Source: an optimization exercise on an open RTL-to-GDS flow (aim: small area, a short achievable clock period and few clock cycles). Production flows keep margins and buffers that such runs may drop.
RTL that was checked went through simulation tests only; none was proved equivalent to the original.
Not every run is shown, and edits may drop behaviour that the tests do not exercise.
For run 2, only the layout was checked, not whether the RTL still works.

==> flow/design.v <==
module D_FF #(
    parameter DWidth = 32,
    parameter RValue = '0
)(
    input   logic                   clk_i,
    input   logic                   rst_ni,
    input   logic                   write_en_i,
    input   logic   [DWidth-1:0]    write_data_i,
    output  logic   [DWidth-1:0]    read_data_o
);
    always_ff @(posedge clk_i) begin
        if (!rst_ni) begin
            read_data_o <= RValue;
        end else if (write_en_i) begin
            read_data_o <= write_data_i;
        end
    end
endmodule
module COUNTER #(
    parameter DWidth = 64,
    parameter RValue = '0,
    parameter FValue = (1 << 64) - 1
)(
    input   logic                   clk_i,
    input   logic                   rst_ni,
    input   logic                   cnt_en_i,
    output  logic                   cnt_done_o,
    output  logic   [DWidth-1:0]    cnt_data_o
);
    localparam      TRUE   = 1'b1;
    localparam      FALSE  = 1'b0;
    always_ff @(posedge clk_i or negedge rst_ni) begin
        if (!rst_ni) begin
            cnt_data_o <= RValue;
            cnt_done_o <= FALSE;
        end else if (cnt_en_i) begin
            if (cnt_data_o == $unsigned(FValue)) begin
                cnt_done_o <= TRUE;
            end else begin
                cnt_done_o <= FALSE;
            end
            cnt_data_o <= cnt_data_o + 1'b1;
        end
    end
endmodule
module MUX2TO1 #(
    parameter DWidth = 32
)(
    input   logic   [DWidth-1:0]    data0_i,
    input   logic   [DWidth-1:0]    data1_i,
    input   logic                   select_i,
    output  logic   [DWidth-1:0]    data_o
);
    always_comb begin
        unique case (select_i)
            1'b0:    data_o = data0_i;
            default: data_o = data1_i;
        endcase
    end
endmodule
module MUX3TO1 #(
    parameter DWidth = 32
)(
    input   logic   [DWidth-1:0]    data0_i,
    input   logic   [DWidth-1:0]    data1_i,
    input   logic   [DWidth-1:0]    data2_i,
    input   logic   [1:0]           select_i,
    output  logic   [DWidth-1:0]    data_o
);
    always_comb begin
        unique case (select_i)
            2'b00:   data_o = data0_i;
            2'b01:   data_o = data1_i;
            2'b10:   data_o = data2_i;
            default: data_o = '0;
        endcase
    end
endmodule
module MUX4TO1 #(
    parameter DWidth = 32
)(
    input   logic   [DWidth-1:0]    data0_i,
    input   logic   [DWidth-1:0]    data1_i,
    input   logic   [DWidth-1:0]    data2_i,
    input   logic   [DWidth-1:0]    data3_i,
    input   logic   [1:0]           select_i,
    output  logic   [DWidth-1:0]    data_o
);
    always_comb begin
        unique case (select_i)
            2'b00:   data_o = data0_i;
            2'b01:   data_o = data1_i;
            2'b10:   data_o = data2_i;
            default: data_o = data3_i;
        endcase
    end
endmodule
module MUX5TO1 #(
    parameter DWidth = 32
)(
    input   logic   [DWidth-1:0]    data0_i,
    input   logic   [DWidth-1:0]    data1_i,
    input   logic   [DWidth-1:0]    data2_i,
    input   logic   [DWidth-1:0]    data3_i,
    input   logic   [DWidth-1:0]    data4_i,
    input   logic   [2:0]           select_i,
    output  logic   [DWidth-1:0]    data_o
);
    always_comb begin
        unique case (select_i)
            3'b000:  data_o = data0_i;
            3'b001:  data_o = data1_i;
            3'b010:  data_o = data2_i;
            3'b011:  data_o = data3_i;
            3'b100:  data_o = data4_i;
            default: data_o = '0;
        endcase
    end
endmodule
module CACHE_SRAM #(
    parameter DWidth = 56,
    parameter Depth  = 128,
    localparam Index = $clog2(Depth)
)(
    input   logic                   clk_i,
    input   logic                   csb_i,
    input   logic                   oeb_i,
    input   logic                   web_i,
    input   logic   [Index-1:0]     addr_i,
    input   logic   [DWidth-1:0]    data_i,
    output  logic   [DWidth-1:0]    data_o
);
    logic   [DWidth-1:0]            mem[0:Depth-1];
    logic   [DWidth-1:0]            rdata_q;
    always_ff @(posedge clk_i) begin
        if (!csb_i) begin
            if (!web_i) begin
                mem[addr_i] <= data_i;
            end else begin
                rdata_q <= mem[addr_i];
            end
        end
    end
    assign  data_o = rdata_q;
endmodule
module INSTR_CACHE #(
    parameter DWidth = 32,
    localparam Depth = 32,
    localparam Tag   = DWidth - 2 - $clog2(Depth),
    localparam Index = $clog2(Depth),
    localparam Valid = 1
)(
    input   logic                   clk_i,
    input   logic                   rst_ni,
    input   logic                   read_i,
    input   logic   [DWidth-1:0]    addr_i,
    input   logic   [DWidth-1:0]    imem_rdata_i,
    input   logic                   imem_ready_i,
    output  logic   [DWidth-1:0]    imem_addr_o,
    output  logic                   imem_req_o,
    output  logic   [DWidth-1:0]    instr_o,
    output  logic                   hit_o
);
    localparam      TRUE   = 1'b1;
    localparam      FALSE  = 1'b0;
    logic   [DWidth-1:0]            latched_instr;
    D_FF #(.DWidth(DWidth), .RValue('0)) FF_INSTR(
        .clk_i                      (clk_i),
        .rst_ni                     (rst_ni),
        .write_en_i                 (hit_o),
        .write_data_i               (instr_o),
        .read_data_o                (latched_instr)
    );
    logic   [DWidth-3:0]            cnt_value;
    logic                           cnt_done;
    COUNTER #(.DWidth(DWidth-2), .RValue('0), .FValue(Depth-1)) COUNTER_ICACHE(
        .clk_i                      (clk_i),
        .rst_ni                     (rst_ni),
        .cnt_en_i                   (!cnt_done),
        .cnt_done_o                 (cnt_done),
        .cnt_data_o                 (cnt_value)
    );
    typedef enum logic [1:0] {  
        StIdle, StRead, StWrite, StReset
    } cache_state_e;
    cache_state_e                   cache_state_d, cache_state_q;
    logic                           cen;
    logic                           wen;
    logic                           oen;
    logic   [DWidth-1:0]            addr;
    logic                           valid;
    logic   [DWidth-1:0]            wdata;
    logic                           hit;
    logic   [Valid+Tag+DWidth-1:0]  cache_line;
    always_comb begin
        unique case (cache_state_q)
            StIdle: begin
                cache_state_d = (read_i) ? StRead : StIdle;
                cen           = ((cache_state_d == StRead));
                wen           = FALSE;
                oen           = TRUE;
                addr          = addr_i;
                valid         = FALSE;
                wdata         = imem_rdata_i;
                hit_o         = FALSE;
                imem_req_o    = FALSE;
                instr_o       = latched_instr;
            end
            StRead: begin
                cache_state_d = (hit) ? (read_i) ? StRead : StIdle : (imem_ready_i) ? StWrite : StRead;
                cen           = ((cache_state_d == StRead) || (cache_state_d == StWrite));
                wen           = ((cache_state_d == StWrite));
                oen           = TRUE;
                addr          = addr_i;
                valid         = ((cache_state_d == StWrite));
                wdata         = imem_rdata_i;
                hit_o         = hit;
                imem_req_o    = !hit;
                instr_o       = (hit) ? cache_line[DWidth-1:0] : latched_instr;
            end
            StWrite: begin
                cache_state_d = (read_i) ? StRead : StIdle;
                cen           = ((cache_state_d == StRead));
                wen           = FALSE;
                oen           = TRUE;
                addr          = addr_i;
                valid         = FALSE;
                wdata         = imem_rdata_i;
                hit_o         = TRUE;
                imem_req_o    = FALSE;
                instr_o       = imem_rdata_i;
            end
            default: begin
                cache_state_d = (cnt_done) ? StIdle : StReset;
                cen           = ((cache_state_d == StReset));
                wen           = ((cache_state_d == StReset));
                oen           = FALSE;
                addr          = {cnt_value, 2'b0};
                valid         = FALSE;
                wdata         = '0;
                hit_o         = FALSE;
                imem_req_o    = FALSE;
                instr_o       = '0;
            end
        endcase
    end
    assign  imem_addr_o = addr_i;
    D_FF #(.DWidth(2), .RValue(StReset)) FF_CACHE_STATE (
        .clk_i                      (clk_i),
        .rst_ni                     (rst_ni),
        .write_en_i                 (1'b1),
        .write_data_i               (cache_state_d[1:0]),
        .read_data_o                (cache_state_q[1:0])
    );
    assign  hit = cache_line[Valid+Tag+DWidth-1] &&
                  (cache_line[Valid+Tag+DWidth-2:DWidth] == addr[DWidth-1:($clog2(Depth)+2)]);
    CACHE_SRAM #(.Depth(Depth), .DWidth(Valid+Tag+DWidth)) ICACHE_SRAM(
        .clk_i                      (clk_i),
        .csb_i                      (!cen),
        .web_i                      (!wen),
        .addr_i                     (addr[Index+1:2]),
        .oeb_i                      (!oen),
        .data_i                     ({valid, addr[DWidth-1:($clog2(Depth)+2)], wdata}),
        .data_o                     (cache_line)
    );
endmodule
module ALU #(
    parameter DWidth  = 32,
    parameter OpWidth = 5,
    localparam ShWidth = $clog2(DWidth)
)(
    input   logic   [DWidth-1:0]    a_i,
    input   logic   [DWidth-1:0]    b_i,
    input   logic   [OpWidth-1:0]   op_sel_i,
    output  logic   [DWidth-1:0]    res_o,
    output  logic                   zero_o
);
    localparam      ADD    = 5'b0_0000;
    localparam      SUB    = 5'b1_0000;
    localparam      SLL    = 5'b0_0001;
    localparam      SLT    = 5'b0_0010;
    localparam      SLTU   = 5'b0_0011;
    localparam      XOR    = 5'b0_0100;
    localparam      SRL    = 5'b0_0101;
    localparam      SRA    = 5'b1_0101;
    localparam      OR     = 5'b0_0110;
    localparam      AND    = 5'b0_0111;
    localparam      MUL    = 5'b0_1000;
    localparam      MULH   = 5'b0_1001;
    localparam      MULHSU = 5'b0_1010;
    localparam      MULHU  = 5'b0_1011;
    logic                           a_tc;
    logic                           b_tc;
    logic   signed [DWidth:0]       mul_a;
    logic   signed [DWidth:0]       mul_b;
    logic   signed [DWidth*2+1:0]   mul_full;
    logic   [DWidth*2-1:0]          mul_result;
    assign  a_tc       = !(op_sel_i[1] & op_sel_i[0]);
    assign  b_tc       = !op_sel_i[1];
    assign  mul_a      = {a_tc & a_i[DWidth-1], a_i};
    assign  mul_b      = {b_tc & b_i[DWidth-1], b_i};
    assign  mul_full   = mul_a * mul_b;
    assign  mul_result = mul_full[DWidth*2-1:0];
    always_comb begin
        unique case(op_sel_i)
            ADD:     res_o = a_i + b_i;
            SUB:     res_o = a_i - b_i;
            SLL:     res_o = a_i << b_i[ShWidth-1:0];
            SLT:     res_o = $signed(a_i) < $signed(b_i);
            SLTU:    res_o = a_i < b_i;
            XOR:     res_o = a_i ^ b_i;
            SRL:     res_o = a_i >> b_i[ShWidth-1:0];
            SRA:     res_o = $unsigned($signed(a_i) >>> b_i[ShWidth-1:0]);
            OR:      res_o = a_i | b_i;
            AND:     res_o = a_i & b_i;
            MUL:     res_o = mul_result[DWidth-1:0];
            MULH,
            MULHSU,
            MULHU:   res_o = mul_result[DWidth*2-1:DWidth];
            default: res_o = '0;
        endcase
    end
    assign  zero_o  = ~(|res_o);
endmodule
module CSR #(
    parameter DWidth = 32,
    parameter AWidth = 12
)(
    input   logic                   clk_i,
    input   logic                   rst_ni,
    input   logic   [DWidth*2-1:0]  cycle_i,
    input   logic   [DWidth*2-1:0]  instret_i,
    input   logic   [AWidth-1:0]    read_addr_i,
    input   logic   [AWidth-1:0]    write_addr_i,
    input   logic   [DWidth-1:0]    write_data_i,
    input   logic                   write_en_i,
    output  logic   [DWidth-1:0]    read_data_o
);
    logic   [DWidth-1:0]            latched_rdata;
    D_FF #(.DWidth(DWidth), .RValue('0)) FF_RDATA (
        .clk_i                      (clk_i),
        .rst_ni                     (rst_ni),
        .write_en_i                 (1'b1),
        .write_data_i               (read_data_o),
        .read_data_o                (latched_rdata)
    );
    logic   [DWidth*2-1:0]          mcycle;
    D_FF #(.DWidth(DWidth*2), .RValue('0)) FF_MCYCLE (
        .clk_i                      (clk_i),
        .rst_ni                     (rst_ni),
        .write_en_i                 (1'b1),
        .write_data_i               (cycle_i),
        .read_data_o                (mcycle)
    );
    logic   [DWidth*2-1:0]          minstret;
    D_FF #(.DWidth(DWidth*2), .RValue('0)) FF_MINSTRET (
        .clk_i                      (clk_i),
        .rst_ni                     (rst_ni),
        .write_en_i                 (1'b1),
        .write_data_i               (instret_i),
        .read_data_o                (minstret)
    );
    always_comb begin
        unique case (read_addr_i)
            'hB00:   read_data_o = mcycle[DWidth-1:0];
            'hB80:   read_data_o = mcycle[DWidth*2-1:DWidth];
            'hB02:   read_data_o = minstret[DWidth-1:0];
            'hB82:   read_data_o = minstret[DWidth*2-1:DWidth];
            default: read_data_o = latched_rdata;
        endcase
    end
endmodule
module REGFILE #(
    parameter DWidth   = 32,
    parameter NumofReg = 32,
    localparam AWidth  = $clog2(NumofReg)
)(
    input   logic                   clk_i,
    input   logic                   rst_ni,
    input   logic   [AWidth-1:0]    read1_addr_i,
    input   logic   [AWidth-1:0]    read2_addr_i,
    input   logic   [AWidth-1:0]    write_addr_i,
    input   logic   [DWidth-1:0]    write_data_i,
    input   logic                   write_en_i,
    output  logic   [DWidth-1:0]    read1_data_o,
    output  logic   [DWidth-1:0]    read2_data_o
);
    logic   [DWidth-1:0]            GPR[0:NumofReg-1];
    assign  GPR[0] = '0;
    assign  read1_data_o = GPR[read1_addr_i];
    assign  read2_data_o = GPR[read2_addr_i];
    logic                           write_en[1:NumofReg-1];
    always_comb begin
        for (int unsigned i = 1; i < NumofReg; i = i + 1) begin
            if ((i == write_addr_i) && write_en_i) begin
                write_en[i] = 1'b1;
            end else begin
                write_en[i] = 1'b0;
            end
        end
    end
    for (genvar j = 1; j < NumofReg; j = j + 1) begin : gen_gpr
        D_FF #(.DWidth(DWidth), .RValue('0)) FF_GPR(
            .clk_i                  (clk_i),
            .rst_ni                 (rst_ni),
            .write_en_i             (write_en[j]),
            .write_data_i           (write_data_i),
            .read_data_o            (GPR[j])
        );
    end
endmodule
module DECODER #(
    parameter DWidth   = 32,
    parameter OpWidth  = 5,
    parameter NumofReg = 32,
    parameter CWidth   = 12,
    localparam AWidth  = $clog2(NumofReg)
)(
    input   logic                   clk_i,
    input   logic                   rst_ni,
    output  logic                   pc_en_o,
    output  logic                   iaddr_en_o,
    input   logic                   imem_ready_i,
    input   logic   [DWidth-1:0]    imem_rdata_i,
    output  logic                   imem_read_o,
    output  logic                   br_sel_o,
    output  logic                   pc_br_en_o,
    output  logic   [DWidth-1:0]    alu_b_imm_o,
    output  logic   [1:0]           alu_a_sel_o,
    output  logic   [1:0]           alu_b_sel_o,
    output  logic   [OpWidth-1:0]   alu_op_sel_o,
    input   logic                   flag_zero_i,
    output  logic   [2:0]           ls_ext_sel_o,
    output  logic   [1:0]           rf_write_sel_o,
    output  logic   [AWidth-1:0]    rf_write_addr_o,
    output  logic                   rf_write_en_o,
    output  logic   [AWidth-1:0]    rf_read1_addr_o,
    output  logic   [AWidth-1:0]    rf_read2_addr_o,
    output  logic                   csr_write_sel_o,
    output  logic                   csr_write_en_o,
    output  logic   [CWidth-1:0]    csr_read_addr_o,
    output  logic   [CWidth-1:0]    csr_write_addr_o,
    output  logic   [DWidth*2-1:0]  csr_instret_o,
    input   logic                   dmem_ready_i,
    output  logic                   dmem_req_o,
    output  logic                   dmem_write_o
);
    localparam      TRUE   = 1'b1;
    localparam      FALSE  = 1'b0;
    localparam      READ   = 1'b0;
    localparam      WRITE  = 1'b1;
    localparam      ADD    = 5'b0_0000;
    localparam      SUB    = 5'b1_0000;
    localparam      SLL    = 5'b0_0001;
    localparam      SLT    = 5'b0_0010;
    localparam      SLTU   = 5'b0_0011;
    localparam      XOR    = 5'b0_0100;
    localparam      SRL    = 5'b0_0101;
    localparam      SRA    = 5'b1_0101;
    localparam      OR     = 5'b0_0110;
    localparam      AND    = 5'b0_0111;
    localparam      MUL    = 5'b0_1000;
    localparam      MULH   = 5'b0_1001;
    localparam      MULHSU = 5'b0_1010;
    localparam      MULHU  = 5'b0_1011;
    localparam      READ1_DATA      = 2'b00;
    localparam      PROGRAM_COUNTER = 2'b01;
    localparam      CSR_RDATA       = 2'b10;
    localparam      N_READ1_DATA    = 2'b11;
    localparam      READ2_DATA      = 2'b00;
    localparam      IMMEDIATE       = 2'b01;
    localparam      N_IMMEDIATE     = 2'b11;
    localparam      PC_ALU          = 1'b0;
    localparam      PC_IMM          = 1'b1;
    localparam      WB_ALU_PC       = 2'b00;
    localparam      WB_DMEM         = 2'b01;
    localparam      WB_JALx         = 2'b10;
    localparam      WB_CSR          = 2'b11;
    localparam      WB_CSR_ALU      = 1'b0;
    localparam      WB_CSR_IMM      = 1'b1;
    localparam      LUI             = 7'b0110111;
    localparam      AUIPC           = 7'b0010111;
    localparam      JAL             = 7'b1101111;
    localparam      JALR            = 7'b1100111;
    localparam      BRANCH          = 7'b1100011;
    localparam      LOAD            = 7'b0000011;
    localparam      STORE           = 7'b0100011;
    localparam      IMM             = 7'b0010011;
    localparam      REG             = 7'b0110011;
    localparam      CSR             = 7'b1110011;
    localparam      BEQ             = 3'b000;
    localparam      BNE             = 3'b001;
    localparam      BLT             = 3'b100;
    localparam      BLTU            = 3'b110;
    localparam      BGE             = 3'b101;
    localparam      BGEU            = 3'b111;
    localparam     CSRRW            = 3'b001;
    localparam     CSRRS            = 3'b010;
    localparam     CSRRC            = 3'b011;
    localparam     CSRRWI           = 3'b101;
    localparam     CSRRSI           = 3'b110;
    localparam     CSRRCI           = 3'b111;
    typedef enum logic [1:0] {  
        StFetch, StExecute, StDmem, StJump
    } dec_state_e;
    dec_state_e                     dec_state_d, dec_state_q;
    logic                           ld_st;
    logic                           jp_br;
    logic                           rf_wb_en;
    logic                           csr_wb_en;
    logic                           dmem_rw;
    always_comb begin
        unique case (dec_state_q)
            StFetch: begin
                dec_state_d      = imem_ready_i ? StExecute : StFetch;
                imem_read_o      = !imem_ready_i;
                pc_en_o          = ((dec_state_d == StExecute));
                iaddr_en_o       = ((dec_state_d == StExecute));
                rf_write_en_o    = FALSE;
                csr_write_en_o   = FALSE;
                pc_br_en_o       = FALSE;
                dmem_write_o     = FALSE;
                dmem_req_o       = FALSE;
            end
            StExecute: begin
                dec_state_d      = ld_st ? StDmem : jp_br ? StJump : StFetch;
                imem_read_o      = ((dec_state_d == StFetch));
                pc_en_o          = jp_br ? TRUE : FALSE;
                iaddr_en_o       = FALSE;
                rf_write_en_o    = ld_st ? FALSE : rf_wb_en ? TRUE : FALSE;
                csr_write_en_o   = csr_wb_en ? TRUE : FALSE;
                pc_br_en_o       = jp_br ? TRUE : FALSE;
                dmem_write_o     = ld_st ? dmem_rw : FALSE;
                dmem_req_o       = ld_st ? TRUE : FALSE;
            end
            StDmem: begin
                dec_state_d      = dmem_ready_i ? StFetch : StDmem;
                imem_read_o      = ((dec_state_d == StFetch));
                pc_en_o          = FALSE;
                iaddr_en_o       = FALSE;
                rf_write_en_o    = dmem_ready_i ? rf_wb_en ? TRUE : FALSE : FALSE;
                csr_write_en_o   = FALSE;
                pc_br_en_o       = FALSE;
                dmem_write_o     = dmem_ready_i ? FALSE : dmem_rw;
                dmem_req_o       = dmem_ready_i ? FALSE : TRUE;
            end
            default: begin  
                dec_state_d      = StFetch;
                imem_read_o      = ((dec_state_d == StFetch));
                pc_en_o          = FALSE;
                iaddr_en_o       = FALSE;
                rf_write_en_o    = FALSE;
                csr_write_en_o   = FALSE;
                pc_br_en_o       = FALSE;
                dmem_write_o     = FALSE;
                dmem_req_o       = FALSE;
            end
        endcase
    end
    D_FF #(.DWidth(2), .RValue(StFetch)) FF_DEC_STATE(
        .clk_i                      (clk_i),
        .rst_ni                     (rst_ni),
        .write_en_i                 (1'b1),
        .write_data_i               (dec_state_d[1:0]),
        .read_data_o                (dec_state_q[1:0])
    );
    COUNTER #(.DWidth(DWidth*2), .RValue('0)) COUNTER_INSTRET(
        .clk_i                      (clk_i),
        .rst_ni                     (rst_ni),
        .cnt_en_i                   ((dec_state_q != StFetch) && ((dec_state_d == StFetch))),
        .cnt_done_o                 (),
        .cnt_data_o                 (csr_instret_o)
    );
    always_comb begin
        unique case (imem_rdata_i[6:0])
            LUI: begin
                alu_b_imm_o          = {imem_rdata_i[31:12], 12'h0};
                alu_a_sel_o          = '0;                      
                alu_b_sel_o          = IMMEDIATE;               
                alu_op_sel_o         = ADD;                     
                rf_read1_addr_o      = '0;                      
                rf_read2_addr_o      = '0;                      
                rf_write_addr_o      = imem_rdata_i[11:7];
                rf_write_sel_o       = WB_ALU_PC;               
                br_sel_o             = '0;                      
                jp_br                = FALSE;
                rf_wb_en             = TRUE;
                ld_st                = FALSE;
                dmem_rw              = '0;                      
                ls_ext_sel_o         = '0;                      
                csr_wb_en            = FALSE;
                csr_read_addr_o      = '0;                      
                csr_write_addr_o     = '0;                      
                csr_write_sel_o      = '0;                      
            end
            AUIPC: begin
                alu_b_imm_o          = {imem_rdata_i[31:12], 12'h0};
                alu_a_sel_o          = PROGRAM_COUNTER;         
                alu_b_sel_o          = IMMEDIATE;               
                alu_op_sel_o         = ADD;                     
                rf_read1_addr_o      = '0;                      
                rf_read2_addr_o      = '0;                      
                rf_write_addr_o      = imem_rdata_i[11:7];
                rf_write_sel_o       = WB_ALU_PC;               
                br_sel_o             = '0;                      
                jp_br                = FALSE;
                rf_wb_en             = TRUE;
                ld_st                = FALSE;
                dmem_rw              = '0;                      
                ls_ext_sel_o         = '0;                      
                csr_wb_en            = FALSE;
                csr_read_addr_o      = '0;                      
                csr_write_addr_o     = '0;                      
                csr_write_sel_o      = '0;                      
            end
            JAL: begin
                alu_b_imm_o          = {{11{imem_rdata_i[31]}}, imem_rdata_i[31], imem_rdata_i[19:12], imem_rdata_i[20], imem_rdata_i[30:21], 1'b0};
                alu_a_sel_o          = PROGRAM_COUNTER;         
                alu_b_sel_o          = IMMEDIATE;               
                alu_op_sel_o         = ADD;                     
                rf_read1_addr_o      = '0;                      
                rf_read2_addr_o      = '0;                      
                rf_write_addr_o      = imem_rdata_i[11:7];
                rf_write_sel_o       = WB_JALx;                 
                br_sel_o             = PC_ALU;                  
                jp_br                = TRUE;
                rf_wb_en             = TRUE;
                ld_st                = FALSE;
                dmem_rw              = '0;                      
                ls_ext_sel_o         = '0;                      
                csr_wb_en            = FALSE;
                csr_read_addr_o      = '0;                      
                csr_write_addr_o     = '0;                      
                csr_write_sel_o      = '0;                      
            end
            JALR: begin
                alu_b_imm_o          = {{20{imem_rdata_i[31]}}, imem_rdata_i[31:20]};
                alu_a_sel_o          = READ1_DATA;              
                alu_b_sel_o          = IMMEDIATE;               
                alu_op_sel_o         = ADD;                     
                rf_read1_addr_o      = imem_rdata_i[19:15];
                rf_read2_addr_o      = '0;                      
                rf_write_addr_o      = imem_rdata_i[11:7];
                rf_write_sel_o       = WB_JALx;                 
                br_sel_o             = PC_ALU;                  
                jp_br                = TRUE;
                rf_wb_en             = TRUE;
                ld_st                = FALSE;
                dmem_rw              = '0;                      
                ls_ext_sel_o         = '0;                      
                csr_wb_en            = FALSE;
                csr_read_addr_o      = '0;                      
                csr_write_addr_o     = '0;                      
                csr_write_sel_o      = '0;                      
            end
            BRANCH: begin
                alu_b_imm_o          = {{19{imem_rdata_i[31]}}, imem_rdata_i[31],imem_rdata_i[7], imem_rdata_i[30:25], imem_rdata_i[11:8], 1'b0};
                alu_a_sel_o          = READ1_DATA;              
                alu_b_sel_o          = READ2_DATA;              
                rf_read1_addr_o      = imem_rdata_i[19:15];
                rf_read2_addr_o      = imem_rdata_i[24:20];
                rf_write_addr_o      = '0;                      
                rf_write_sel_o       = '0;                      
                br_sel_o             = PC_IMM;                  
                unique case (imem_rdata_i[14:12])
                    BEQ: begin
                        alu_op_sel_o = SUB;
                        jp_br        = flag_zero_i;
                    end
                    BNE: begin
                        alu_op_sel_o = SUB;
                        jp_br        = !flag_zero_i;
                    end
                    BLT: begin
                        alu_op_sel_o = SLT;
                        jp_br        = !flag_zero_i;
                    end
                    BLTU: begin
                        alu_op_sel_o = SLTU;
                        jp_br        = !flag_zero_i;
                    end
                    BGE: begin
                        alu_op_sel_o = SLT;
                        jp_br        = flag_zero_i;
                    end
                    BGEU: begin
                        alu_op_sel_o = SLTU;
                        jp_br        = flag_zero_i;
                    end
                    default: begin                              
                        alu_op_sel_o = '0;                      
                        jp_br        = FALSE;
                    end
                endcase
                rf_wb_en             = FALSE;
                ld_st                = FALSE;
                dmem_rw              = '0;                      
                ls_ext_sel_o         = '0;                      
                csr_wb_en            = FALSE;
                csr_read_addr_o      = '0;                      
                csr_write_addr_o     = '0;                      
                csr_write_sel_o      = '0;                      
            end
            LOAD: begin
                alu_b_imm_o          = {{20{imem_rdata_i[31]}}, imem_rdata_i[31:20]};
                alu_a_sel_o          = READ1_DATA;              
                alu_b_sel_o          = IMMEDIATE;               
                alu_op_sel_o         = ADD;                     
                rf_read1_addr_o      = imem_rdata_i[19:15];
                rf_read2_addr_o      = '0;                      
                rf_write_addr_o      = imem_rdata_i[11:7];
                rf_write_sel_o       = WB_DMEM;                 
                br_sel_o             = '0;                      
                jp_br                = FALSE;
                rf_wb_en             = TRUE;
                ld_st                = TRUE;
                dmem_rw              = READ;
                ls_ext_sel_o         = imem_rdata_i[14:12];
                csr_wb_en            = FALSE;
                csr_read_addr_o      = '0;                      
                csr_write_addr_o     = '0;                      
                csr_write_sel_o      = '0;                      
            end
            STORE: begin
                alu_b_imm_o          = {{20{imem_rdata_i[31]}}, imem_rdata_i[31:25], imem_rdata_i[11:7]};
                alu_a_sel_o          = READ1_DATA;              
                alu_b_sel_o          = IMMEDIATE;               
                alu_op_sel_o         = ADD;                     
                rf_read1_addr_o      = imem_rdata_i[19:15];
                rf_read2_addr_o      = imem_rdata_i[24:20];
                rf_write_addr_o      = '0;                      
                rf_write_sel_o       = '0;                      
                br_sel_o             = '0;                      
                jp_br                = FALSE;
                rf_wb_en             = FALSE;
                ld_st                = TRUE;
                dmem_rw              = WRITE;
                ls_ext_sel_o         = imem_rdata_i[14:12];
                csr_wb_en            = FALSE;
                csr_read_addr_o      = '0;                      
                csr_write_addr_o     = '0;                      
                csr_write_sel_o      = '0;                      
            end
            IMM: begin
                unique case ({imem_rdata_i[30], imem_rdata_i[25], imem_rdata_i[14:12]})
                    SLL,
                    SRL,
                    SRA: begin
                        alu_b_imm_o  = {{20{1'b0}}, imem_rdata_i[24:20]};
                        alu_op_sel_o = {imem_rdata_i[30], imem_rdata_i[25], imem_rdata_i[14:12]};
                    end
                    default: begin
                        alu_b_imm_o  = {{20{imem_rdata_i[31]}}, imem_rdata_i[31:20]};
                        alu_op_sel_o = {2'b0, imem_rdata_i[14:12]};
                    end
                endcase
                alu_a_sel_o          = READ1_DATA;              
                alu_b_sel_o          = IMMEDIATE;               
                rf_read1_addr_o      = imem_rdata_i[19:15];
                rf_read2_addr_o      = '0;                      
                rf_write_addr_o      = imem_rdata_i[11:7];
                rf_write_sel_o       = WB_ALU_PC;               
                br_sel_o             = '0;                      
                jp_br                = FALSE;
                rf_wb_en             = TRUE;
                ld_st                = FALSE;
                dmem_rw              = '0;                      
                ls_ext_sel_o         = '0;                      
                csr_wb_en            = FALSE;
                csr_read_addr_o      = '0;                      
                csr_write_addr_o     = '0;                      
                csr_write_sel_o      = '0;                      
            end
            REG: begin
                alu_b_imm_o          = '0;                      
                alu_a_sel_o          = READ1_DATA;              
                alu_b_sel_o          = READ2_DATA;              
                alu_op_sel_o         = {imem_rdata_i[30], imem_rdata_i[25], imem_rdata_i[14:12]};
                rf_read1_addr_o      = imem_rdata_i[19:15];
                rf_read2_addr_o      = imem_rdata_i[24:20];
                rf_write_addr_o      = imem_rdata_i[11:7];
                rf_write_sel_o       = WB_ALU_PC;               
                br_sel_o             = '0;                      
                jp_br                = FALSE;
                rf_wb_en             = TRUE;
                ld_st                = FALSE;
                dmem_rw              = '0;                      
                ls_ext_sel_o         = '0;                      
                csr_wb_en            = FALSE;
                csr_read_addr_o      = '0;                      
                csr_write_addr_o     = '0;                      
                csr_write_sel_o      = '0;                      
            end
            CSR: begin
                rf_read2_addr_o      = '0;                      
                rf_write_addr_o      = imem_rdata_i[11:7];
                rf_write_sel_o       = WB_CSR;                  
                br_sel_o             = '0;                      
                jp_br                = FALSE;
                rf_wb_en             = TRUE;
                ld_st                = FALSE;
                dmem_rw              = '0;                      
                ls_ext_sel_o         = '0;                      
                csr_read_addr_o      = imem_rdata_i[31:20];
                csr_write_addr_o     = imem_rdata_i[31:20];
                unique case (imem_rdata_i[14:12])
                    CSRRW: begin
                        alu_b_imm_o     = '0;                               
                        alu_a_sel_o     = READ1_DATA;                       
                        alu_b_sel_o     = IMMEDIATE;                        
                        alu_op_sel_o    = ADD;                              
                        rf_read1_addr_o = imem_rdata_i[19:15];
                        csr_wb_en       = TRUE;
                        csr_write_sel_o = WB_CSR_ALU;
                    end
                    CSRRS: begin
                        alu_b_imm_o     = '0;                               
                        alu_a_sel_o     = READ1_DATA;                       
                        alu_b_sel_o     = CSR_RDATA;                        
                        alu_op_sel_o    = OR;                               
                        rf_read1_addr_o = imem_rdata_i[19:15];
                        csr_wb_en       = (imem_rdata_i[19:15] == '0) ? FALSE : TRUE;
                        csr_write_sel_o = WB_CSR_ALU;
                    end
                    CSRRC: begin
                        alu_b_imm_o     = '0;
                        alu_a_sel_o     = N_READ1_DATA;                     
                        alu_b_sel_o     = CSR_RDATA;                        
                        alu_op_sel_o    = AND;                              
                        rf_read1_addr_o = imem_rdata_i[19:15];
                        csr_wb_en       = (imem_rdata_i[19:15] == '0) ? FALSE : TRUE;
                        csr_write_sel_o = WB_CSR_ALU;
                    end
                    CSRRWI: begin
                        alu_b_imm_o     = {27'd0, imem_rdata_i[19:15]};     
                        alu_a_sel_o     = '0;                               
                        alu_b_sel_o     = '0;                               
                        alu_op_sel_o    = '0;                               
                        rf_read1_addr_o = '0;                               
                        csr_wb_en       = TRUE;
                        csr_write_sel_o = WB_CSR_IMM;
                    end
                    CSRRSI: begin
                        alu_b_imm_o     = {27'd0, imem_rdata_i[19:15]};     
                        alu_a_sel_o     = CSR_RDATA;                        
                        alu_b_sel_o     = IMMEDIATE;                        
                        alu_op_sel_o    = OR;                               
                        rf_read1_addr_o = '0;                               
                        csr_wb_en       = (imem_rdata_i[19:15] == '0) ? FALSE : TRUE;
                        csr_write_sel_o = WB_CSR_ALU;
                    end
                    CSRRCI: begin
                        alu_b_imm_o     = {27'd0, imem_rdata_i[19:15]};     
                        alu_a_sel_o     = CSR_RDATA;                        
                        alu_b_sel_o     = N_IMMEDIATE;                      
                        alu_op_sel_o    = AND;                              
                        rf_read1_addr_o = imem_rdata_i[19:15];
                        csr_wb_en       = (imem_rdata_i[19:15] == '0) ? FALSE : TRUE;
                        csr_write_sel_o = WB_CSR_ALU;
                    end
                    default: begin  
                        alu_b_imm_o     = '0;
                        alu_a_sel_o     = '0;
                        alu_b_sel_o     = '0;
                        alu_op_sel_o    = '0;
                        rf_read1_addr_o = '0;
                        csr_wb_en       = FALSE;
                        csr_write_sel_o = '0;
                    end
                endcase
            end
            default: begin
                alu_b_imm_o          = '0;
                alu_a_sel_o          = '0;
                alu_b_sel_o          = '0;
                alu_op_sel_o         = '0;
                rf_read1_addr_o      = '0;
                rf_read2_addr_o      = '0;
                rf_write_addr_o      = '0;
                rf_write_sel_o       = '0;
                br_sel_o             = PC_ALU;
                jp_br                = FALSE;
                rf_wb_en             = FALSE;
                ld_st                = FALSE;
                dmem_rw              = '0;
                ls_ext_sel_o         = '0;
                csr_wb_en            = FALSE;
                csr_read_addr_o      = '0;
                csr_write_addr_o     = '0;
                csr_write_sel_o      = '0;
            end
        endcase
    end
endmodule
module SCALAR_CORE #(
    parameter DWidth     = 32,
    localparam NumofReg  = 32,
    localparam AWidth    = $clog2(NumofReg),
    localparam CWidth    = 12,
    localparam OpWidth   = 5
)(
    input   logic                   clk_i,
    input   logic                   rst_ni,
    input   logic                   imem_ready_i,
    input   logic   [DWidth-1:0]    imem_rdata_i,
    output  logic   [DWidth-1:0]    imem_addr_o,
    output  logic                   imem_req_o,
    input   logic                   dmem_ready_i,
    input   logic   [DWidth-1:0]    dmem_rdata_i,
    output  logic   [DWidth-1:0]    dmem_wdata_o,
    output  logic   [DWidth-1:0]    dmem_addr_o,
    output  logic                   dmem_req_o,
    output  logic                   dmem_write_o
);
    logic   [DWidth*2-1:0]          cycle;
    COUNTER #(.DWidth(DWidth*2), .RValue('0)) COUNTER_CYCLE(
        .clk_i                      (clk_i),
        .rst_ni                     (rst_ni),
        .cnt_en_i                   (1'b1),
        .cnt_done_o                 (),
        .cnt_data_o                 (cycle)
    );
    logic   [DWidth-3:0]            inc_iaddr;
    assign inc_iaddr = imem_addr_o[DWidth-1:2] + {{(DWidth-3){1'b0}}, 1'b1};
    logic   [DWidth-1:0]            branch_addr;
    logic                           dec_br_en;
    logic   [DWidth-1:0]            pc_iaddr_d;
    MUX2TO1 #(.DWidth(DWidth)) MUX_PC(
        .data0_i                    ({inc_iaddr, 2'b0}),
        .data1_i                    (branch_addr),
        .select_i                   (dec_br_en),
        .data_o                     (pc_iaddr_d)
    );
    logic                           dec_pc_en;
    logic   [DWidth-1:0]            pc_iaddr_q;
    D_FF #(.DWidth(DWidth), .RValue('0)) FF_PC (
        .clk_i                      (clk_i),
        .rst_ni                     (rst_ni),
        .write_en_i                 (dec_pc_en),
        .write_data_i               (pc_iaddr_d),
        .read_data_o                (pc_iaddr_q)
    );
    logic                           dec_iaddr_en;
    logic   [DWidth-1:0]            ir_addr_q;
    D_FF #(.DWidth(DWidth), .RValue('0)) FF_IADDR(
        .clk_i                      (clk_i),
        .rst_ni                     (rst_ni),
        .write_en_i                 (dec_iaddr_en),
        .write_data_i               (pc_iaddr_q),
        .read_data_o                (ir_addr_q)
    );
    assign  imem_addr_o = pc_iaddr_q;
    logic   [1:0]                   dec_a_sel;
    logic   [DWidth-1:0]            dec_b_imm;
    logic   [1:0]                   dec_b_sel;
    logic   [OpWidth-1:0]           dec_alu_op_sel;
    logic                           alu_zero;
    logic   [2:0]                   dec_ls_ext_sel;
    logic   [1:0]                   dec_rf_write_sel;
    logic                           dec_br_sel;
    logic   [AWidth-1:0]            dec_read1_addr;
    logic   [AWidth-1:0]            dec_read2_addr;
    logic   [AWidth-1:0]            dec_write_addr;
    logic                           dec_write_en;
    logic                           dec_cwrite_sel;
    logic   [CWidth-1:0]            dec_cread_addr;
    logic   [CWidth-1:0]            dec_cwrite_addr;
    logic                           dec_cwrite_en;
    logic   [DWidth*2-1:0]          dec_instret;
    DECODER #(.DWidth(DWidth), .OpWidth(OpWidth), .NumofReg(NumofReg),
              .CWidth(CWidth)) DECODER(
        .clk_i                      (clk_i),
        .rst_ni                     (rst_ni),
        .pc_en_o                    (dec_pc_en),
        .iaddr_en_o                 (dec_iaddr_en),
        .imem_ready_i               (imem_ready_i),
        .imem_rdata_i               (imem_rdata_i),
        .imem_read_o                (imem_req_o),
        .br_sel_o                   (dec_br_sel),
        .pc_br_en_o                 (dec_br_en),
        .alu_b_imm_o                (dec_b_imm),
        .alu_a_sel_o                (dec_a_sel),
        .alu_b_sel_o                (dec_b_sel),
        .alu_op_sel_o               (dec_alu_op_sel),
        .flag_zero_i                (alu_zero),
        .ls_ext_sel_o               (dec_ls_ext_sel),
        .rf_write_sel_o             (dec_rf_write_sel),
        .rf_write_addr_o            (dec_write_addr),
        .rf_write_en_o              (dec_write_en),
        .rf_read1_addr_o            (dec_read1_addr),
        .rf_read2_addr_o            (dec_read2_addr),
        .csr_write_sel_o            (dec_cwrite_sel),
        .csr_write_en_o             (dec_cwrite_en),
        .csr_read_addr_o            (dec_cread_addr),
        .csr_write_addr_o           (dec_cwrite_addr),
        .csr_instret_o              (dec_instret),
        .dmem_ready_i               (dmem_ready_i),
        .dmem_req_o                 (dmem_req_o),
        .dmem_write_o               (dmem_write_o)
    );
    logic   [DWidth-1:0]            rf_write_data;
    logic   [DWidth-1:0]            rf_read1_data;
    logic   [DWidth-1:0]            rf_read2_data;
    REGFILE #(.DWidth(DWidth), .NumofReg(NumofReg)) SRF(
        .clk_i                      (clk_i),
        .rst_ni                     (rst_ni),
        .read1_addr_i               (dec_read1_addr),
        .read2_addr_i               (dec_read2_addr),
        .write_addr_i               (dec_write_addr),
        .write_data_i               (rf_write_data),
        .write_en_i                 (dec_write_en),
        .read1_data_o               (rf_read1_data),
        .read2_data_o               (rf_read2_data)
    );
    logic   [DWidth-1:0]            csr_write_data;
    logic   [DWidth-1:0]            csr_read_data;
    CSR #(.DWidth(DWidth), .AWidth(CWidth)) CSR(
        .clk_i                      (clk_i),
        .rst_ni                     (rst_ni),
        .cycle_i                    (cycle),
        .instret_i                  (dec_instret),
        .read_addr_i                (dec_cread_addr),
        .write_addr_i               (dec_cwrite_addr),
        .write_data_i               (csr_write_data),
        .write_en_i                 (dec_cwrite_en),
        .read_data_o                (csr_read_data)
    );
    logic   [DWidth-1:0]            alu_a;
    logic   [DWidth-1:0]            alu_b;
    MUX4TO1 #(.DWidth(DWidth)) MUX_ALU_A(
        .data0_i                    (rf_read1_data),
        .data1_i                    (ir_addr_q),
        .data2_i                    (csr_read_data),
        .data3_i                    (~rf_read1_data),
        .select_i                   (dec_a_sel),
        .data_o                     (alu_a)
    );
    MUX4TO1 #(.DWidth(DWidth)) MUX_ALU_B(
        .data0_i                    (rf_read2_data),
        .data1_i                    (dec_b_imm),
        .data2_i                    (csr_read_data),
        .data3_i                    (~dec_b_imm),
        .select_i                   (dec_b_sel),
        .data_o                     (alu_b)
    );
    logic   [DWidth-1:0]            alu_res;
    ALU #(.DWidth(DWidth), .OpWidth(OpWidth)) ALU(
        .a_i                        (alu_a),
        .b_i                        (alu_b),
        .op_sel_i                   (dec_alu_op_sel),
        .res_o                      (alu_res),
        .zero_o                     (alu_zero)
    );
    logic   [DWidth-1:0]            br_inc_pc;
    assign br_inc_pc = dec_b_imm + ir_addr_q;
    MUX2TO1 #(.DWidth(DWidth)) MUX_BR(
        .data0_i                    (alu_res),
        .data1_i                    (br_inc_pc),
        .select_i                   (dec_br_sel),
        .data_o                     (branch_addr)
    );
    assign  dmem_addr_o = alu_res;
    MUX5TO1 #(.DWidth(DWidth)) MUX_LD(
        .data0_i                    ({{24{rf_read2_data[7]}}, rf_read2_data[7:0]}),    
        .data1_i                    ({{16{rf_read2_data[15]}}, rf_read2_data[15:0]}),  
        .data2_i                    (rf_read2_data[31:0]),                             
        .data3_i                    ({{24{1'b0}}, rf_read2_data[7:0]}),                
        .data4_i                    ({{16{1'b0}}, rf_read2_data[15:0]}),               
        .select_i                   (dec_ls_ext_sel),
        .data_o                     (dmem_wdata_o)
    );
    logic   [DWidth-1:0]            data_rdata;
    MUX3TO1 #(.DWidth(DWidth)) MUX_ST(
        .data0_i                    ({{24{dmem_rdata_i[7]}}, dmem_rdata_i[7:0]}),      
        .data1_i                    ({{16{dmem_rdata_i[15]}}, dmem_rdata_i[15:0]}),    
        .data2_i                    (dmem_rdata_i[31:0]),                              
        .select_i                   (dec_ls_ext_sel[1:0]),
        .data_o                     (data_rdata)
    );
    MUX4TO1 #(.DWidth(DWidth)) MUX_WB(
        .data0_i                    (alu_res),
        .data1_i                    (data_rdata),
        .data2_i                    ({imem_addr_o[DWidth-1:2], 2'b0}),
        .data3_i                    (csr_read_data),
        .select_i                   (dec_rf_write_sel),
        .data_o                     (rf_write_data)
    );
    MUX2TO1 #(.DWidth(DWidth)) MUX_WB_CSR(
        .data0_i                    (alu_res),
        .data1_i                    (dec_b_imm),
        .select_i                   (dec_cwrite_sel),
        .data_o                     (csr_write_data)
    );
endmodule
module CPU_TOP #(
    parameter DWidth = 32
)(
    input   logic                   clk_i,
    input   logic                   rst_ni,
    input   logic                   imem_ready_i,
    input   logic   [DWidth-1:0]    imem_rdata_i,
    output  logic   [DWidth-1:0]    imem_addr_o,
    output  logic                   imem_req_o,
    input   logic                   dmem_ready_i,
    input   logic   [DWidth-1:0]    dmem_rdata_i,
    output  logic   [DWidth-1:0]    dmem_wdata_o,
    output  logic   [DWidth-1:0]    dmem_addr_o,
    output  logic                   dmem_req_o,
    output  logic                   dmem_write_o
);
    logic                           icache_read;
    logic   [DWidth-1:0]            icache_addr;
    logic   [DWidth-1:0]            icache_rdata;
    logic                           icache_hit;
    INSTR_CACHE #(.DWidth(DWidth)) ICACHE(
        .clk_i                      (clk_i),
        .rst_ni                     (rst_ni),
        .read_i                     (icache_read),
        .addr_i                     (icache_addr),
        .imem_rdata_i               (imem_rdata_i),
        .imem_ready_i               (imem_ready_i),
        .imem_addr_o                (imem_addr_o),
        .imem_req_o                 (imem_req_o),
        .instr_o                    (icache_rdata),
        .hit_o                      (icache_hit)
    );
    SCALAR_CORE #(.DWidth(DWidth)) SCORE(
        .clk_i                      (clk_i),
        .rst_ni                     (rst_ni),
        .imem_ready_i               (icache_hit),
        .imem_rdata_i               (icache_rdata),
        .imem_addr_o                (icache_addr),
        .imem_req_o                 (icache_read),
        .dmem_ready_i               (dmem_ready_i),
        .dmem_rdata_i               (dmem_rdata_i),
        .dmem_wdata_o               (dmem_wdata_o),
        .dmem_addr_o                (dmem_addr_o),
        .dmem_req_o                 (dmem_req_o),
        .dmem_write_o               (dmem_write_o)
    );
endmodule
==> flow/run.sh <==
#!/bin/bash
# synth_recipe.tcl (not shown) runs the flow's synth.tcl, then flattens the netlist and writes it again
# the make line also repeats each setting of config.mk as NAME=value (left out here)
make -C /OpenROAD-flow-scripts/flow DESIGN_CONFIG=/design/flow/config.mk WORK_HOME=/design/flow/orfs CLKGATE_MAP_FILE= SYNTH_SCRIPT=/design/flow/synth_recipe.tcl finish
==> flow/config.mk <==
export PLATFORM = sky130hd
export DESIGN_NAME = CPU_TOP
export DESIGN_NICKNAME = CPU_TOP
export VERILOG_FILES = /design/flow/design.v
export SDC_FILE = /design/flow/constraint.sdc
export NUM_CORES = 8
export LEC_CHECK = 0
export CAP_MARGIN = 20
export CORE_MARGIN = 2
export CORE_UTILIZATION = 30
export PLACE_DENSITY = 0.5
export SETUP_SLACK_MARGIN = 0.4
export SLEW_MARGIN = 20
==> flow/constraint.sdc <==
create_clock -name core_clock -period 26.0 [get_ports {clk_i}]
set_input_delay 5.2000 -clock core_clock [delete_from_list [all_inputs] [get_ports {clk_i}]]
set_output_delay 5.2000 -clock core_clock [all_outputs]
set_load 0.01 [all_outputs]
Fig. 1: run 1, PDN straps and rails
Drawn at 0.5 px/um. Pins as bars on the die edge. Tap cells in grey.
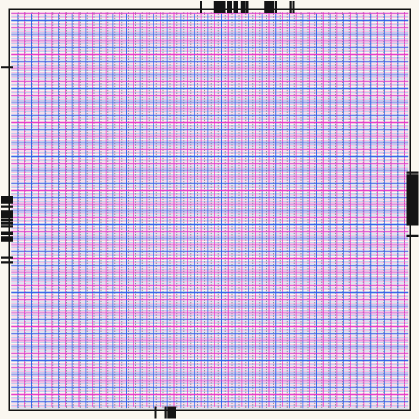
magenta -> VDD
blue -> VSS
met4 straps = 58
met1 rails = 292
met5 straps = 58
tap cells = 8350

Fig. 2: run 1, placement by cell class
Drawn at 1 px/um.
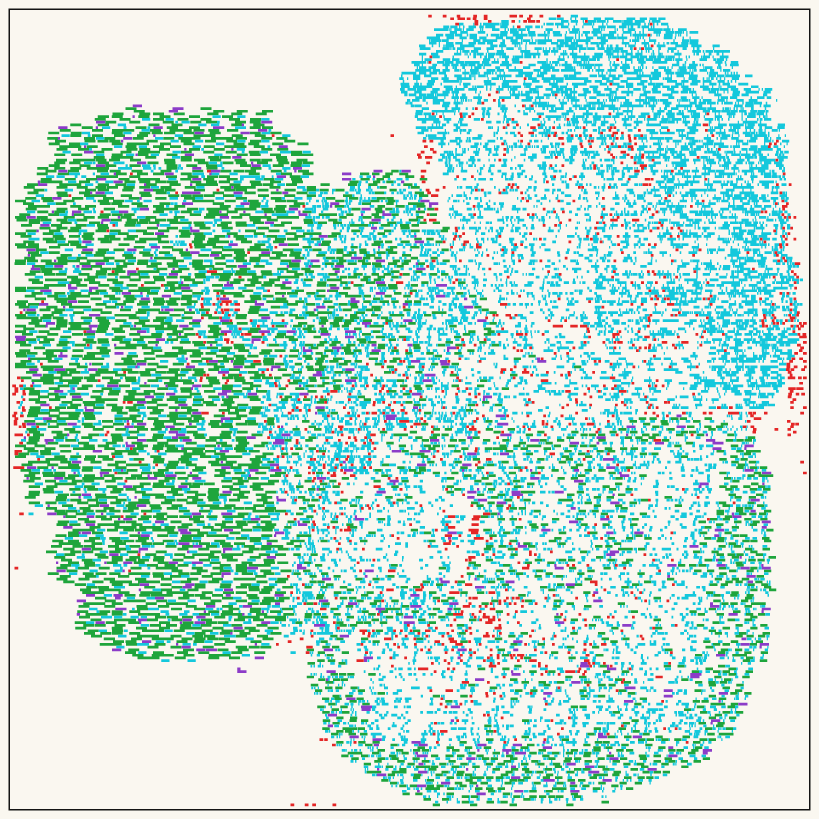
purple -> clock drivers and dummy loads  # cells 654
cyan -> remaining logic cells  # cells 13334
green -> registers  # cells 3325
red -> remaining buffers and delay cells  # cells 1344

==> results.sh, run 1 <==
export IMPL_grt_pass1_vias=154681
export IMPL_nClkBuffers=470
export IMPL_synth_top_family_by_area="adder cells"
export IMPL_r2r_cells=58
export IMPL_hold_violations=0
export IMPL_reg2reg_slack_ns=4.68
export IMPL_fp_dieH_um=799
export IMPL_whs_ns=0.456
export IMPL_layout_cells_non_filler=27054
export IMPL_min_period_ns=25.38
export IMPL_routed_top_layer="met5"
export IMPL_dieArea_mm2=0.638
export IMPL_dr_wl_met2_um=446000
export IMPL_use_met1=0.436
export IMPL_synthTopCellsByArea="edfxtp_1, dfxtp_1, fa_1, nand2_1, mux4_2"
export IMPL_rr_endpoint="ICACHE.ICACHE_SRAM.rdata_q[21]$_DFFE_PP_"
export IMPL_largest_class="multi-input combinational cells"
export IMPL_nonClockInverterCount=1194
export IMPL_finalCritPeriodShare=0.976
export IMPL_outcome="finished clean"
export IMPL_yosys_cell_count_top_type="nand2_1"
export IMPL_rows=291
export IMPL_critPathCaptureType="primary output"
export IMPL_crit_cells=53
Testbench counts for the RTL of run 1, summed over its fixed seeds: cycles 417,237.
Fig. 3: run 1, clock distribution
Drawn at 1 px/um.
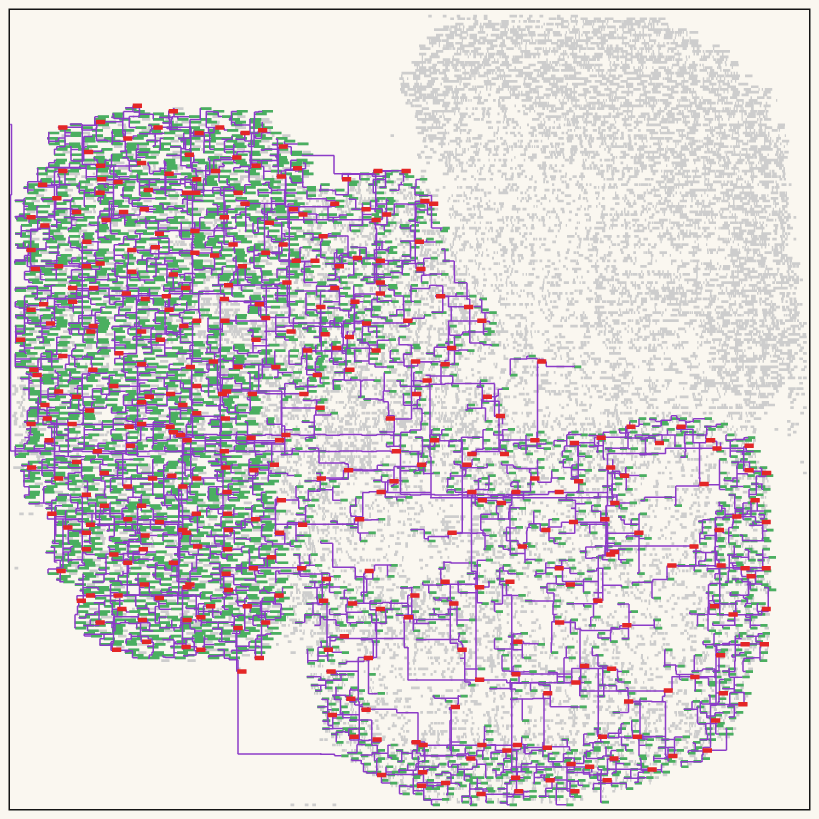
green -> flip-flops  # count 3325
purple -> clock wires  # length 46.7 mm
red -> clock-net drivers  # count 363
flops lie = all over the die
routed clock nets = 364

==> run 1: flip-flops by register name, indices dropped and copies added (netlist names), 58 cells and up <==
register / flops
ICACHE.ICACHE_SRAM.mem: 1856
SCORE.SRF.gen_gpr.FF_GPR.read_data_o: 992
SCORE.DECODER.COUNTER_INSTRET.cnt_data_o: 64
SCORE.COUNTER_CYCLE.cnt_data_o: 64
ICACHE.ICACHE_SRAM.rdata_q: 58
SCORE.CSR.FF_MCYCLE.read_data_o: 64
SCORE.CSR.FF_MINSTRET.read_data_o: 64
==> run 1: layout by cell type (no fill, tap or decap), drive strengths merged, types with 47 or more instances in the layout <==
master            n
edfxtp         1914
a222oi           65
o22ai            58
nor4             86
and2            198
nand3           385
and3            172
a21o             73
xnor2           222
a32oi            72
nand4           194
o31ai            54
clkbuf          471
xor2            107
mux4            465
fa             1128
a221oi          162
nor2b            68
a31oi            60
inv            1194
a21oi          1456
ha              352
mux2i           164
clkdlybuf4s50   159
a22o            105
diode            47
dfxtp          1252
o211ai           84
o21ai           351
buf            1182
a211oi          152
a22oi           601
dfrtp           159
clkinv          142
nor3            178
mux2             75
nand2          3171
nor2           1167
Fig. 4: run 1, the clock network
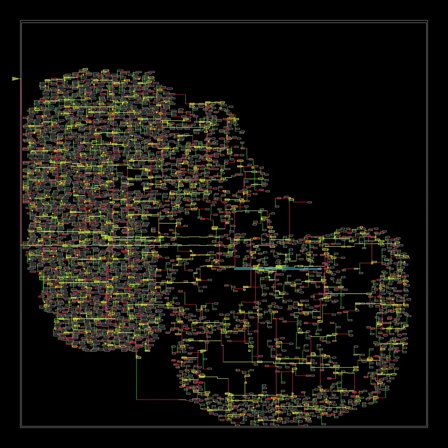

## Run 2: files that changed since run 1, shown whole
==> flow/design.v <==
module CPU_TOP #(
    parameter DWidth = 32
)(
    input   logic                   clk_i,
    input   logic                   rst_ni,
    input   logic                   imem_ready_i,
    input   logic   [DWidth-1:0]    imem_rdata_i,
    output  logic   [DWidth-1:0]    imem_addr_o,
    output  logic                   imem_req_o,
    input   logic                   dmem_ready_i,
    input   logic   [DWidth-1:0]    dmem_rdata_i,
    output  logic   [DWidth-1:0]    dmem_wdata_o,
    output  logic   [DWidth-1:0]    dmem_addr_o,
    output  logic                   dmem_req_o,
    output  logic                   dmem_write_o
);
    localparam logic [4:0] OP_LUI   = 5'b01101;
    localparam logic [4:0] OP_AUIPC = 5'b00101;
    localparam logic [4:0] OP_JAL   = 5'b11011;
    localparam logic [4:0] OP_JALR  = 5'b11001;
    localparam logic [4:0] OP_BR    = 5'b11000;
    localparam logic [4:0] OP_LD    = 5'b00000;
    localparam logic [4:0] OP_ST    = 5'b01000;
    localparam logic [4:0] OP_IMM   = 5'b00100;
    localparam logic [4:0] OP_REG   = 5'b01100;
    localparam logic [4:0] OP_SYS   = 5'b11100;
    logic   [29:0]  fpc;             
    logic   [29:0]  hi;              
    logic   [4:0]   cnt;             
    logic           ireq;
    logic   [31:0]  lbuf [0:15];
    logic   [29:0]  fdist;
    logic           at_hi, lb_hit, f_out, fill_done, byp;
    assign fdist      = hi - fpc;
    assign at_hi     = (fdist == 30'd0);
    assign lb_hit    = (fdist[29:5] == 25'd0) && (fdist[4:0] != 5'd0) && (fdist[4:0] <= cnt);
    assign f_out     = !(lb_hit || at_hi);
    assign fill_done = ireq && imem_ready_i;
    assign byp       = fill_done && at_hi;
    assign imem_req_o  = ireq;
    assign imem_addr_o = {hi, 2'b00};
    always_ff @(posedge clk_i or negedge rst_ni) begin
        if (!rst_ni) begin
            ireq <= 1'b0;
            hi   <= '0;
            cnt  <= '0;
        end else if (!ireq || fill_done) begin
            if (f_out) begin
                hi   <= fpc;
                cnt  <= '0;
                ireq <= 1'b1;
            end else begin
                if (fill_done) begin
                    hi  <= hi + 30'd1;
                    cnt <= cnt[4] ? cnt : cnt + 5'd1;
                end
                ireq <= fill_done ? at_hi : (fdist[29:1] == 29'd0);
            end
        end
    end
    always_ff @(posedge clk_i) begin
        if (fill_done) lbuf[hi[3:0]] <= imem_rdata_i;
    end
    logic   [31:0]  lword, fword;
    logic           favail, pred_tk;
    logic   [29:0]  pred_tgt;
    assign lword    = lbuf[fpc[3:0]];
    assign fword    = byp ? imem_rdata_i : lword;
    assign favail   = lb_hit || byp;
    assign pred_tk  = lb_hit && (lword[6:0] == 7'b1100011) && lword[31];
    assign pred_tgt = fpc + {{20{lword[31]}}, lword[7], lword[30:25], lword[11:9]};
    logic   [31:0]  ir;
    logic   [29:0]  ir_pc;
    logic           ir_v, ir_pred;
    logic           ex_fire, redirect;
    logic   [29:0]  redir_tgt;
    always_ff @(posedge clk_i or negedge rst_ni) begin
        if (!rst_ni) begin
            ir_v <= 1'b0;
            fpc  <= '0;
        end else if (redirect) begin
            ir_v <= 1'b0;
            fpc  <= redir_tgt;
        end else if (!ir_v || ex_fire) begin
            ir_v <= favail;
            if (favail) fpc <= pred_tk ? pred_tgt : fpc + 30'd1;
        end
    end
    always_ff @(posedge clk_i) begin
        if ((!ir_v || ex_fire) && !redirect && favail) begin
            ir      <= fword;
            ir_pc   <= fpc;
            ir_pred <= pred_tk;
        end
    end
    logic   [4:0]   opc, rd, rs1a, rs2a;
    logic   [2:0]   f3;
    logic           is_lui, is_auipc, is_jal, is_jalr, is_br, is_ld, is_st;
    logic           is_imm, is_reg, is_sys, is_mul, is_alu;
    logic           uses_rs1, uses_rs2, writes_rd;
    assign opc  = ir[6:2];
    assign rd   = ir[11:7];
    assign f3   = ir[14:12];
    assign rs1a = ir[19:15];
    assign rs2a = ir[24:20];
    assign is_lui   = (opc == OP_LUI);
    assign is_auipc = (opc == OP_AUIPC);
    assign is_jal   = (opc == OP_JAL);
    assign is_jalr  = (opc == OP_JALR);
    assign is_br    = (opc == OP_BR);
    assign is_ld    = (opc == OP_LD);
    assign is_st    = (opc == OP_ST);
    assign is_imm   = (opc == OP_IMM);
    assign is_reg   = (opc == OP_REG);
    assign is_sys   = (opc == OP_SYS);
    assign is_mul   = is_reg && ir[25];
    assign is_alu   = is_imm || (is_reg && !ir[25]);
    assign uses_rs1  = is_jalr || is_br || is_ld || is_st || is_imm || is_reg;
    assign uses_rs2  = is_br || is_st || is_reg;
    assign writes_rd = (is_lui || is_auipc || is_jal || is_jalr || is_imm || is_reg || is_sys)
                       && (rd != 5'd0);
    logic   [31:0]  imm_i, imm_s, imm_u, imm;
    assign imm_i = {{20{ir[31]}}, ir[31:20]};
    assign imm_s = {{20{ir[31]}}, ir[31:25], ir[11:7]};
    assign imm_u = {ir[31:12], 12'h0};
    assign imm   = is_st ? imm_s : (is_lui || is_auipc) ? imm_u : imm_i;
    logic   [31:0]  rf [1:31];
    logic   [31:0]  rv1, rv2;
    assign rv1 = (rs1a == 5'd0) ? 32'd0 : rf[rs1a];
    assign rv2 = (rs2a == 5'd0) ? 32'd0 : rf[rs2a];
    logic   [31:0]  opa, opb;
    logic           do_sub;
    logic   [32:0]  addsub;
    logic           eq, ltu, lts;
    assign opa    = is_lui ? 32'd0 : is_auipc ? {ir_pc, 2'b00} : rv1;
    assign opb    = (is_reg || is_br) ? rv2 : imm;
    assign do_sub = is_br || (is_reg && ir[30] && (f3 == 3'b000))
                    || (is_alu && (f3[2:1] == 2'b01));
    assign addsub = {1'b0, opa} + {1'b0, do_sub ? ~opb : opb} + {32'd0, do_sub};
    assign eq     = (opa == opb);
    assign ltu    = !addsub[32];
    assign lts    = (opa[31] != opb[31]) ? opa[31] : addsub[31];
    logic   [31:0]  sh_in, sh_r, sh_l;
    logic   [32:0]  sh_x;
    always_comb begin
        for (int i = 0; i < 32; i++) sh_in[i] = (f3 == 3'b001) ? opa[31-i] : opa[i];
    end
    assign sh_x = $signed({ir[30] && (f3 == 3'b101) && opa[31], sh_in}) >>> opb[4:0];
    assign sh_r = sh_x[31:0];
    always_comb begin
        for (int i = 0; i < 32; i++) sh_l[i] = sh_r[31-i];
    end
    logic   [31:0]  alu_out;
    always_comb begin
        if (is_alu) begin
            unique case (f3)
                3'b000:  alu_out = addsub[31:0];
                3'b001:  alu_out = sh_l;
                3'b010:  alu_out = {31'd0, lts};
                3'b011:  alu_out = {31'd0, ltu};
                3'b100:  alu_out = opa ^ opb;
                3'b101:  alu_out = sh_r;
                3'b110:  alu_out = opa | opb;
                default: alu_out = opa & opb;
            endcase
        end else begin
            alu_out = addsub[31:0];
        end
    end
    logic   [1:0]   mstep;
    logic   [33:0]  macc;
    logic   [23:0]  mlo;
    logic   [32:0]  ma;
    logic   [8:0]   mb;
    logic   [41:0]  mprod, msum;
    logic   [31:0]  mul_res;
    assign ma = {(f3 != 3'b011) && rv1[31], rv1};
    always_comb begin
        unique case (mstep)
            2'd0:    mb = {1'b0, rv2[7:0]};
            2'd1:    mb = {1'b0, rv2[15:8]};
            2'd2:    mb = {1'b0, rv2[23:16]};
            default: mb = {!f3[1] && rv2[31], rv2[31:24]};
        endcase
    end
    assign mprod   = $signed(ma) * $signed(mb);
    assign msum    = $signed({{8{macc[33]}}, macc} & {42{mstep != 2'd0}}) + $signed(mprod);
    assign mul_res = (f3 == 3'b000) ? {msum[7:0], mlo} : msum[39:8];
    logic   [63:0]  mcycle, minstret;
    logic   [31:0]  csr_val;
    assign csr_val = ir[21] ? (ir[27] ? minstret[63:32] : minstret[31:0])
                            : (ir[27] ? mcycle[63:32]   : mcycle[31:0]);
    logic           br_tk;
    logic   [29:0]  link_w, pcrel_tgt;
    always_comb begin
        unique case (f3)
            3'b000:  br_tk = eq;
            3'b001:  br_tk = !eq;
            3'b100:  br_tk = lts;
            3'b101:  br_tk = !lts;
            3'b110:  br_tk = ltu;
            3'b111:  br_tk = !ltu;
            default: br_tk = 1'b0;
        endcase
    end
    assign link_w    = ir_pc + 30'd1;
    assign pcrel_tgt = ir_pc + (is_jal ? {{12{ir[31]}}, ir[19:12], ir[20], ir[30:22]}
                                       : {{20{ir[31]}}, ir[7], ir[30:25], ir[11:9]});
    assign redirect  = ex_fire && (is_jal || is_jalr || (is_br && (br_tk != ir_pred)));
    assign redir_tgt = is_jalr ? addsub[31:2] : (is_br && !br_tk) ? link_w : pcrel_tgt;
    logic           dreq, dwe;
    logic   [31:0]  daddr, dwdata;
    logic           ld_pend;
    logic   [4:0]   ld_rd;
    logic   [1:0]   ld_f3;
    logic           wb_v;
    logic   [4:0]   wb_rd;
    logic   [1:0]   wb_f3;
    logic   [31:0]  wb_raw, wb_data;
    logic           d_done, mem_op;
    assign dmem_req_o   = dreq;
    assign dmem_write_o = dwe;
    assign dmem_addr_o  = daddr;
    assign dmem_wdata_o = dwdata;
    assign d_done = dreq && dmem_ready_i;
    assign mem_op = is_ld || is_st;
    assign wb_data = wb_f3[1] ? wb_raw
                   : wb_f3[0] ? {{16{wb_raw[15]}}, wb_raw[15:0]}
                   :            {{24{wb_raw[7]}},  wb_raw[7:0]};
    logic           haz, stall, ex_wr;
    assign ex_wr = writes_rd && (!is_mul || (mstep == 2'd3));
    assign haz   = (ld_pend && (ld_rd != 5'd0) &&
                       ((uses_rs1 && rs1a == ld_rd) || (uses_rs2 && rs2a == ld_rd) ||
                        (writes_rd && rd == ld_rd)))
                || (wb_v && ((uses_rs1 && rs1a == wb_rd) || (uses_rs2 && rs2a == wb_rd) || ex_wr))
                || (mem_op && dreq && !dmem_ready_i);
    assign stall   = haz || (is_mul && (mstep != 2'd3));
    assign ex_fire = ir_v && !stall;
    always_ff @(posedge clk_i or negedge rst_ni) begin
        if (!rst_ni) begin
            dreq    <= 1'b0;
            ld_pend <= 1'b0;
            wb_v    <= 1'b0;
            mstep   <= '0;
        end else begin
            if (ex_fire && mem_op) dreq <= 1'b1;
            else if (d_done)       dreq <= 1'b0;
            if (ex_fire && is_ld)  ld_pend <= 1'b1;
            else if (d_done)       ld_pend <= 1'b0;
            wb_v <= d_done && ld_pend && (ld_rd != 5'd0);
            if (ir_v && is_mul && !haz) mstep <= mstep + 2'd1;
        end
    end
    always_ff @(posedge clk_i) begin
        if (ex_fire && mem_op) begin
            daddr  <= addsub[31:0];
            dwe    <= is_st;
            dwdata <= f3[1] ? rv2 : f3[0] ? {{16{rv2[15]}}, rv2[15:0]} : {{24{rv2[7]}}, rv2[7:0]};
        end
        if (ex_fire && is_ld) begin
            ld_rd <= rd;
            ld_f3 <= f3[1:0];
        end
        if (d_done) begin
            wb_rd  <= ld_rd;
            wb_f3  <= ld_f3;
            wb_raw <= dmem_rdata_i;
        end
        if (ir_v && is_mul && !haz) begin
            macc <= msum[41:8];
            mlo  <= {msum[7:0], mlo[23:8]};
        end
    end
    logic   [31:0]  wd;
    assign wd = is_mul ? mul_res : is_sys ? csr_val : (is_jal || is_jalr) ? {link_w, 2'b00} : alu_out;
    always_ff @(posedge clk_i) begin
        if (wb_v)
            rf[wb_rd] <= wb_data;
        else if (ex_fire && writes_rd)
            rf[rd] <= wd;
    end
    always_ff @(posedge clk_i or negedge rst_ni) begin
        if (!rst_ni) begin
            mcycle   <= '0;
            minstret <= '0;
        end else begin
            mcycle <= mcycle + 64'd1;
            if (ex_fire) minstret <= minstret + 64'd1;
        end
    end
endmodule
Fig. 5: run 2, the clock network
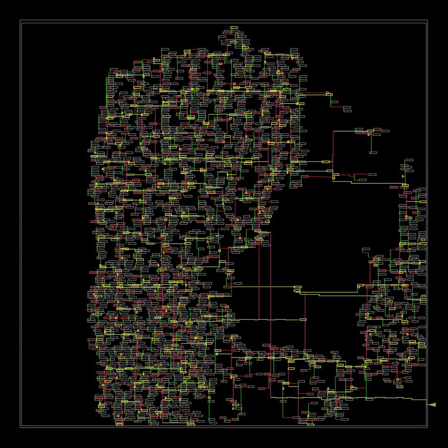
Layout Skew: 0.0541 ns
TritonCTS Buffers: 212
clock latency at the later pin of the worst-skew pair: 0.91 ns
sequential cells: 1944

Fig. 6: run 2, wiring by layer
Drawn at 1 px/um.
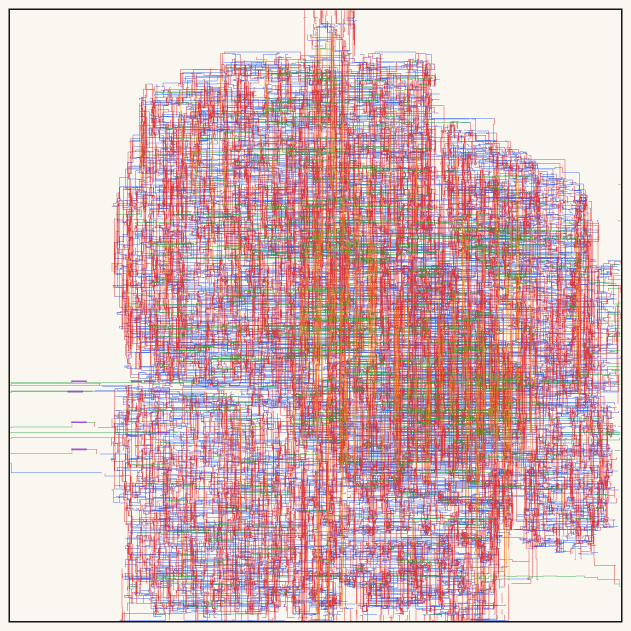
purple -> M5  # wire length 109 um
red -> M2  # wire length 196 mm
orange -> M4  # wire length 23.3 mm
green -> M3  # wire length 30.2 mm
blue -> M1  # wire length 171 mm

==> run 2 against run 1 <==
Net effect: global-route usage fell by 10 points; via count fell by 54%; clock skew fell by 0.079 ns; first-iteration DRC count fell by 66%; worst hold slack got worse by 0.020 ns; flip-flop and latch count fell by 1381; setup slack improved by 13 ns; critical path depth fell by 17; critical path type is now reg -> reg; largest cell class is now sequential cells.
==> results.sh, run 2 <==
export IMPL_nClkBuffers=256
export IMPL_wl_met1_um=171000
export IMPL_synthMuxAreaShare=0.179
export IMPL_dr_first_iter_drc_count=8628
export IMPL_rows=222
export IMPL_layout_commonest_cell="edfxtp_1"
export IMPL_outcome="finished clean"
export IMPL_min_period_ns=12.70
export IMPL_crit_path_max_incr_delay_ns=0.92
export IMPL_use_met1=0.293
export IMPL_synth_fa_ha_area_frac=0.0838
export IMPL_largest_register_ffs=992
export IMPL_dr_wl_met2_um=196000
export IMPL_largest_class="sequential cells"
export IMPL_synth_top_family_by_area="multiplexers"
export IMPL_layout_cells_non_filler=13278
export IMPL_mostFrequentLayoutCells="edfxtp_1, mux4_2, nand2_1, inv_1, nor2_1"
export IMPL_drc_errors=0
export IMPL_dieArea_mm2=0.373
export IMPL_finalCritPeriodShare=0.488
export IMPL_whs_ns=0.435
export IMPL_hold_violations=0
export IMPL_nonClockInverterCount=522
export IMPL_ys_types=96
export IMPL_htree_levels=4
export IMPL_syn_inst=8077
export IMPL_areaGrowthSynthToFinish_pct=14.2
export IMPL_fp_dieH_um=611
export IMPL_grt_pass1_vias=74385
export IMPL_vias=74775
export IMPL_routed_top_layer="met5"
export IMPL_synthTopCellsByArea="edfxtp_1, mux4_2, fa_1, dfrtp_1, ha_1"
export IMPL_critPathCaptureType="flip-flop"
Fig. 7: run 2, clock distribution
Drawn at 1 px/um.
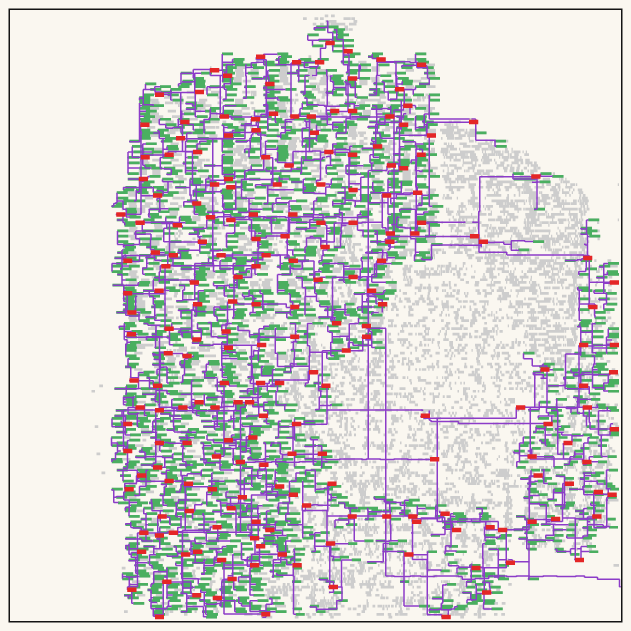
green -> flip-flops  # count 1944
red -> clock-net drivers  # count 212
purple -> clock wires  # length 26.9 mm
routed clock nets = 213

Fig. 8: run 2, placement by cell class
Drawn at 1 px/um.
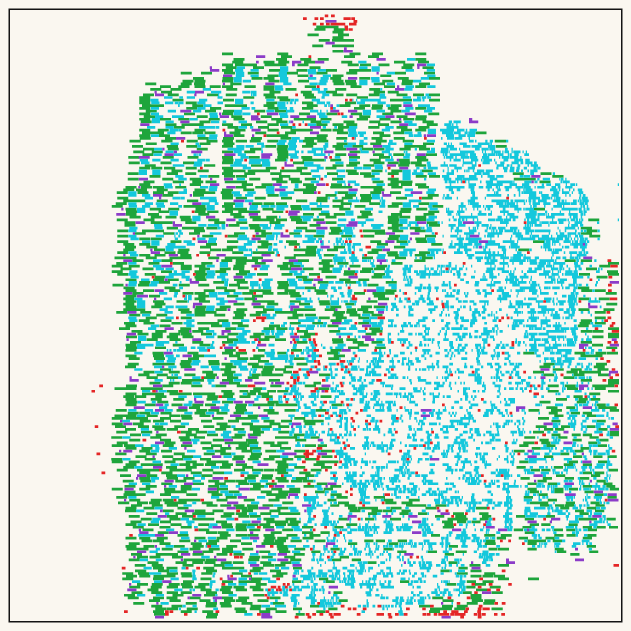
purple -> clock drivers and dummy loads  # cells 393
cyan -> remaining logic cells  # cells 5669
red -> remaining buffers and delay cells  # cells 448
green -> registers  # cells 1944

==> run 2: cell count changes in the layout (fill, tap and decap cells not counted), sizes merged, moves of 180 or more <==
cell | previous run | this run
nand2 | 3171 | 619
a21oi | 1456 | 445
dfxtp | 1252 | 10
a22oi | 601 | 27
inv | 1194 | 526
clkbuf | 471 | 256
nor2 | 1167 | 521
edfxtp | 1914 | 1734
nand3 | 385 | 144
fa | 1128 | 280
buf | 1182 | 285
mux4 | 465 | 733
==> run 2: worst paths after layout <==
kind / to / slack, ns / startpoint / cells after the start
max in group asynchronous: hi[7]$_DFFE_PN0P_ / 19.71 / rst_ni / 3
setup reg to reg: rf[4][30]$_DFFE_PP_ / 13.30 / flip-flop / 36
setup / recovery: rf[4][30]$_DFFE_PP_ / 13.30 / flip-flop / 36
hold / removal: wb_f3[0]$_DFFE_PP_ / 0.44 / ld_f3[0]$_DFFE_PP_ / 0
hold reg to reg: wb_f3[0]$_DFFE_PP_ / 0.44 / ld_f3[0]$_DFFE_PP_ / 0
min in group asynchronous: minstret[55]$_DFFE_PN0P_ / 4.40 / rst_ni / 1
Fig. 9: run 2, track usage over the die
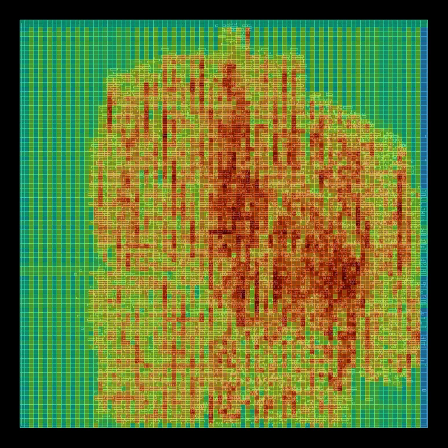

==> run 3, diff against run 2 <==
--- a/flow/design.v
+++ b/flow/design.v
@@ -1,5 +1,7 @@
 module CPU_TOP #(
-    parameter DWidth = 32
+    parameter DWidth = 32,
+    parameter LbBits = 5,           
+    parameter PfDist = 19           
 )(
     input   logic                   clk_i,
     input   logic                   rst_ni,
@@ -26,14 +28,14 @@
     localparam logic [4:0] OP_SYS   = 5'b11100;
     logic   [29:0]  fpc;             
     logic   [29:0]  hi;              
-    logic   [4:0]   cnt;             
+    logic   [LbBits:0] cnt;          
     logic           ireq;
-    logic   [31:0]  lbuf [0:15];
+    logic   [31:0]  lbuf [0:(1<<LbBits)-1];
     logic   [29:0]  fdist;
     logic           at_hi, lb_hit, f_out, fill_done, byp;
     assign fdist      = hi - fpc;
     assign at_hi     = (fdist == 30'd0);
-    assign lb_hit    = (fdist[29:5] == 25'd0) && (fdist[4:0] != 5'd0) && (fdist[4:0] <= cnt);
+    assign lb_hit    = (fdist[29:LbBits+1] == '0) && (fdist[LbBits:0] != '0) && (fdist[LbBits:0] <= cnt);
     assign f_out     = !(lb_hit || at_hi);
     assign fill_done = ireq && imem_ready_i;
     assign byp       = fill_done && at_hi;
@@ -52,19 +54,19 @@
             end else begin
                 if (fill_done) begin
                     hi  <= hi + 30'd1;
-                    cnt <= cnt[4] ? cnt : cnt + 5'd1;
+                    cnt <= cnt[LbBits] ? cnt : cnt + 1'b1;
                 end
-                ireq <= fill_done ? at_hi : (fdist[29:1] == 29'd0);
+                ireq <= fill_done ? (fdist < PfDist - 1) : (fdist < PfDist);
             end
         end
     end
     always_ff @(posedge clk_i) begin
-        if (fill_done) lbuf[hi[3:0]] <= imem_rdata_i;
+        if (fill_done) lbuf[hi[LbBits-1:0]] <= imem_rdata_i;
     end
     logic   [31:0]  lword, fword;
     logic           favail, pred_tk;
     logic   [29:0]  pred_tgt;
-    assign lword    = lbuf[fpc[3:0]];
+    assign lword    = lbuf[fpc[LbBits-1:0]];
     assign fword    = byp ? imem_rdata_i : lword;
     assign favail   = lb_hit || byp;
     assign pred_tk  = lb_hit && (lword[6:0] == 7'b1100011) && lword[31];
Fig. 10: run 3, track usage over the die
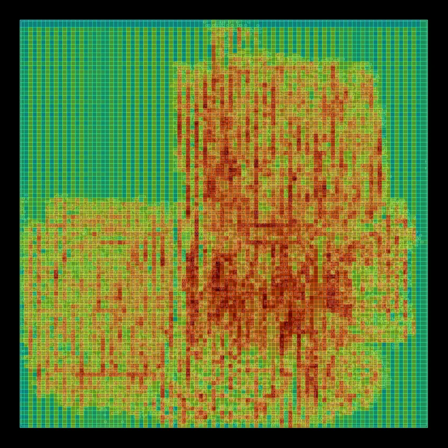
GRT busiest layer: met2
GR Util met3: 0.0388
fin util: 0.346

Fig. 11: run 3, PDN straps and rails
Pins as bars on the die edge. Tap cells in grey.
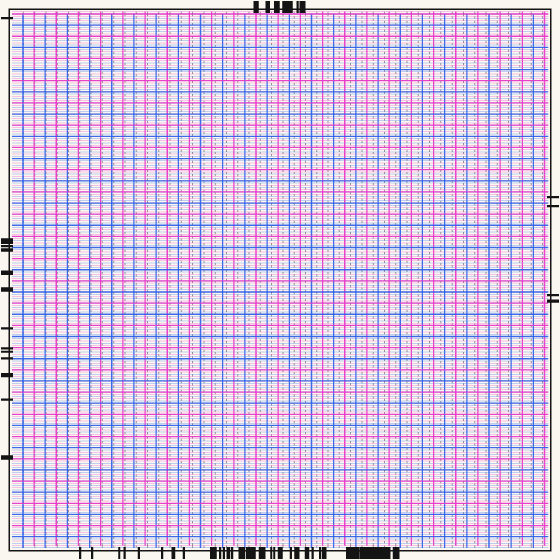
magenta -> VDD
blue -> VSS
rows = 241
signal pins = 167
met1 rails = 242
met4 straps = 48

==> run 3 against run 2 <==
Net effect: utilization increased by 0.15 points; clock skew increased by 0.058 ns; largest cell class unchanged; synthesized cell count increased by 8.6%; highest routed layer unchanged; critical path type unchanged; sequential share of layout area increased by 3.5 points; final cell count increased by 13%.
==> results.sh, run 3 <==
export IMPL_gp_congestion=0.969
export IMPL_grt_pass1_vias=83847
export IMPL_cts_resized_gates=0
export IMPL_finalCritPeriodShare=0.505
export IMPL_synth_edf_count=2246
export IMPL_worstHoldPathType="reg -> reg"
export IMPL_yosys_cell_count_top_type="edfxtp_1"
export IMPL_clock_latency_ns=0.97
export IMPL_outcome="finished clean"
export IMPL_hold_violations=0
export IMPL_min_period_ns=13.12
export IMPL_crit_end="rf[28][29]$_DFFE_PP_"
export IMPL_dieArea_mm2=0.436
export IMPL_areaGrowthSynthToFinish_pct=15.1
export IMPL_antenna_found_initial=36
export IMPL_dr_first_iter_drc_count=8866
export IMPL_cts_buffers=288
export IMPL_clock_skew_ns=0.112
export IMPL_placed_cells=14484
export IMPL_cts_setup_buffers=0
export IMPL_ys_types=104
export IMPL_final_setup_tns_ns=0
export IMPL_reg2reg_slack_ns=12.88
export IMPL_htree_levels=5
export IMPL_layout_commonest_cell="edfxtp_1"
export IMPL_synth_cell_area_mm2=0.129
export IMPL_drc_errors=0
export IMPL_whs_ns=0.436
export IMPL_rr_endpoint="rf[28][29]$_DFFE_PP_"
export IMPL_drtAntennaViolNets=0
export IMPL_layout_drive_gt1_share=0.202
export IMPL_layout_cells_non_filler=15023
export IMPL_rows=241
export IMPL_holdPathEnd="wb_f3[1]$_DFFE_PP_"
export IMPL_drt_wl_total_um=484000
export IMPL_gr_total_overflow=0
export IMPL_fp_dieH_um=660
export IMPL_synthTopCellsByArea="edfxtp_1, mux4_2, fa_1, dfrtp_1, ha_1"
export IMPL_crit_path_max_incr_delay_ns=0.93
export IMPL_mostFrequentLayoutCells="edfxtp_1, mux4_2, nand2_1, nor2_1, inv_1"
export IMPL_vias=83178
export IMPL_port_buffers=164
export IMPL_syn_inst=8772
export IMPL_boundaryPins=167
export IMPL_cp_num_buf_inv=8
export IMPL_critPathCaptureType="flip-flop"
export IMPL_hold_depth=0
export IMPL_placed_cell_area_mm2=0.139
export IMPL_crit_cells=34
export IMPL_r2r_cells=34
export IMPL_largest_register_ffs=1024
export IMPL_worstHoldStart="ld_f3[1]$_DFFE_PP_"
Testbench counts for the RTL of run 3, summed over its fixed seeds: cycles 191,576.
Fig. 12: run 3, wiring by layer
Drawn at 1 px/um.
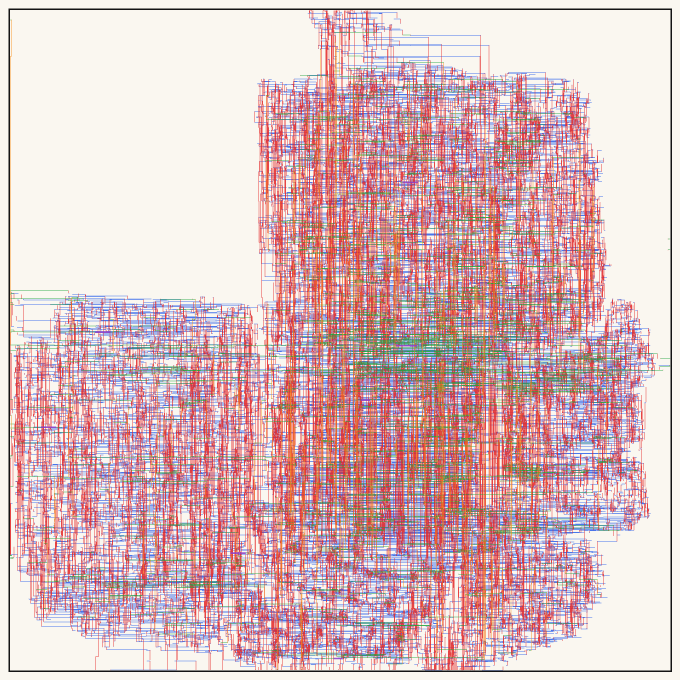
green -> M3  # wire length 33.7 mm
orange -> M4  # wire length 25.3 mm
purple -> M5  # wire length 89.2 um
blue -> M1  # wire length 195 mm
red -> M2  # wire length 230 mm

Fig. 13: run 3, placement by cell class
Drawn at 1 px/um.
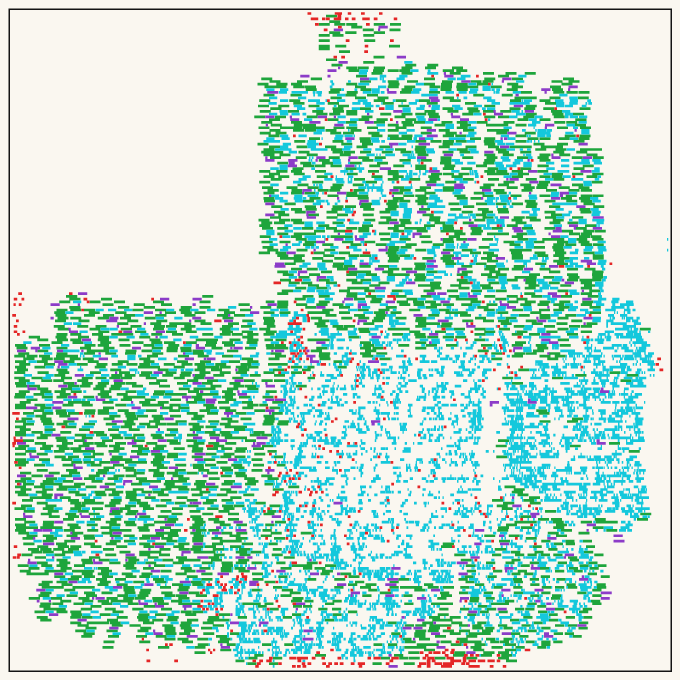
purple -> clock drivers and dummy loads  # cells 522
cyan -> remaining logic cells  # cells 5817
green -> registers  # cells 2457
red -> remaining buffers and delay cells  # cells 503

## run 3: changes by cell type after synthesis, sizes merged, moves of 30 or more
cell,delta
nor2,+80
edfxtp,+512
and2,-36
and3,-39
mux2i,+42
o21ai,+57
mux2,-55
inv,-30
mux4,+153
## run 3: logic make-up after synthesis
logic type / after synthesis / synth area share
adder cells (fa/ha/maj): 574 / 0.0718
XOR/XNOR: 348 / 0.0236
buffers and inverters: 988 / 0.0318
flip-flops: 2457 / 0.562
AO/OA/AOI/OAI: 1376 / 0.0675
other: 1 / 0.0000290
multiplexers: 1191 / 0.179
AND/OR/NAND/NOR: 1837 / 0.0639
## run 3: cell type report
class	instances	area, um2
fill	41356	281000
sequential	2457	72700
multi-input combinational	5328	53500
clock buffer	368	7690
tap	5710	7140
timing repair buffer	503	4270
inverter	489	1840
clock inverter	154	1600
antenna	14	35.0
## run 3: per-layer routing
metal | global-route usage | part of all wire | vias to the layer above
li1 | - | - | 34491
met1 | 0.281 | 0.40 | 44151
met2 | 0.355 | 0.48 | 3632
met3 | 0.0388 | 0.070 | 890
met4 | 0.0993 | 0.052 | 14
met5 | 0 | 0.00018 | -
Fig. 14: run 3, clock distribution
Drawn at 1 px/um.
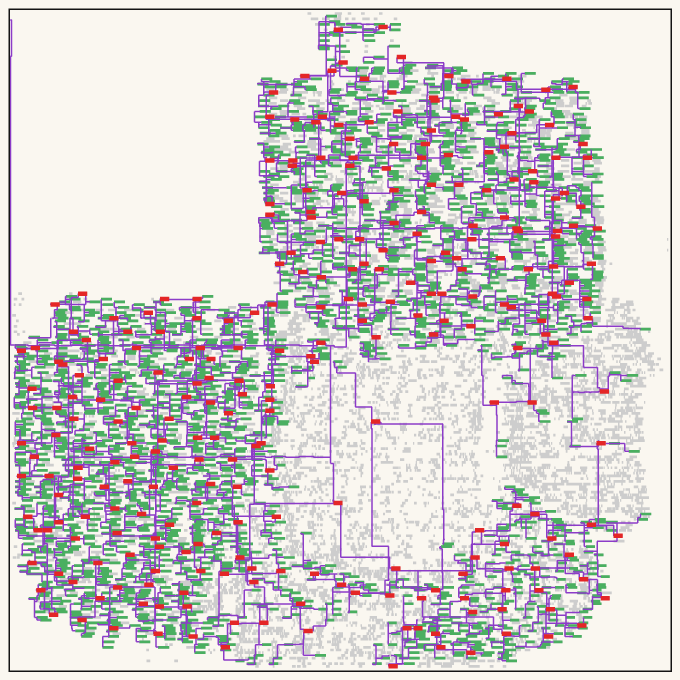

--- run 4: outline of the changes from run 3 ---
flow/design.v: 293 -> 1293 lines; modules unchanged: 0
  MUL_STEP: new, 890 lines
  CPU_TOP: edited, 293 -> 403 lines
==> flow/flow/run.sh (new file) <==
#!/bin/bash
# The standard ORFS layout (standard.sh), with its timing repair aiming for
# setup slack well beyond the design's clock period, so that the resizer
# sizes and buffers the design for a shorter clock than 26 ns.
set -euo pipefail
bash standard.sh SETUP_SLACK_MARGIN=20 finish > standard_flow.log 2>&1
==> flow/standard.sh (new file) <==
#!/bin/bash
# synth_recipe.tcl (not shown) runs the flow's synth.tcl, then flattens the netlist and writes it again
# the make line also repeats each setting of config.mk as NAME=value (left out here)
make -C /OpenROAD-flow-scripts/flow DESIGN_CONFIG=/design/flow/config.mk WORK_HOME=/design/flow/orfs CLKGATE_MAP_FILE= SYNTH_SCRIPT=/design/flow/synth_recipe.tcl "${@:-finish}"
--- a/flow/config.mk
+++ b/flow/config.mk
@@ -10,4 +10,3 @@
 export CORE_UTILIZATION = 30
 export PLACE_DENSITY = 0.5
-export SETUP_SLACK_MARGIN = 0.4
 export SLEW_MARGIN = 20
removed: flow/run.sh
Fig. 15: run 4, clock distribution
Drawn at 1 px/um.
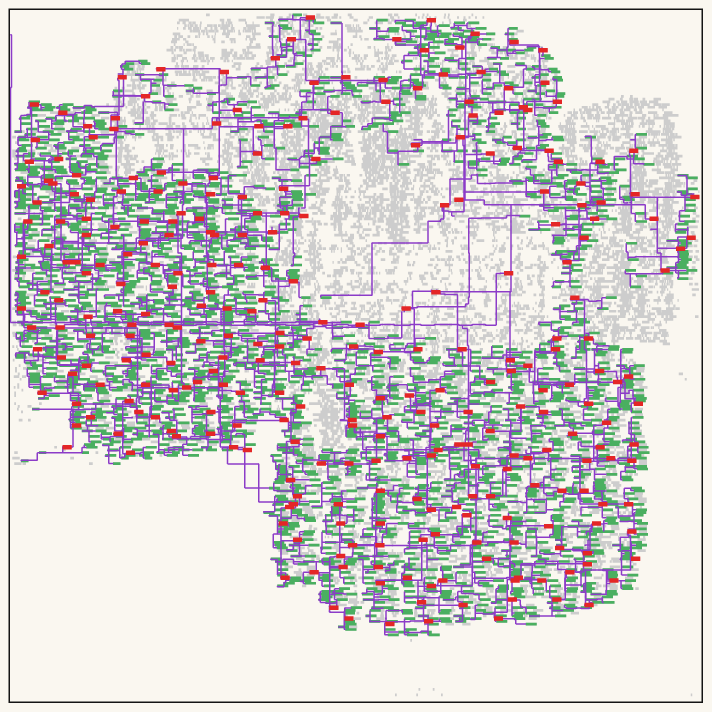
purple -> clock wires  # length 37.2 mm
green -> flip-flops  # count 2669
red -> clock-net drivers  # count 301
routed clock nets = 302

Fig. 16: run 4, the clock network
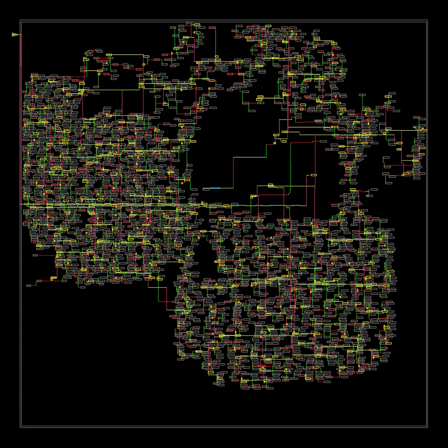
TritonCTS Buffers: 301
CLK BUF: 398
sequential cells: 2669

Fig. 17: run 4, PDN straps and rails
Pins as bars on the die edge. Tap cells in grey.
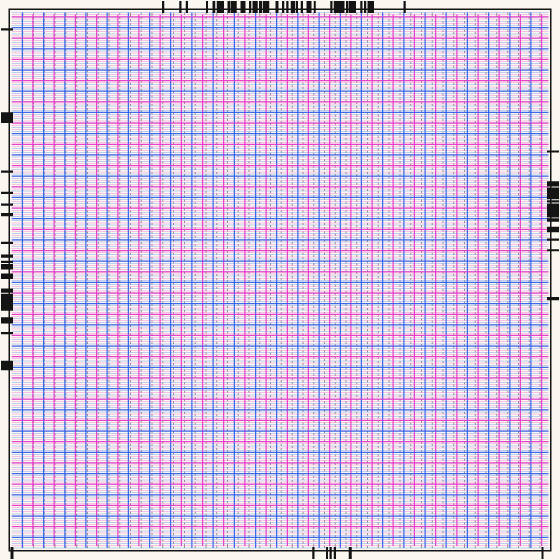
magenta -> VDD
blue -> VSS
met5 straps = 50
signal pins = 167
met4 straps = 50
rows = 252

Fig. 18: run 4, placement by cell class
Drawn at 1 px/um.
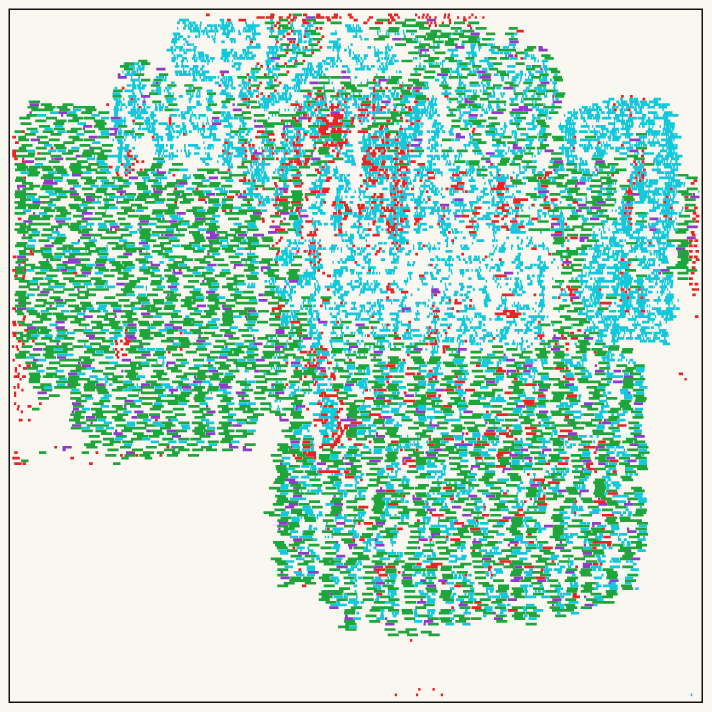
purple -> clock drivers and dummy loads  # cells 547
red -> remaining buffers and delay cells  # cells 1171
cyan -> remaining logic cells  # cells 7182
green -> registers  # cells 2669

==> run 4 against run 3 <==
Net effect: critical path type is now reg -> out; flip-flop and latch count rose by 212; synthesized area grew 9.7%; sequential share of layout area is 4.3 points lower; maximum frequency increased by 85%; non-clock buffer count grew 668; register-to-register slack gained 6.1 ns; still clean on timing, DRC and antenna; via count increased by 22%.
==> results.sh, run 4 <==
export IMPL_layout_drive_gt1_share=0.286
export IMPL_dieArea_mm2=0.478
export IMPL_holdPathEnd="wbl_f3[0]$_DFFE_PP_"
export IMPL_final_clk_cell_share=0.0539
export IMPL_placed_cells=16575
export IMPL_largest_register_ffs=992
export IMPL_seq_cell_share=0.446
export IMPL_multi_input_area_share=0.368
export IMPL_insertedDiodeCount=16
export IMPL_dr_first_iter_drc_count=12438
export IMPL_hold_violations=0
export IMPL_outcome="finished clean"
export IMPL_rows=252
export IMPL_drtAntennaViolNets=0
export IMPL_worstHoldStart="ld_f3[0]$_DFFE_PP_"
export IMPL_r2r_cells=27
export IMPL_whs_ns=0.430
export IMPL_met2_usage=0.356
export IMPL_nWellTaps=6223
export IMPL_multi_input_area_mm2=0.0649
export IMPL_crit_path_max_incr_delay_ns=0.66
export IMPL_bufAreaShareNonClock=0.0752
export IMPL_fill_cells=44398
export IMPL_min_period_ns=7.09
export IMPL_rr_endpoint="loop_start[24]$_DFFE_PP_"
export IMPL_synth_edf_count=2393
export IMPL_ys_types=118
export IMPL_crit_start="dwdata[1]$_DFFE_PP_"
export IMPL_layout_cells_non_filler=17808
export IMPL_crit_end="dmem_wdata_o[1]"
export IMPL_hold_depth=0
export IMPL_syn_inst=10437
export IMPL_critPathCaptureType="primary output"
export IMPL_clock_latency_ns=1.00
export IMPL_crit_cells=1
export IMPL_drt_wl_total_um=575000
export IMPL_port_buffers=162
export IMPL_worstHoldPathType="reg -> reg"
export IMPL_areaGrowthSynthToFinish_pct=24.4
export IMPL_synthTopCellsByArea="edfxtp_1, mux4_2, dfrtp_1, fa_1, mux2i_1"
export IMPL_placed_cell_area_mm2=0.153
export IMPL_buffers=1171
export IMPL_synth_cell_area_mm2=0.142
export IMPL_grt_pass1_vias=99429
Testbench counts for the RTL of run 4, summed over its fixed seeds: cycles 172,768.
[run 4: timing repair]
action / 4_1_cts / 5_1_grt
setup buffers: 399 / 155
endpoints found under the setup margin: 2680 / 2488
cloned: 91 / 22
pin swaps: 242 / 196
endpoints found under the hold margin: 0 / 0
resized for setup: 1405 / 384
[run 4: metal layers]
metal | vias to the layer above | share of wire
met3 | 1054 | 0.092
met4 | 14 | 0.051
met2 | 5209 | 0.45
li1 | 41696 | -
met1 | 53237 | 0.41
met5 | - | 0.00014
[run 4: kinds of logic after synthesis]
family / Yosys count / synth area share
muxes: 1232 / 0.153
DFF: 2669 / 0.554
AOI/OAI and AO/OA: 1759 / 0.0815
and+or+nand+nor: 2571 / 0.0849
xor gates and xnor gates: 479 / 0.0296
other: 1 / 0.0000264
adders and majority gates: 559 / 0.0629
buffers and inverters: 1167 / 0.0339
[run 4: metrics by stage]
stage / setup WS (ns) / util
floorplan: 18.51 / -
global placement: 15.29 / 0.326
detailed placement: 15.29 / 0.326
CTS: 18.88 / 0.367
global route: 18.85 / 0.374
finish: 18.91 / 0.375
Fig. 19: run 4, wiring by layer
Drawn at 1 px/um.
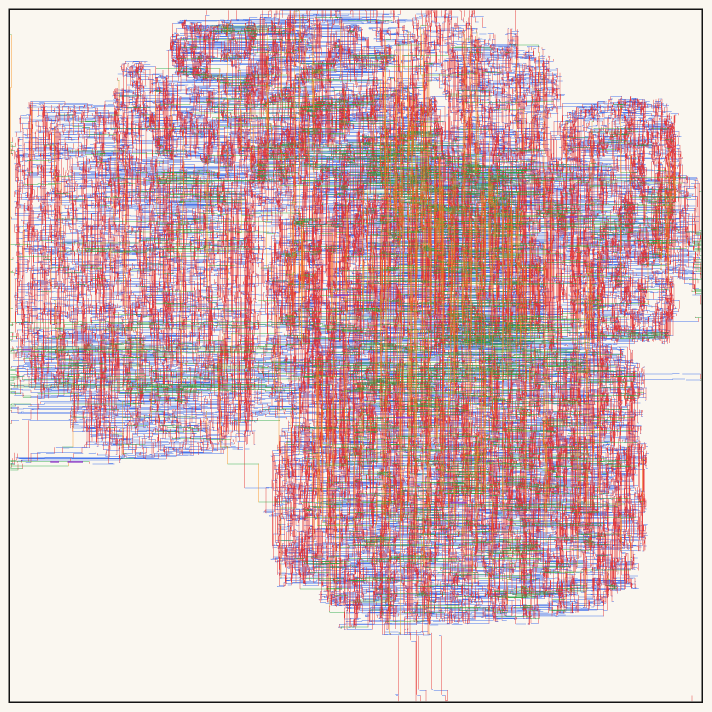

==> run 5: too many edits to list; what changed since run 4 <==
flow/design.v: 1293 -> 1548 lines; modules unchanged: 0
  MUL_STEP: edited, 890 -> 1042 lines
  PADD: new, 34 lines
  CPU_TOP: edited, 403 -> 472 lines
==> module PADD as of run 5 <==
module PADD #(
    parameter W = 32
)(
    input   logic   [W-1:0] a,
    input   logic   [W-1:0] b,
    input   logic           cin,
    output  logic   [W-1:0] sum,
    output  logic           cout
);
    localparam L = $clog2(W);
    logic   [W-1:0] g [0:L];
    logic   [W-1:0] p [0:L];
    logic   [W:0]   c;
    always_comb begin
        g[0] = a & b;
        p[0] = a ^ b;
        g[0][0] = g[0][0] | (p[0][0] & cin);
        for (int k = 0; k < L; k++) begin
            for (int i = 0; i < W; i++) begin
                if ((i >> k) & 1) begin
                    g[k+1][i] = g[k][i] | (p[k][i] & g[k][((i >> k) << k) - 1]);
                    p[k+1][i] = p[k][i] & p[k][((i >> k) << k) - 1];
                end else begin
                    g[k+1][i] = g[k][i];
                    p[k+1][i] = p[k][i];
                end
            end
        end
        c[0] = cin;
        for (int i = 0; i < W; i++) c[i+1] = g[L][i];
    end
    assign sum  = p[0] ^ c[W-1:0];
    assign cout = c[W];
endmodule
--- a/flow/flow/run.sh
+++ b/flow/flow/run.sh
@@ -4,3 +4,3 @@
 # sizes and buffers the design for a shorter clock than 26 ns.
 set -euo pipefail
-bash standard.sh SETUP_SLACK_MARGIN=20 finish > standard_flow.log 2>&1
+bash standard.sh SETUP_SLACK_MARGIN=19.6 finish > standard_flow.log 2>&1
--- a/flow/config.mk
+++ b/flow/config.mk
@@ -9,4 +9,6 @@
 export CORE_MARGIN = 2
 export CORE_UTILIZATION = 30
+export CTS_CLUSTER_DIAMETER = 80
+export CTS_CLUSTER_SIZE = 30
 export PLACE_DENSITY = 0.5
 export SLEW_MARGIN = 20
Fig. 20: run 5, wiring by layer
Drawn at 1 px/um.
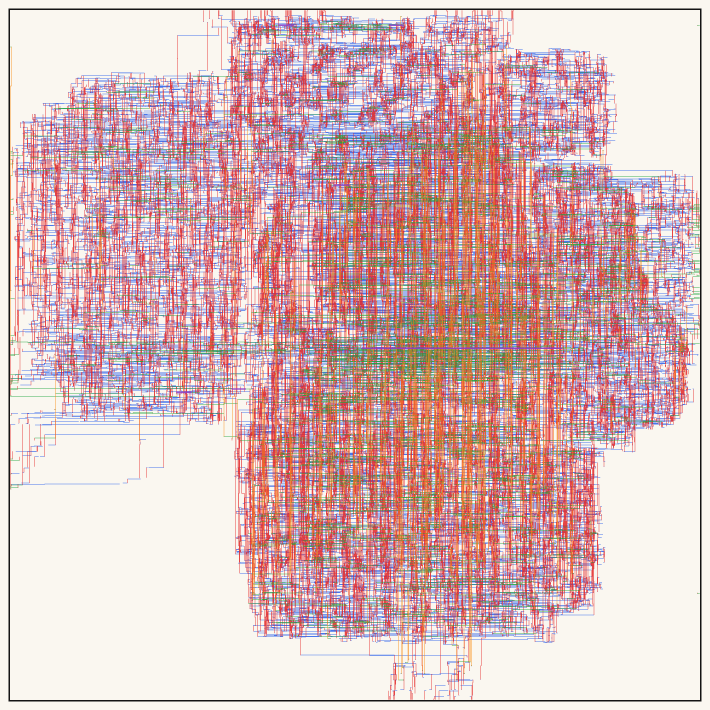
blue -> M1  # wire length 227 mm
orange -> M4  # wire length 41.5 mm
red -> M2  # wire length 264 mm
purple -> M5  # wire length 267 um
green -> M3  # wire length 47.0 mm

Fig. 21: run 5, the clock network
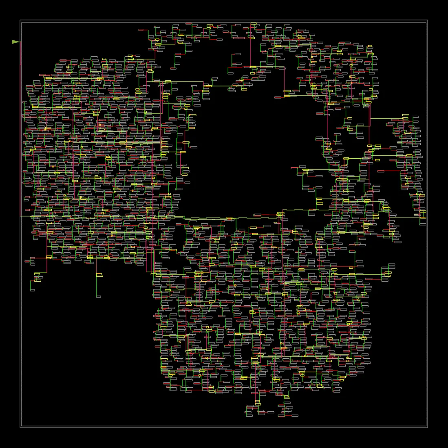
sequential cells: 2678
clock latency at the later pin of the worst-skew pair: 0.98 ns
CLK BUF: 176
Layout Skew: 0.122 ns

Fig. 22: run 5, placement by cell class
Drawn at 1 px/um.
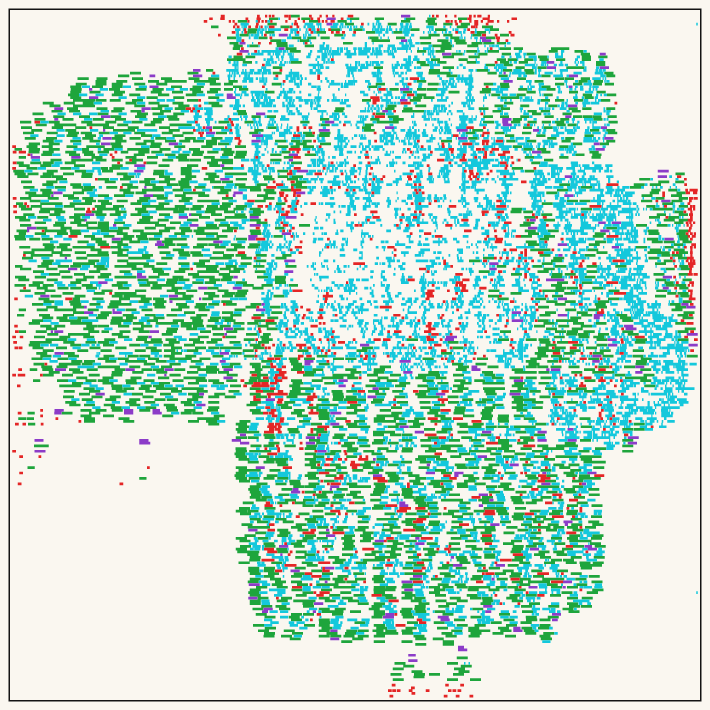
purple -> clock drivers and dummy loads  # cells 289
red -> remaining buffers and delay cells  # cells 1062
green -> registers  # cells 2678
cyan -> remaining logic cells  # cells 6944

Fig. 23: run 5, clock distribution
Drawn at 1 px/um.
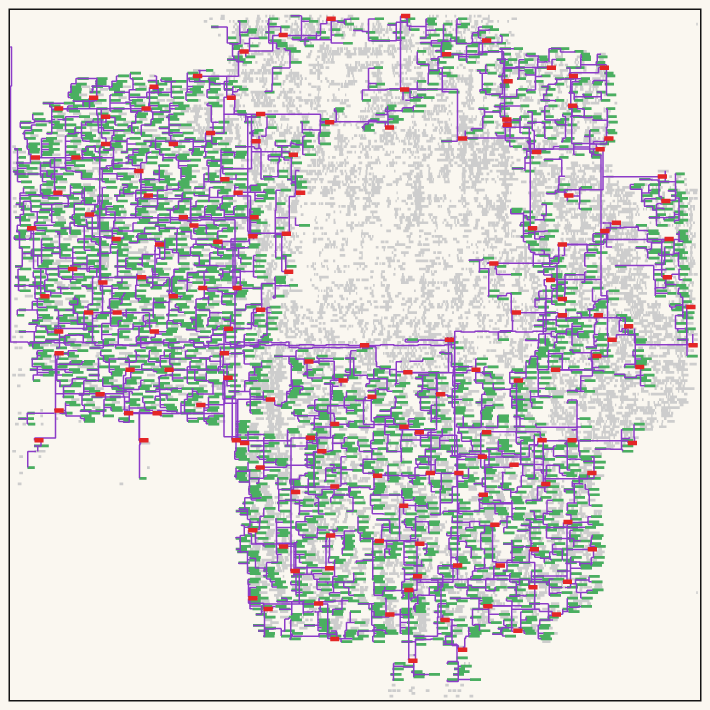
purple -> clock wires  # length 33.8 mm
green -> flip-flops  # count 2678
red -> clock-net drivers  # count 160
routed clock nets = 161
flops lie = all over the die

==> run 5 against run 4 <==
Net effect: the layout now fails its checks (max-capacitance violations, max-slew violations); synthesized area is 0.42% lower; highest routed layer unchanged; final cell count down 3.4%; clock skew increased by 0.0032 ns; critical path depth is 26 higher; worst hold slack gained 0.034 ns.
==> results.sh, run 5 <==
export IMPL_worstHoldPathType="reg -> reg"
export IMPL_areaGrowthSynthToFinish_pct=19.9
export IMPL_cts_resized_gates=1142
export IMPL_grt_pass1_vias=98228
export IMPL_drc_errors=0
export IMPL_synth_compound_area_frac=0.0848
export IMPL_drt_wl_total_um=580000
export IMPL_boundaryPins=167
export IMPL_vias=98514
export IMPL_drtAntennaViolNets=0
export IMPL_synth_edf_count=2335
export IMPL_mostFrequentLayoutCells="edfxtp_1, nand2_1, mux4_2, buf_4, inv_1"
export IMPL_synth_cell_area_mm2=0.141
export IMPL_yosys_area_share_simple=0.0821
export IMPL_dieArea_mm2=0.476
export IMPL_layout_drive_gt1_share=0.256
export IMPL_drv_cap=3
export IMPL_placed_cells=16263
export IMPL_synthMuxAreaShare=0.148
export IMPL_setup_viol=0
export IMPL_cts_buffers=160
export IMPL_dr_first_iter_drc_count=12154
export IMPL_gp_congestion=0.983
export IMPL_gr_total_overflow=0
export IMPL_finalCritPeriodShare=0.271
export IMPL_setup_slack_ns=18.96
export IMPL_cts_setup_buffers=332
export IMPL_outcome="complete, but fails checks"
export IMPL_crit_path_max_incr_delay_ns=0.55
export IMPL_htree_levels=4
export IMPL_yosys_cell_count_top_type="edfxtp_1"
export IMPL_synthTopCellsByArea="edfxtp_1, mux4_2, dfrtp_1, fa_1, ha_1"
export IMPL_fp_dieH_um=690
export IMPL_rows=251
export IMPL_placed_cell_area_mm2=0.152
export IMPL_final_core_util=0.362
export IMPL_syn_inst=10185
export IMPL_violations="max-capacitance violations, max-slew violations"
export IMPL_pre_cts_slack_ns=15.05
export IMPL_final_setup_tns_ns=0
export IMPL_critPathCaptureType="flip-flop"
export IMPL_slew_violations=8
export IMPL_layout_commonest_cell="edfxtp_1"
Testbench counts for the RTL of run 5, summed over its fixed seeds: cycles 171,664.
[run 5: routing by layer]
layer,GRT usage,up-vias,routed length (um)
li1,-,40313,-
met4,0.135,12,41500
met1,0.302,52139,227000
met5,0,-,266
met2,0.368,4924,264000
met3,0.0433,1126,47000
[run 5: final timing paths]
check | start | to | slack, ns | cells past startpoint
worst max-delay path | mstep[1]$_DFFE_PN0P_ | mres[30]$_DFFE_PP_ | 18.96 | 27
worst min-delay path | mlo[23]$_DFFE_PP_ | mlo[15]$_DFFE_PP_ | 0.46 | 0
worst max register to register | mstep[1]$_DFFE_PN0P_ | mres[30]$_DFFE_PP_ | 18.96 | 27
worst min register to register | mlo[23]$_DFFE_PP_ | mlo[15]$_DFFE_PP_ | 0.46 | 0
max in group asynchronous | rst_ni | daddr[6]$_DFFE_PN0P_ | 20.08 | 2
min in group asynchronous | rst_ni | daddr[16]$_DFFE_PN0P_ | 4.34 | 1
[run 5: final cells by class]
type,instances,area [um2]
inverter,506,1980
sequential,2678,78600
antenna,25,62.6
tap,6198,7750
fill,44456,299000
multi-input combinational,6436,63000
timing repair inverter,2,22.5
clock inverter,113,1910
clock buffer,176,4240
timing repair buffer,1062,11800
Fig. 24: run 5, PDN straps and rails
Pins as bars on the die edge. Tap cells in grey.
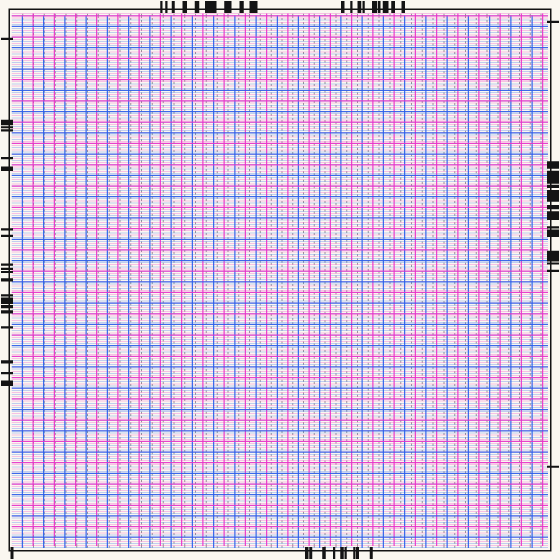

==> run 6, diff against run 5 <==
--- a/flow/design.v
+++ b/flow/design.v
@@ -1345,15 +1345,14 @@
     assign redir_tgt = is_jalr ? addsub[31:2] : (is_br && !br_tk) ? link_w : pcrel_tgt;
     logic           mul_busy, mul_lo, m_sa, m_sb;
     logic   [1:0]   mstep;
-    logic   [4:0]   mul_rd;
+    logic   [4:0]   mul_rd, mres_rd;
     logic   [31:0]  ma_q, mb_q, mb_org;
     logic   [31:0]  acc_s, acc_c;
     logic           acc_ci;
     logic   [23:0]  mlo;
     logic   [39:0]  ms, mc;
     logic   [8:0]   mlo9;
-    logic           mres_v, mres_we, mul_done;
-    logic   [4:0]   mres_rd;
+    logic           mres_v, mres_we;
     logic   [31:0]  mres;
     assign mb_org = {mb_q[7:0], mb_q[31:8]};
     MUL_STEP MSTEP (
@@ -1368,16 +1367,15 @@
         .s      (ms),
         .c      (mc)
     );
-    assign mlo9     = {1'b0, ms[7:0]} + {1'b0, mc[7:0]};
-    logic   [31:0]  mhi;
+    assign mlo9    = {1'b0, ms[7:0]} + {1'b0, mc[7:0]};
+    assign mres_rd = mul_rd;
     PADD #(.W(32)) MUL_ADD (
-        .a      (ms[39:8]),
-        .b      (mc[39:8]),
-        .cin    (mlo9[8]),
-        .sum    (mhi),
+        .a      (acc_s),
+        .b      (acc_c),
+        .cin    (acc_ci),
+        .sum    (mres),
         .cout   ()
     );
-    assign mul_done = mul_busy && (mstep == 2'd3) && (!mres_v || mres_we);
     always_ff @(posedge clk_i or negedge rst_ni) begin
         if (!rst_ni) begin
             mul_busy <= 1'b0;
@@ -1387,13 +1385,12 @@
             if (ex_fire && is_mul) begin
                 mul_busy <= 1'b1;
                 mstep    <= '0;
-            end else if (mul_busy && mstep != 2'd3) begin
+            end else if (mul_busy) begin
                 mstep    <= mstep + 2'd1;
-            end else if (mul_done) begin
-                mul_busy <= 1'b0;
+                if (mstep == 2'd3) mul_busy <= 1'b0;
             end
-            if (mul_done)     mres_v <= (mul_rd != 5'd0);
-            else if (mres_we) mres_v <= 1'b0;
+            if (mul_busy && mstep == 2'd3) mres_v <= (mul_rd != 5'd0);
+            else if (mres_we)              mres_v <= 1'b0;
         end
     end
     always_ff @(posedge clk_i) begin
@@ -1404,17 +1401,13 @@
             m_sb   <= !f3[1] && rv2[31];
             mul_rd <= rd;
             mul_lo <= (f3 == 3'b000);
-        end else if (mul_busy && mstep != 2'd3) begin
-            acc_s  <= ms[39:8];
-            acc_c  <= mc[39:8];
-            acc_ci <= mlo9[8];
+        end else if (mul_busy) begin
+            acc_s  <= (mstep == 2'd3 && mul_lo) ? {mlo9[7:0], mlo} : ms[39:8];
+            acc_c  <= (mstep == 2'd3 && mul_lo) ? 32'd0 : mc[39:8];
+            acc_ci <= !(mstep == 2'd3 && mul_lo) && mlo9[8];
             mlo    <= {mlo9[7:0], mlo[23:8]};
             mb_q   <= {mb_q[7:0], mb_q[31:8]};
         end
-        if (mul_done) begin
-            mres    <= mul_lo ? {mlo9[7:0], mlo} : mhi;
-            mres_rd <= mul_rd;
-        end
     end
     logic           dreq, dwe;
     logic   [31:0]  daddr, dwdata;
@@ -1521,7 +1514,7 @@
                 || dep(mul_busy, mul_rd) || waw(mres_v, mres_rd)
                 || (ex_wr && wb_force)
                 || (mem_op && q_v)
-                || (is_mul && mul_busy && !(mstep == 2'd3 && !mres_v));
+                || (is_mul && (mul_busy || (mres_v && wbl_v)));
     assign ex_fire = ir_v && !haz;
     logic   [31:0]  wd;
     assign wd      = is_sys ? csr_val : (is_jal || is_jalr) ? {link_w, 2'b00} : alu_out;
==> flow/flow/run.sh (replaced) <==
#!/bin/bash
# The standard ORFS layout (standard.sh), with its timing repair aiming for
# setup slack well beyond the design's clock period, so that the resizer
# sizes and buffers the design for a shorter clock than 26 ns. A hook at the
# end of global routing repairs max slew / max capacitance again after the
# timing repair (flow/post_grt.tcl).
set -euo pipefail
bash standard.sh SETUP_SLACK_MARGIN=19.6 \
  POST_GLOBAL_ROUTE_TCL="$PWD/flow/post_grt.tcl" \
  finish > standard_flow.log 2>&1
==> flow/flow/post_grt.tcl (new file) <==
# Hook run at the end of ORFS's global route step (POST_GLOBAL_ROUTE_TCL).
# The timing repair after global routing can leave a few nets over their
# max slew or max capacitance (for instance when it clones a gate onto a
# weak driver). Repair those nets again, as ORFS does before the timing
# repair, and re-legalise the placement and the global routes.
puts "post-GRT: repair_design after repair_timing"
report_check_types -max_slew -max_capacitance -violators
repair_design_helper
log_cmd global_route -start_incremental
log_cmd detailed_placement
log_cmd global_route -end_incremental \
  -congestion_report_file $::env(REPORTS_DIR)/congestion_post_grt_hook.rpt
log_cmd estimate_parasitics -global_routing
report_check_types -max_slew -max_capacitance -violators
--- a/flow/config.mk
+++ b/flow/config.mk
@@ -7,8 +7,9 @@
 export LEC_CHECK = 0
 export CAP_MARGIN = 20
 export CORE_MARGIN = 2
-export CORE_UTILIZATION = 30
+export CORE_UTILIZATION = 40
 export CTS_CLUSTER_DIAMETER = 80
 export CTS_CLUSTER_SIZE = 30
-export PLACE_DENSITY = 0.5
+export PLACE_DENSITY = 0.6
 export SLEW_MARGIN = 20
+export TNS_END_PERCENT = 20
Fig. 25: run 6, PDN straps and rails
Pins as bars on the die edge. Tap cells in grey.
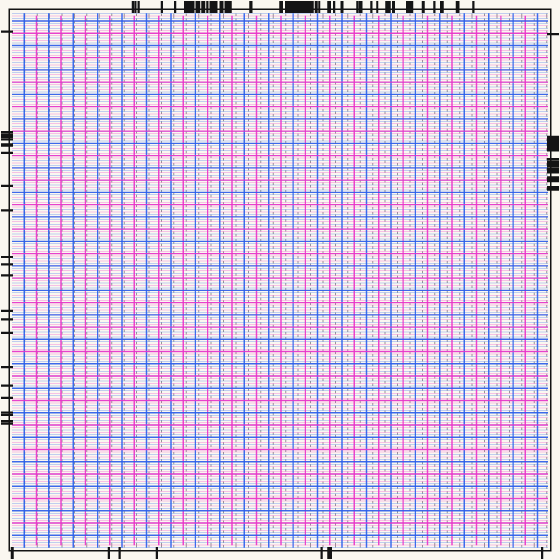
magenta -> VDD
blue -> VSS
rows = 218
met5 straps = 43

Fig. 26: run 6, track usage over the die
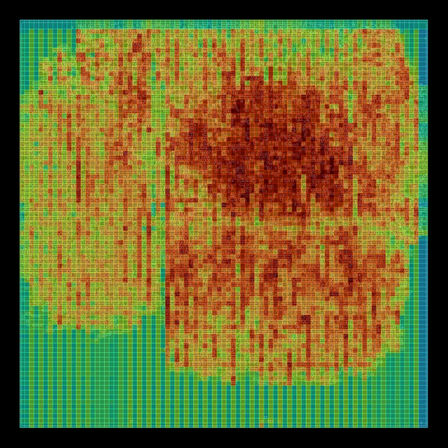
overall global routing resource usage: 0.303
M1 GR Usage: 0.395
met2 track demand over resource: 0.463

Fig. 27: run 6, wiring by layer
Drawn at 1 px/um.
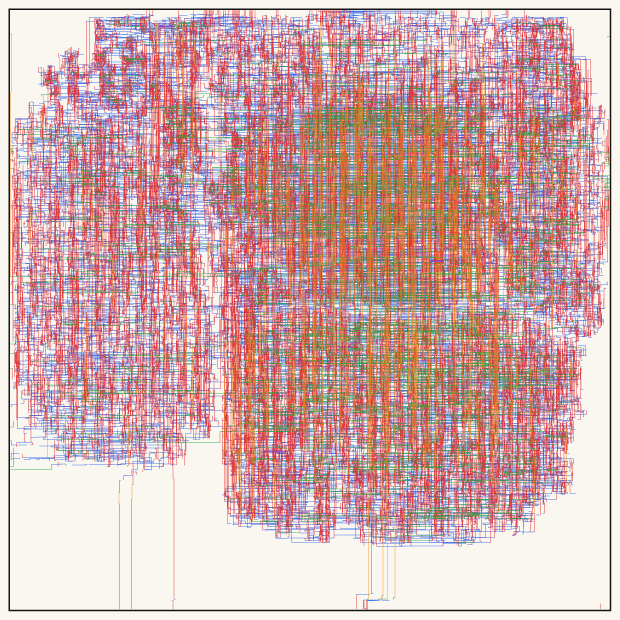
purple -> M5  # wire length 59.8 um
red -> M2  # wire length 247 mm
green -> M3  # wire length 56.5 mm
blue -> M1  # wire length 208 mm
orange -> M4  # wire length 43.5 mm

Fig. 28: run 6, placement by cell class
Drawn at 1 px/um.
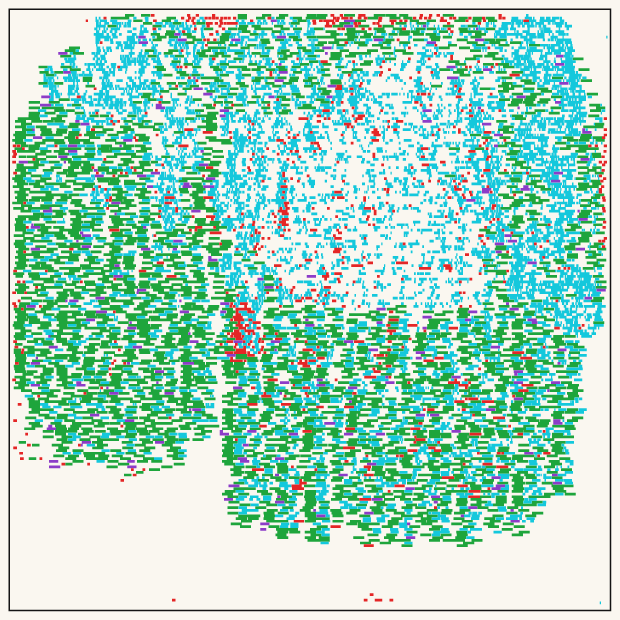
red -> remaining buffers and delay cells  # cells 841
green -> registers  # cells 2641
cyan -> remaining logic cells  # cells 6991
purple -> clock drivers and dummy loads  # cells 242

==> run 6 against run 5 <==
Net effect: now clean on timing, DRC and antenna; synthesized area rose by 0.48%; utilization rose by 9.9 points; final cell count is 10% lower; first-iteration DRC count increased by 11%; count of clock-buffer cells in the layout is 7 lower; flip-flop and latch count down 37; setup slack got worse by 0.20 ns; non-clock buffer count decreased by 221; die area down 25%; worst hold slack worse by 0.021 ns; critical path type unchanged; critical endpoint is now rf[10][10]$_DFFE_PP_.
==> results.sh, run 6 <==
export IMPL_synth_cell_area_mm2=0.142
export IMPL_boundaryPins=167
export IMPL_ff_latch_area_mm2=0.0775
export IMPL_outcome="finished clean"
export IMPL_buffers=841
export IMPL_min_period_ns=7.25
export IMPL_areaGrowthSynthToFinish_pct=14.6
export IMPL_setup_slack_ns=18.75
export IMPL_cts_setup_buffers=223
export IMPL_slew_violations=0
export IMPL_cts_buffers=139
export IMPL_vias=98822
export IMPL_cts_resized_gates=666
export IMPL_nClkBuffers=169
export IMPL_nWellTaps=4730
export IMPL_port_buffers=162
export IMPL_whs_ns=0.443
export IMPL_finalCritPeriodShare=0.279
export IMPL_wl_met1_um=208000
export IMPL_layout_cells_non_filler=15465
export IMPL_synth_compound_area_frac=0.0866
export IMPL_dieArea_mm2=0.360
export IMPL_bufAreaShareNonClock=0.0550
export IMPL_hold_violations=0
export IMPL_htree_levels=4
export IMPL_final_clk_cell_share=0.0297
export IMPL_ys_types=110
export IMPL_design_seq_count=2641
export IMPL_fp_dieH_um=600
export IMPL_antenna_found_initial=33
export IMPL_multi_input_area_mm2=0.0634
export IMPL_syn_inst=10218
export IMPL_largest_register_ffs=992
export IMPL_rows=218
export IMPL_synth_fa_ha_area_frac=0.0688
export IMPL_pre_cts_slack_ns=15.44
export IMPL_gp_congestion=1.08
export IMPL_placed_cells=14880
export IMPL_crit_path_max_incr_delay_ns=1.02
export IMPL_drtAntennaViolNets=0
export IMPL_mostFrequentLayoutCells="edfxtp_1, mux4_2, nand2_1, buf_4, inv_1"
export IMPL_synthTopCellsByArea="edfxtp_1, mux4_2, dfrtp_1, fa_1, ha_1"
export IMPL_fill_cells=30950
export IMPL_nonClockInverterCount=506
export IMPL_multi_input_area_share=0.390
export IMPL_setup_viol=0
Testbench counts for the RTL of run 6, summed over its fixed seeds: cycles 172,942.
run 6: metrics by stage:
stage	instance area (um2)	util
floorplan	142000	-
global placement	151000	0.427
detailed placement	151000	0.427
CTS	161000	0.457
finish	163000	0.461
run 6: logic make-up after synthesis:
logic type / count (synthesis)
AOI/OAI and AO/OA: 1856
xor gates and xnor gates: 420
buffers and inverters: 1108
and+or+nand+nor: 2359
adders and majority gates: 589
other: 1
DFF: 2641
muxes: 1244
run 6: final timing paths:
path	from	to	depth (start not counted)
min in group asynchronous	rst_ni	dwdata[24]$_DFFE_PN0P_	1
min	ld_f3[1]$_DFFE_PP_	wbl_f3[1]$_DFFE_PP_	0
max	ir[17]$_DFFE_PP_	rf[10][10]$_DFFE_PP_	17
max in group asynchronous	rst_ni	ireq$_DFFE_PN0P_	4
min reg2reg	ld_f3[1]$_DFFE_PP_	wbl_f3[1]$_DFFE_PP_	0
max reg2reg	ir[17]$_DFFE_PP_	rf[10][10]$_DFFE_PP_	17

==> screenshots <==
Track usage over the die.
(a)
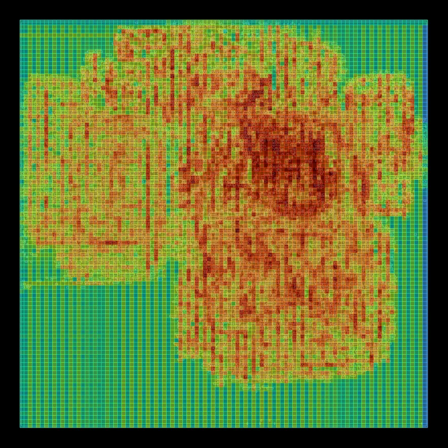
(b)
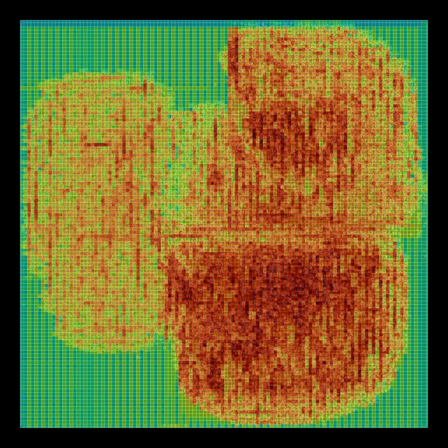
(b) is run 1.
(a) is run 4.
- highest track usage: (b)

## static timing again, ports no longer ideal
No port has a modelled driver above. Below, the same layouts with a new extraction and two added sets of constraints. Step 1 assumes that a clkbuf_16 drives the clock port and a buf_2 every other input. Step 2, shift: input delay + t, output delay - t, t = (earliest + latest rising clock arrival at the registers) / 2. This alone moves slack from input paths to output paths. Slacks: ideal / step 1 / step 2; pairs: ideal / step 1.
run | t (ns) | slack for setup (ns) | hold WS [ns] | slew at the worst register clock pin (ns) | worst data-port slew with drivers (ns)
run 1 | 1.119 | 0.624 / 0.548 / 0.548 | 0.456 / 0.456 / 0.456 | 0.08 / 0.08 | 0.27
run 2 | 0.994 | 13.302 / 13.302 / 13.302 | 0.435 / 0.435 / 0.435 | 0.07 / 0.07 | 0.19
run 3 | 1.021 | 12.876 / 12.876 / 12.876 | 0.436 / 0.436 / 0.436 | 0.09 / 0.09 | 0.15
run 4 | 1.050 | 18.906 / 18.799 / 18.882 | 0.430 / 0.430 / 0.430 | 0.10 / 0.10 | 0.19
run 5 | 1.037 | 18.958 / 18.958 / 18.614 | 0.464 / 0.464 / 0.464 | 0.12 / 0.12 | 0.19
run 6 | 0.980 | 18.754 / 18.754 / 18.324 | 0.443 / 0.443 / 0.443 | 0.12 / 0.12 | 0.10
For run 6, which loses most, drivers alone change the setup slack by 0.000 ns; drivers and shift together by -0.430 ns.
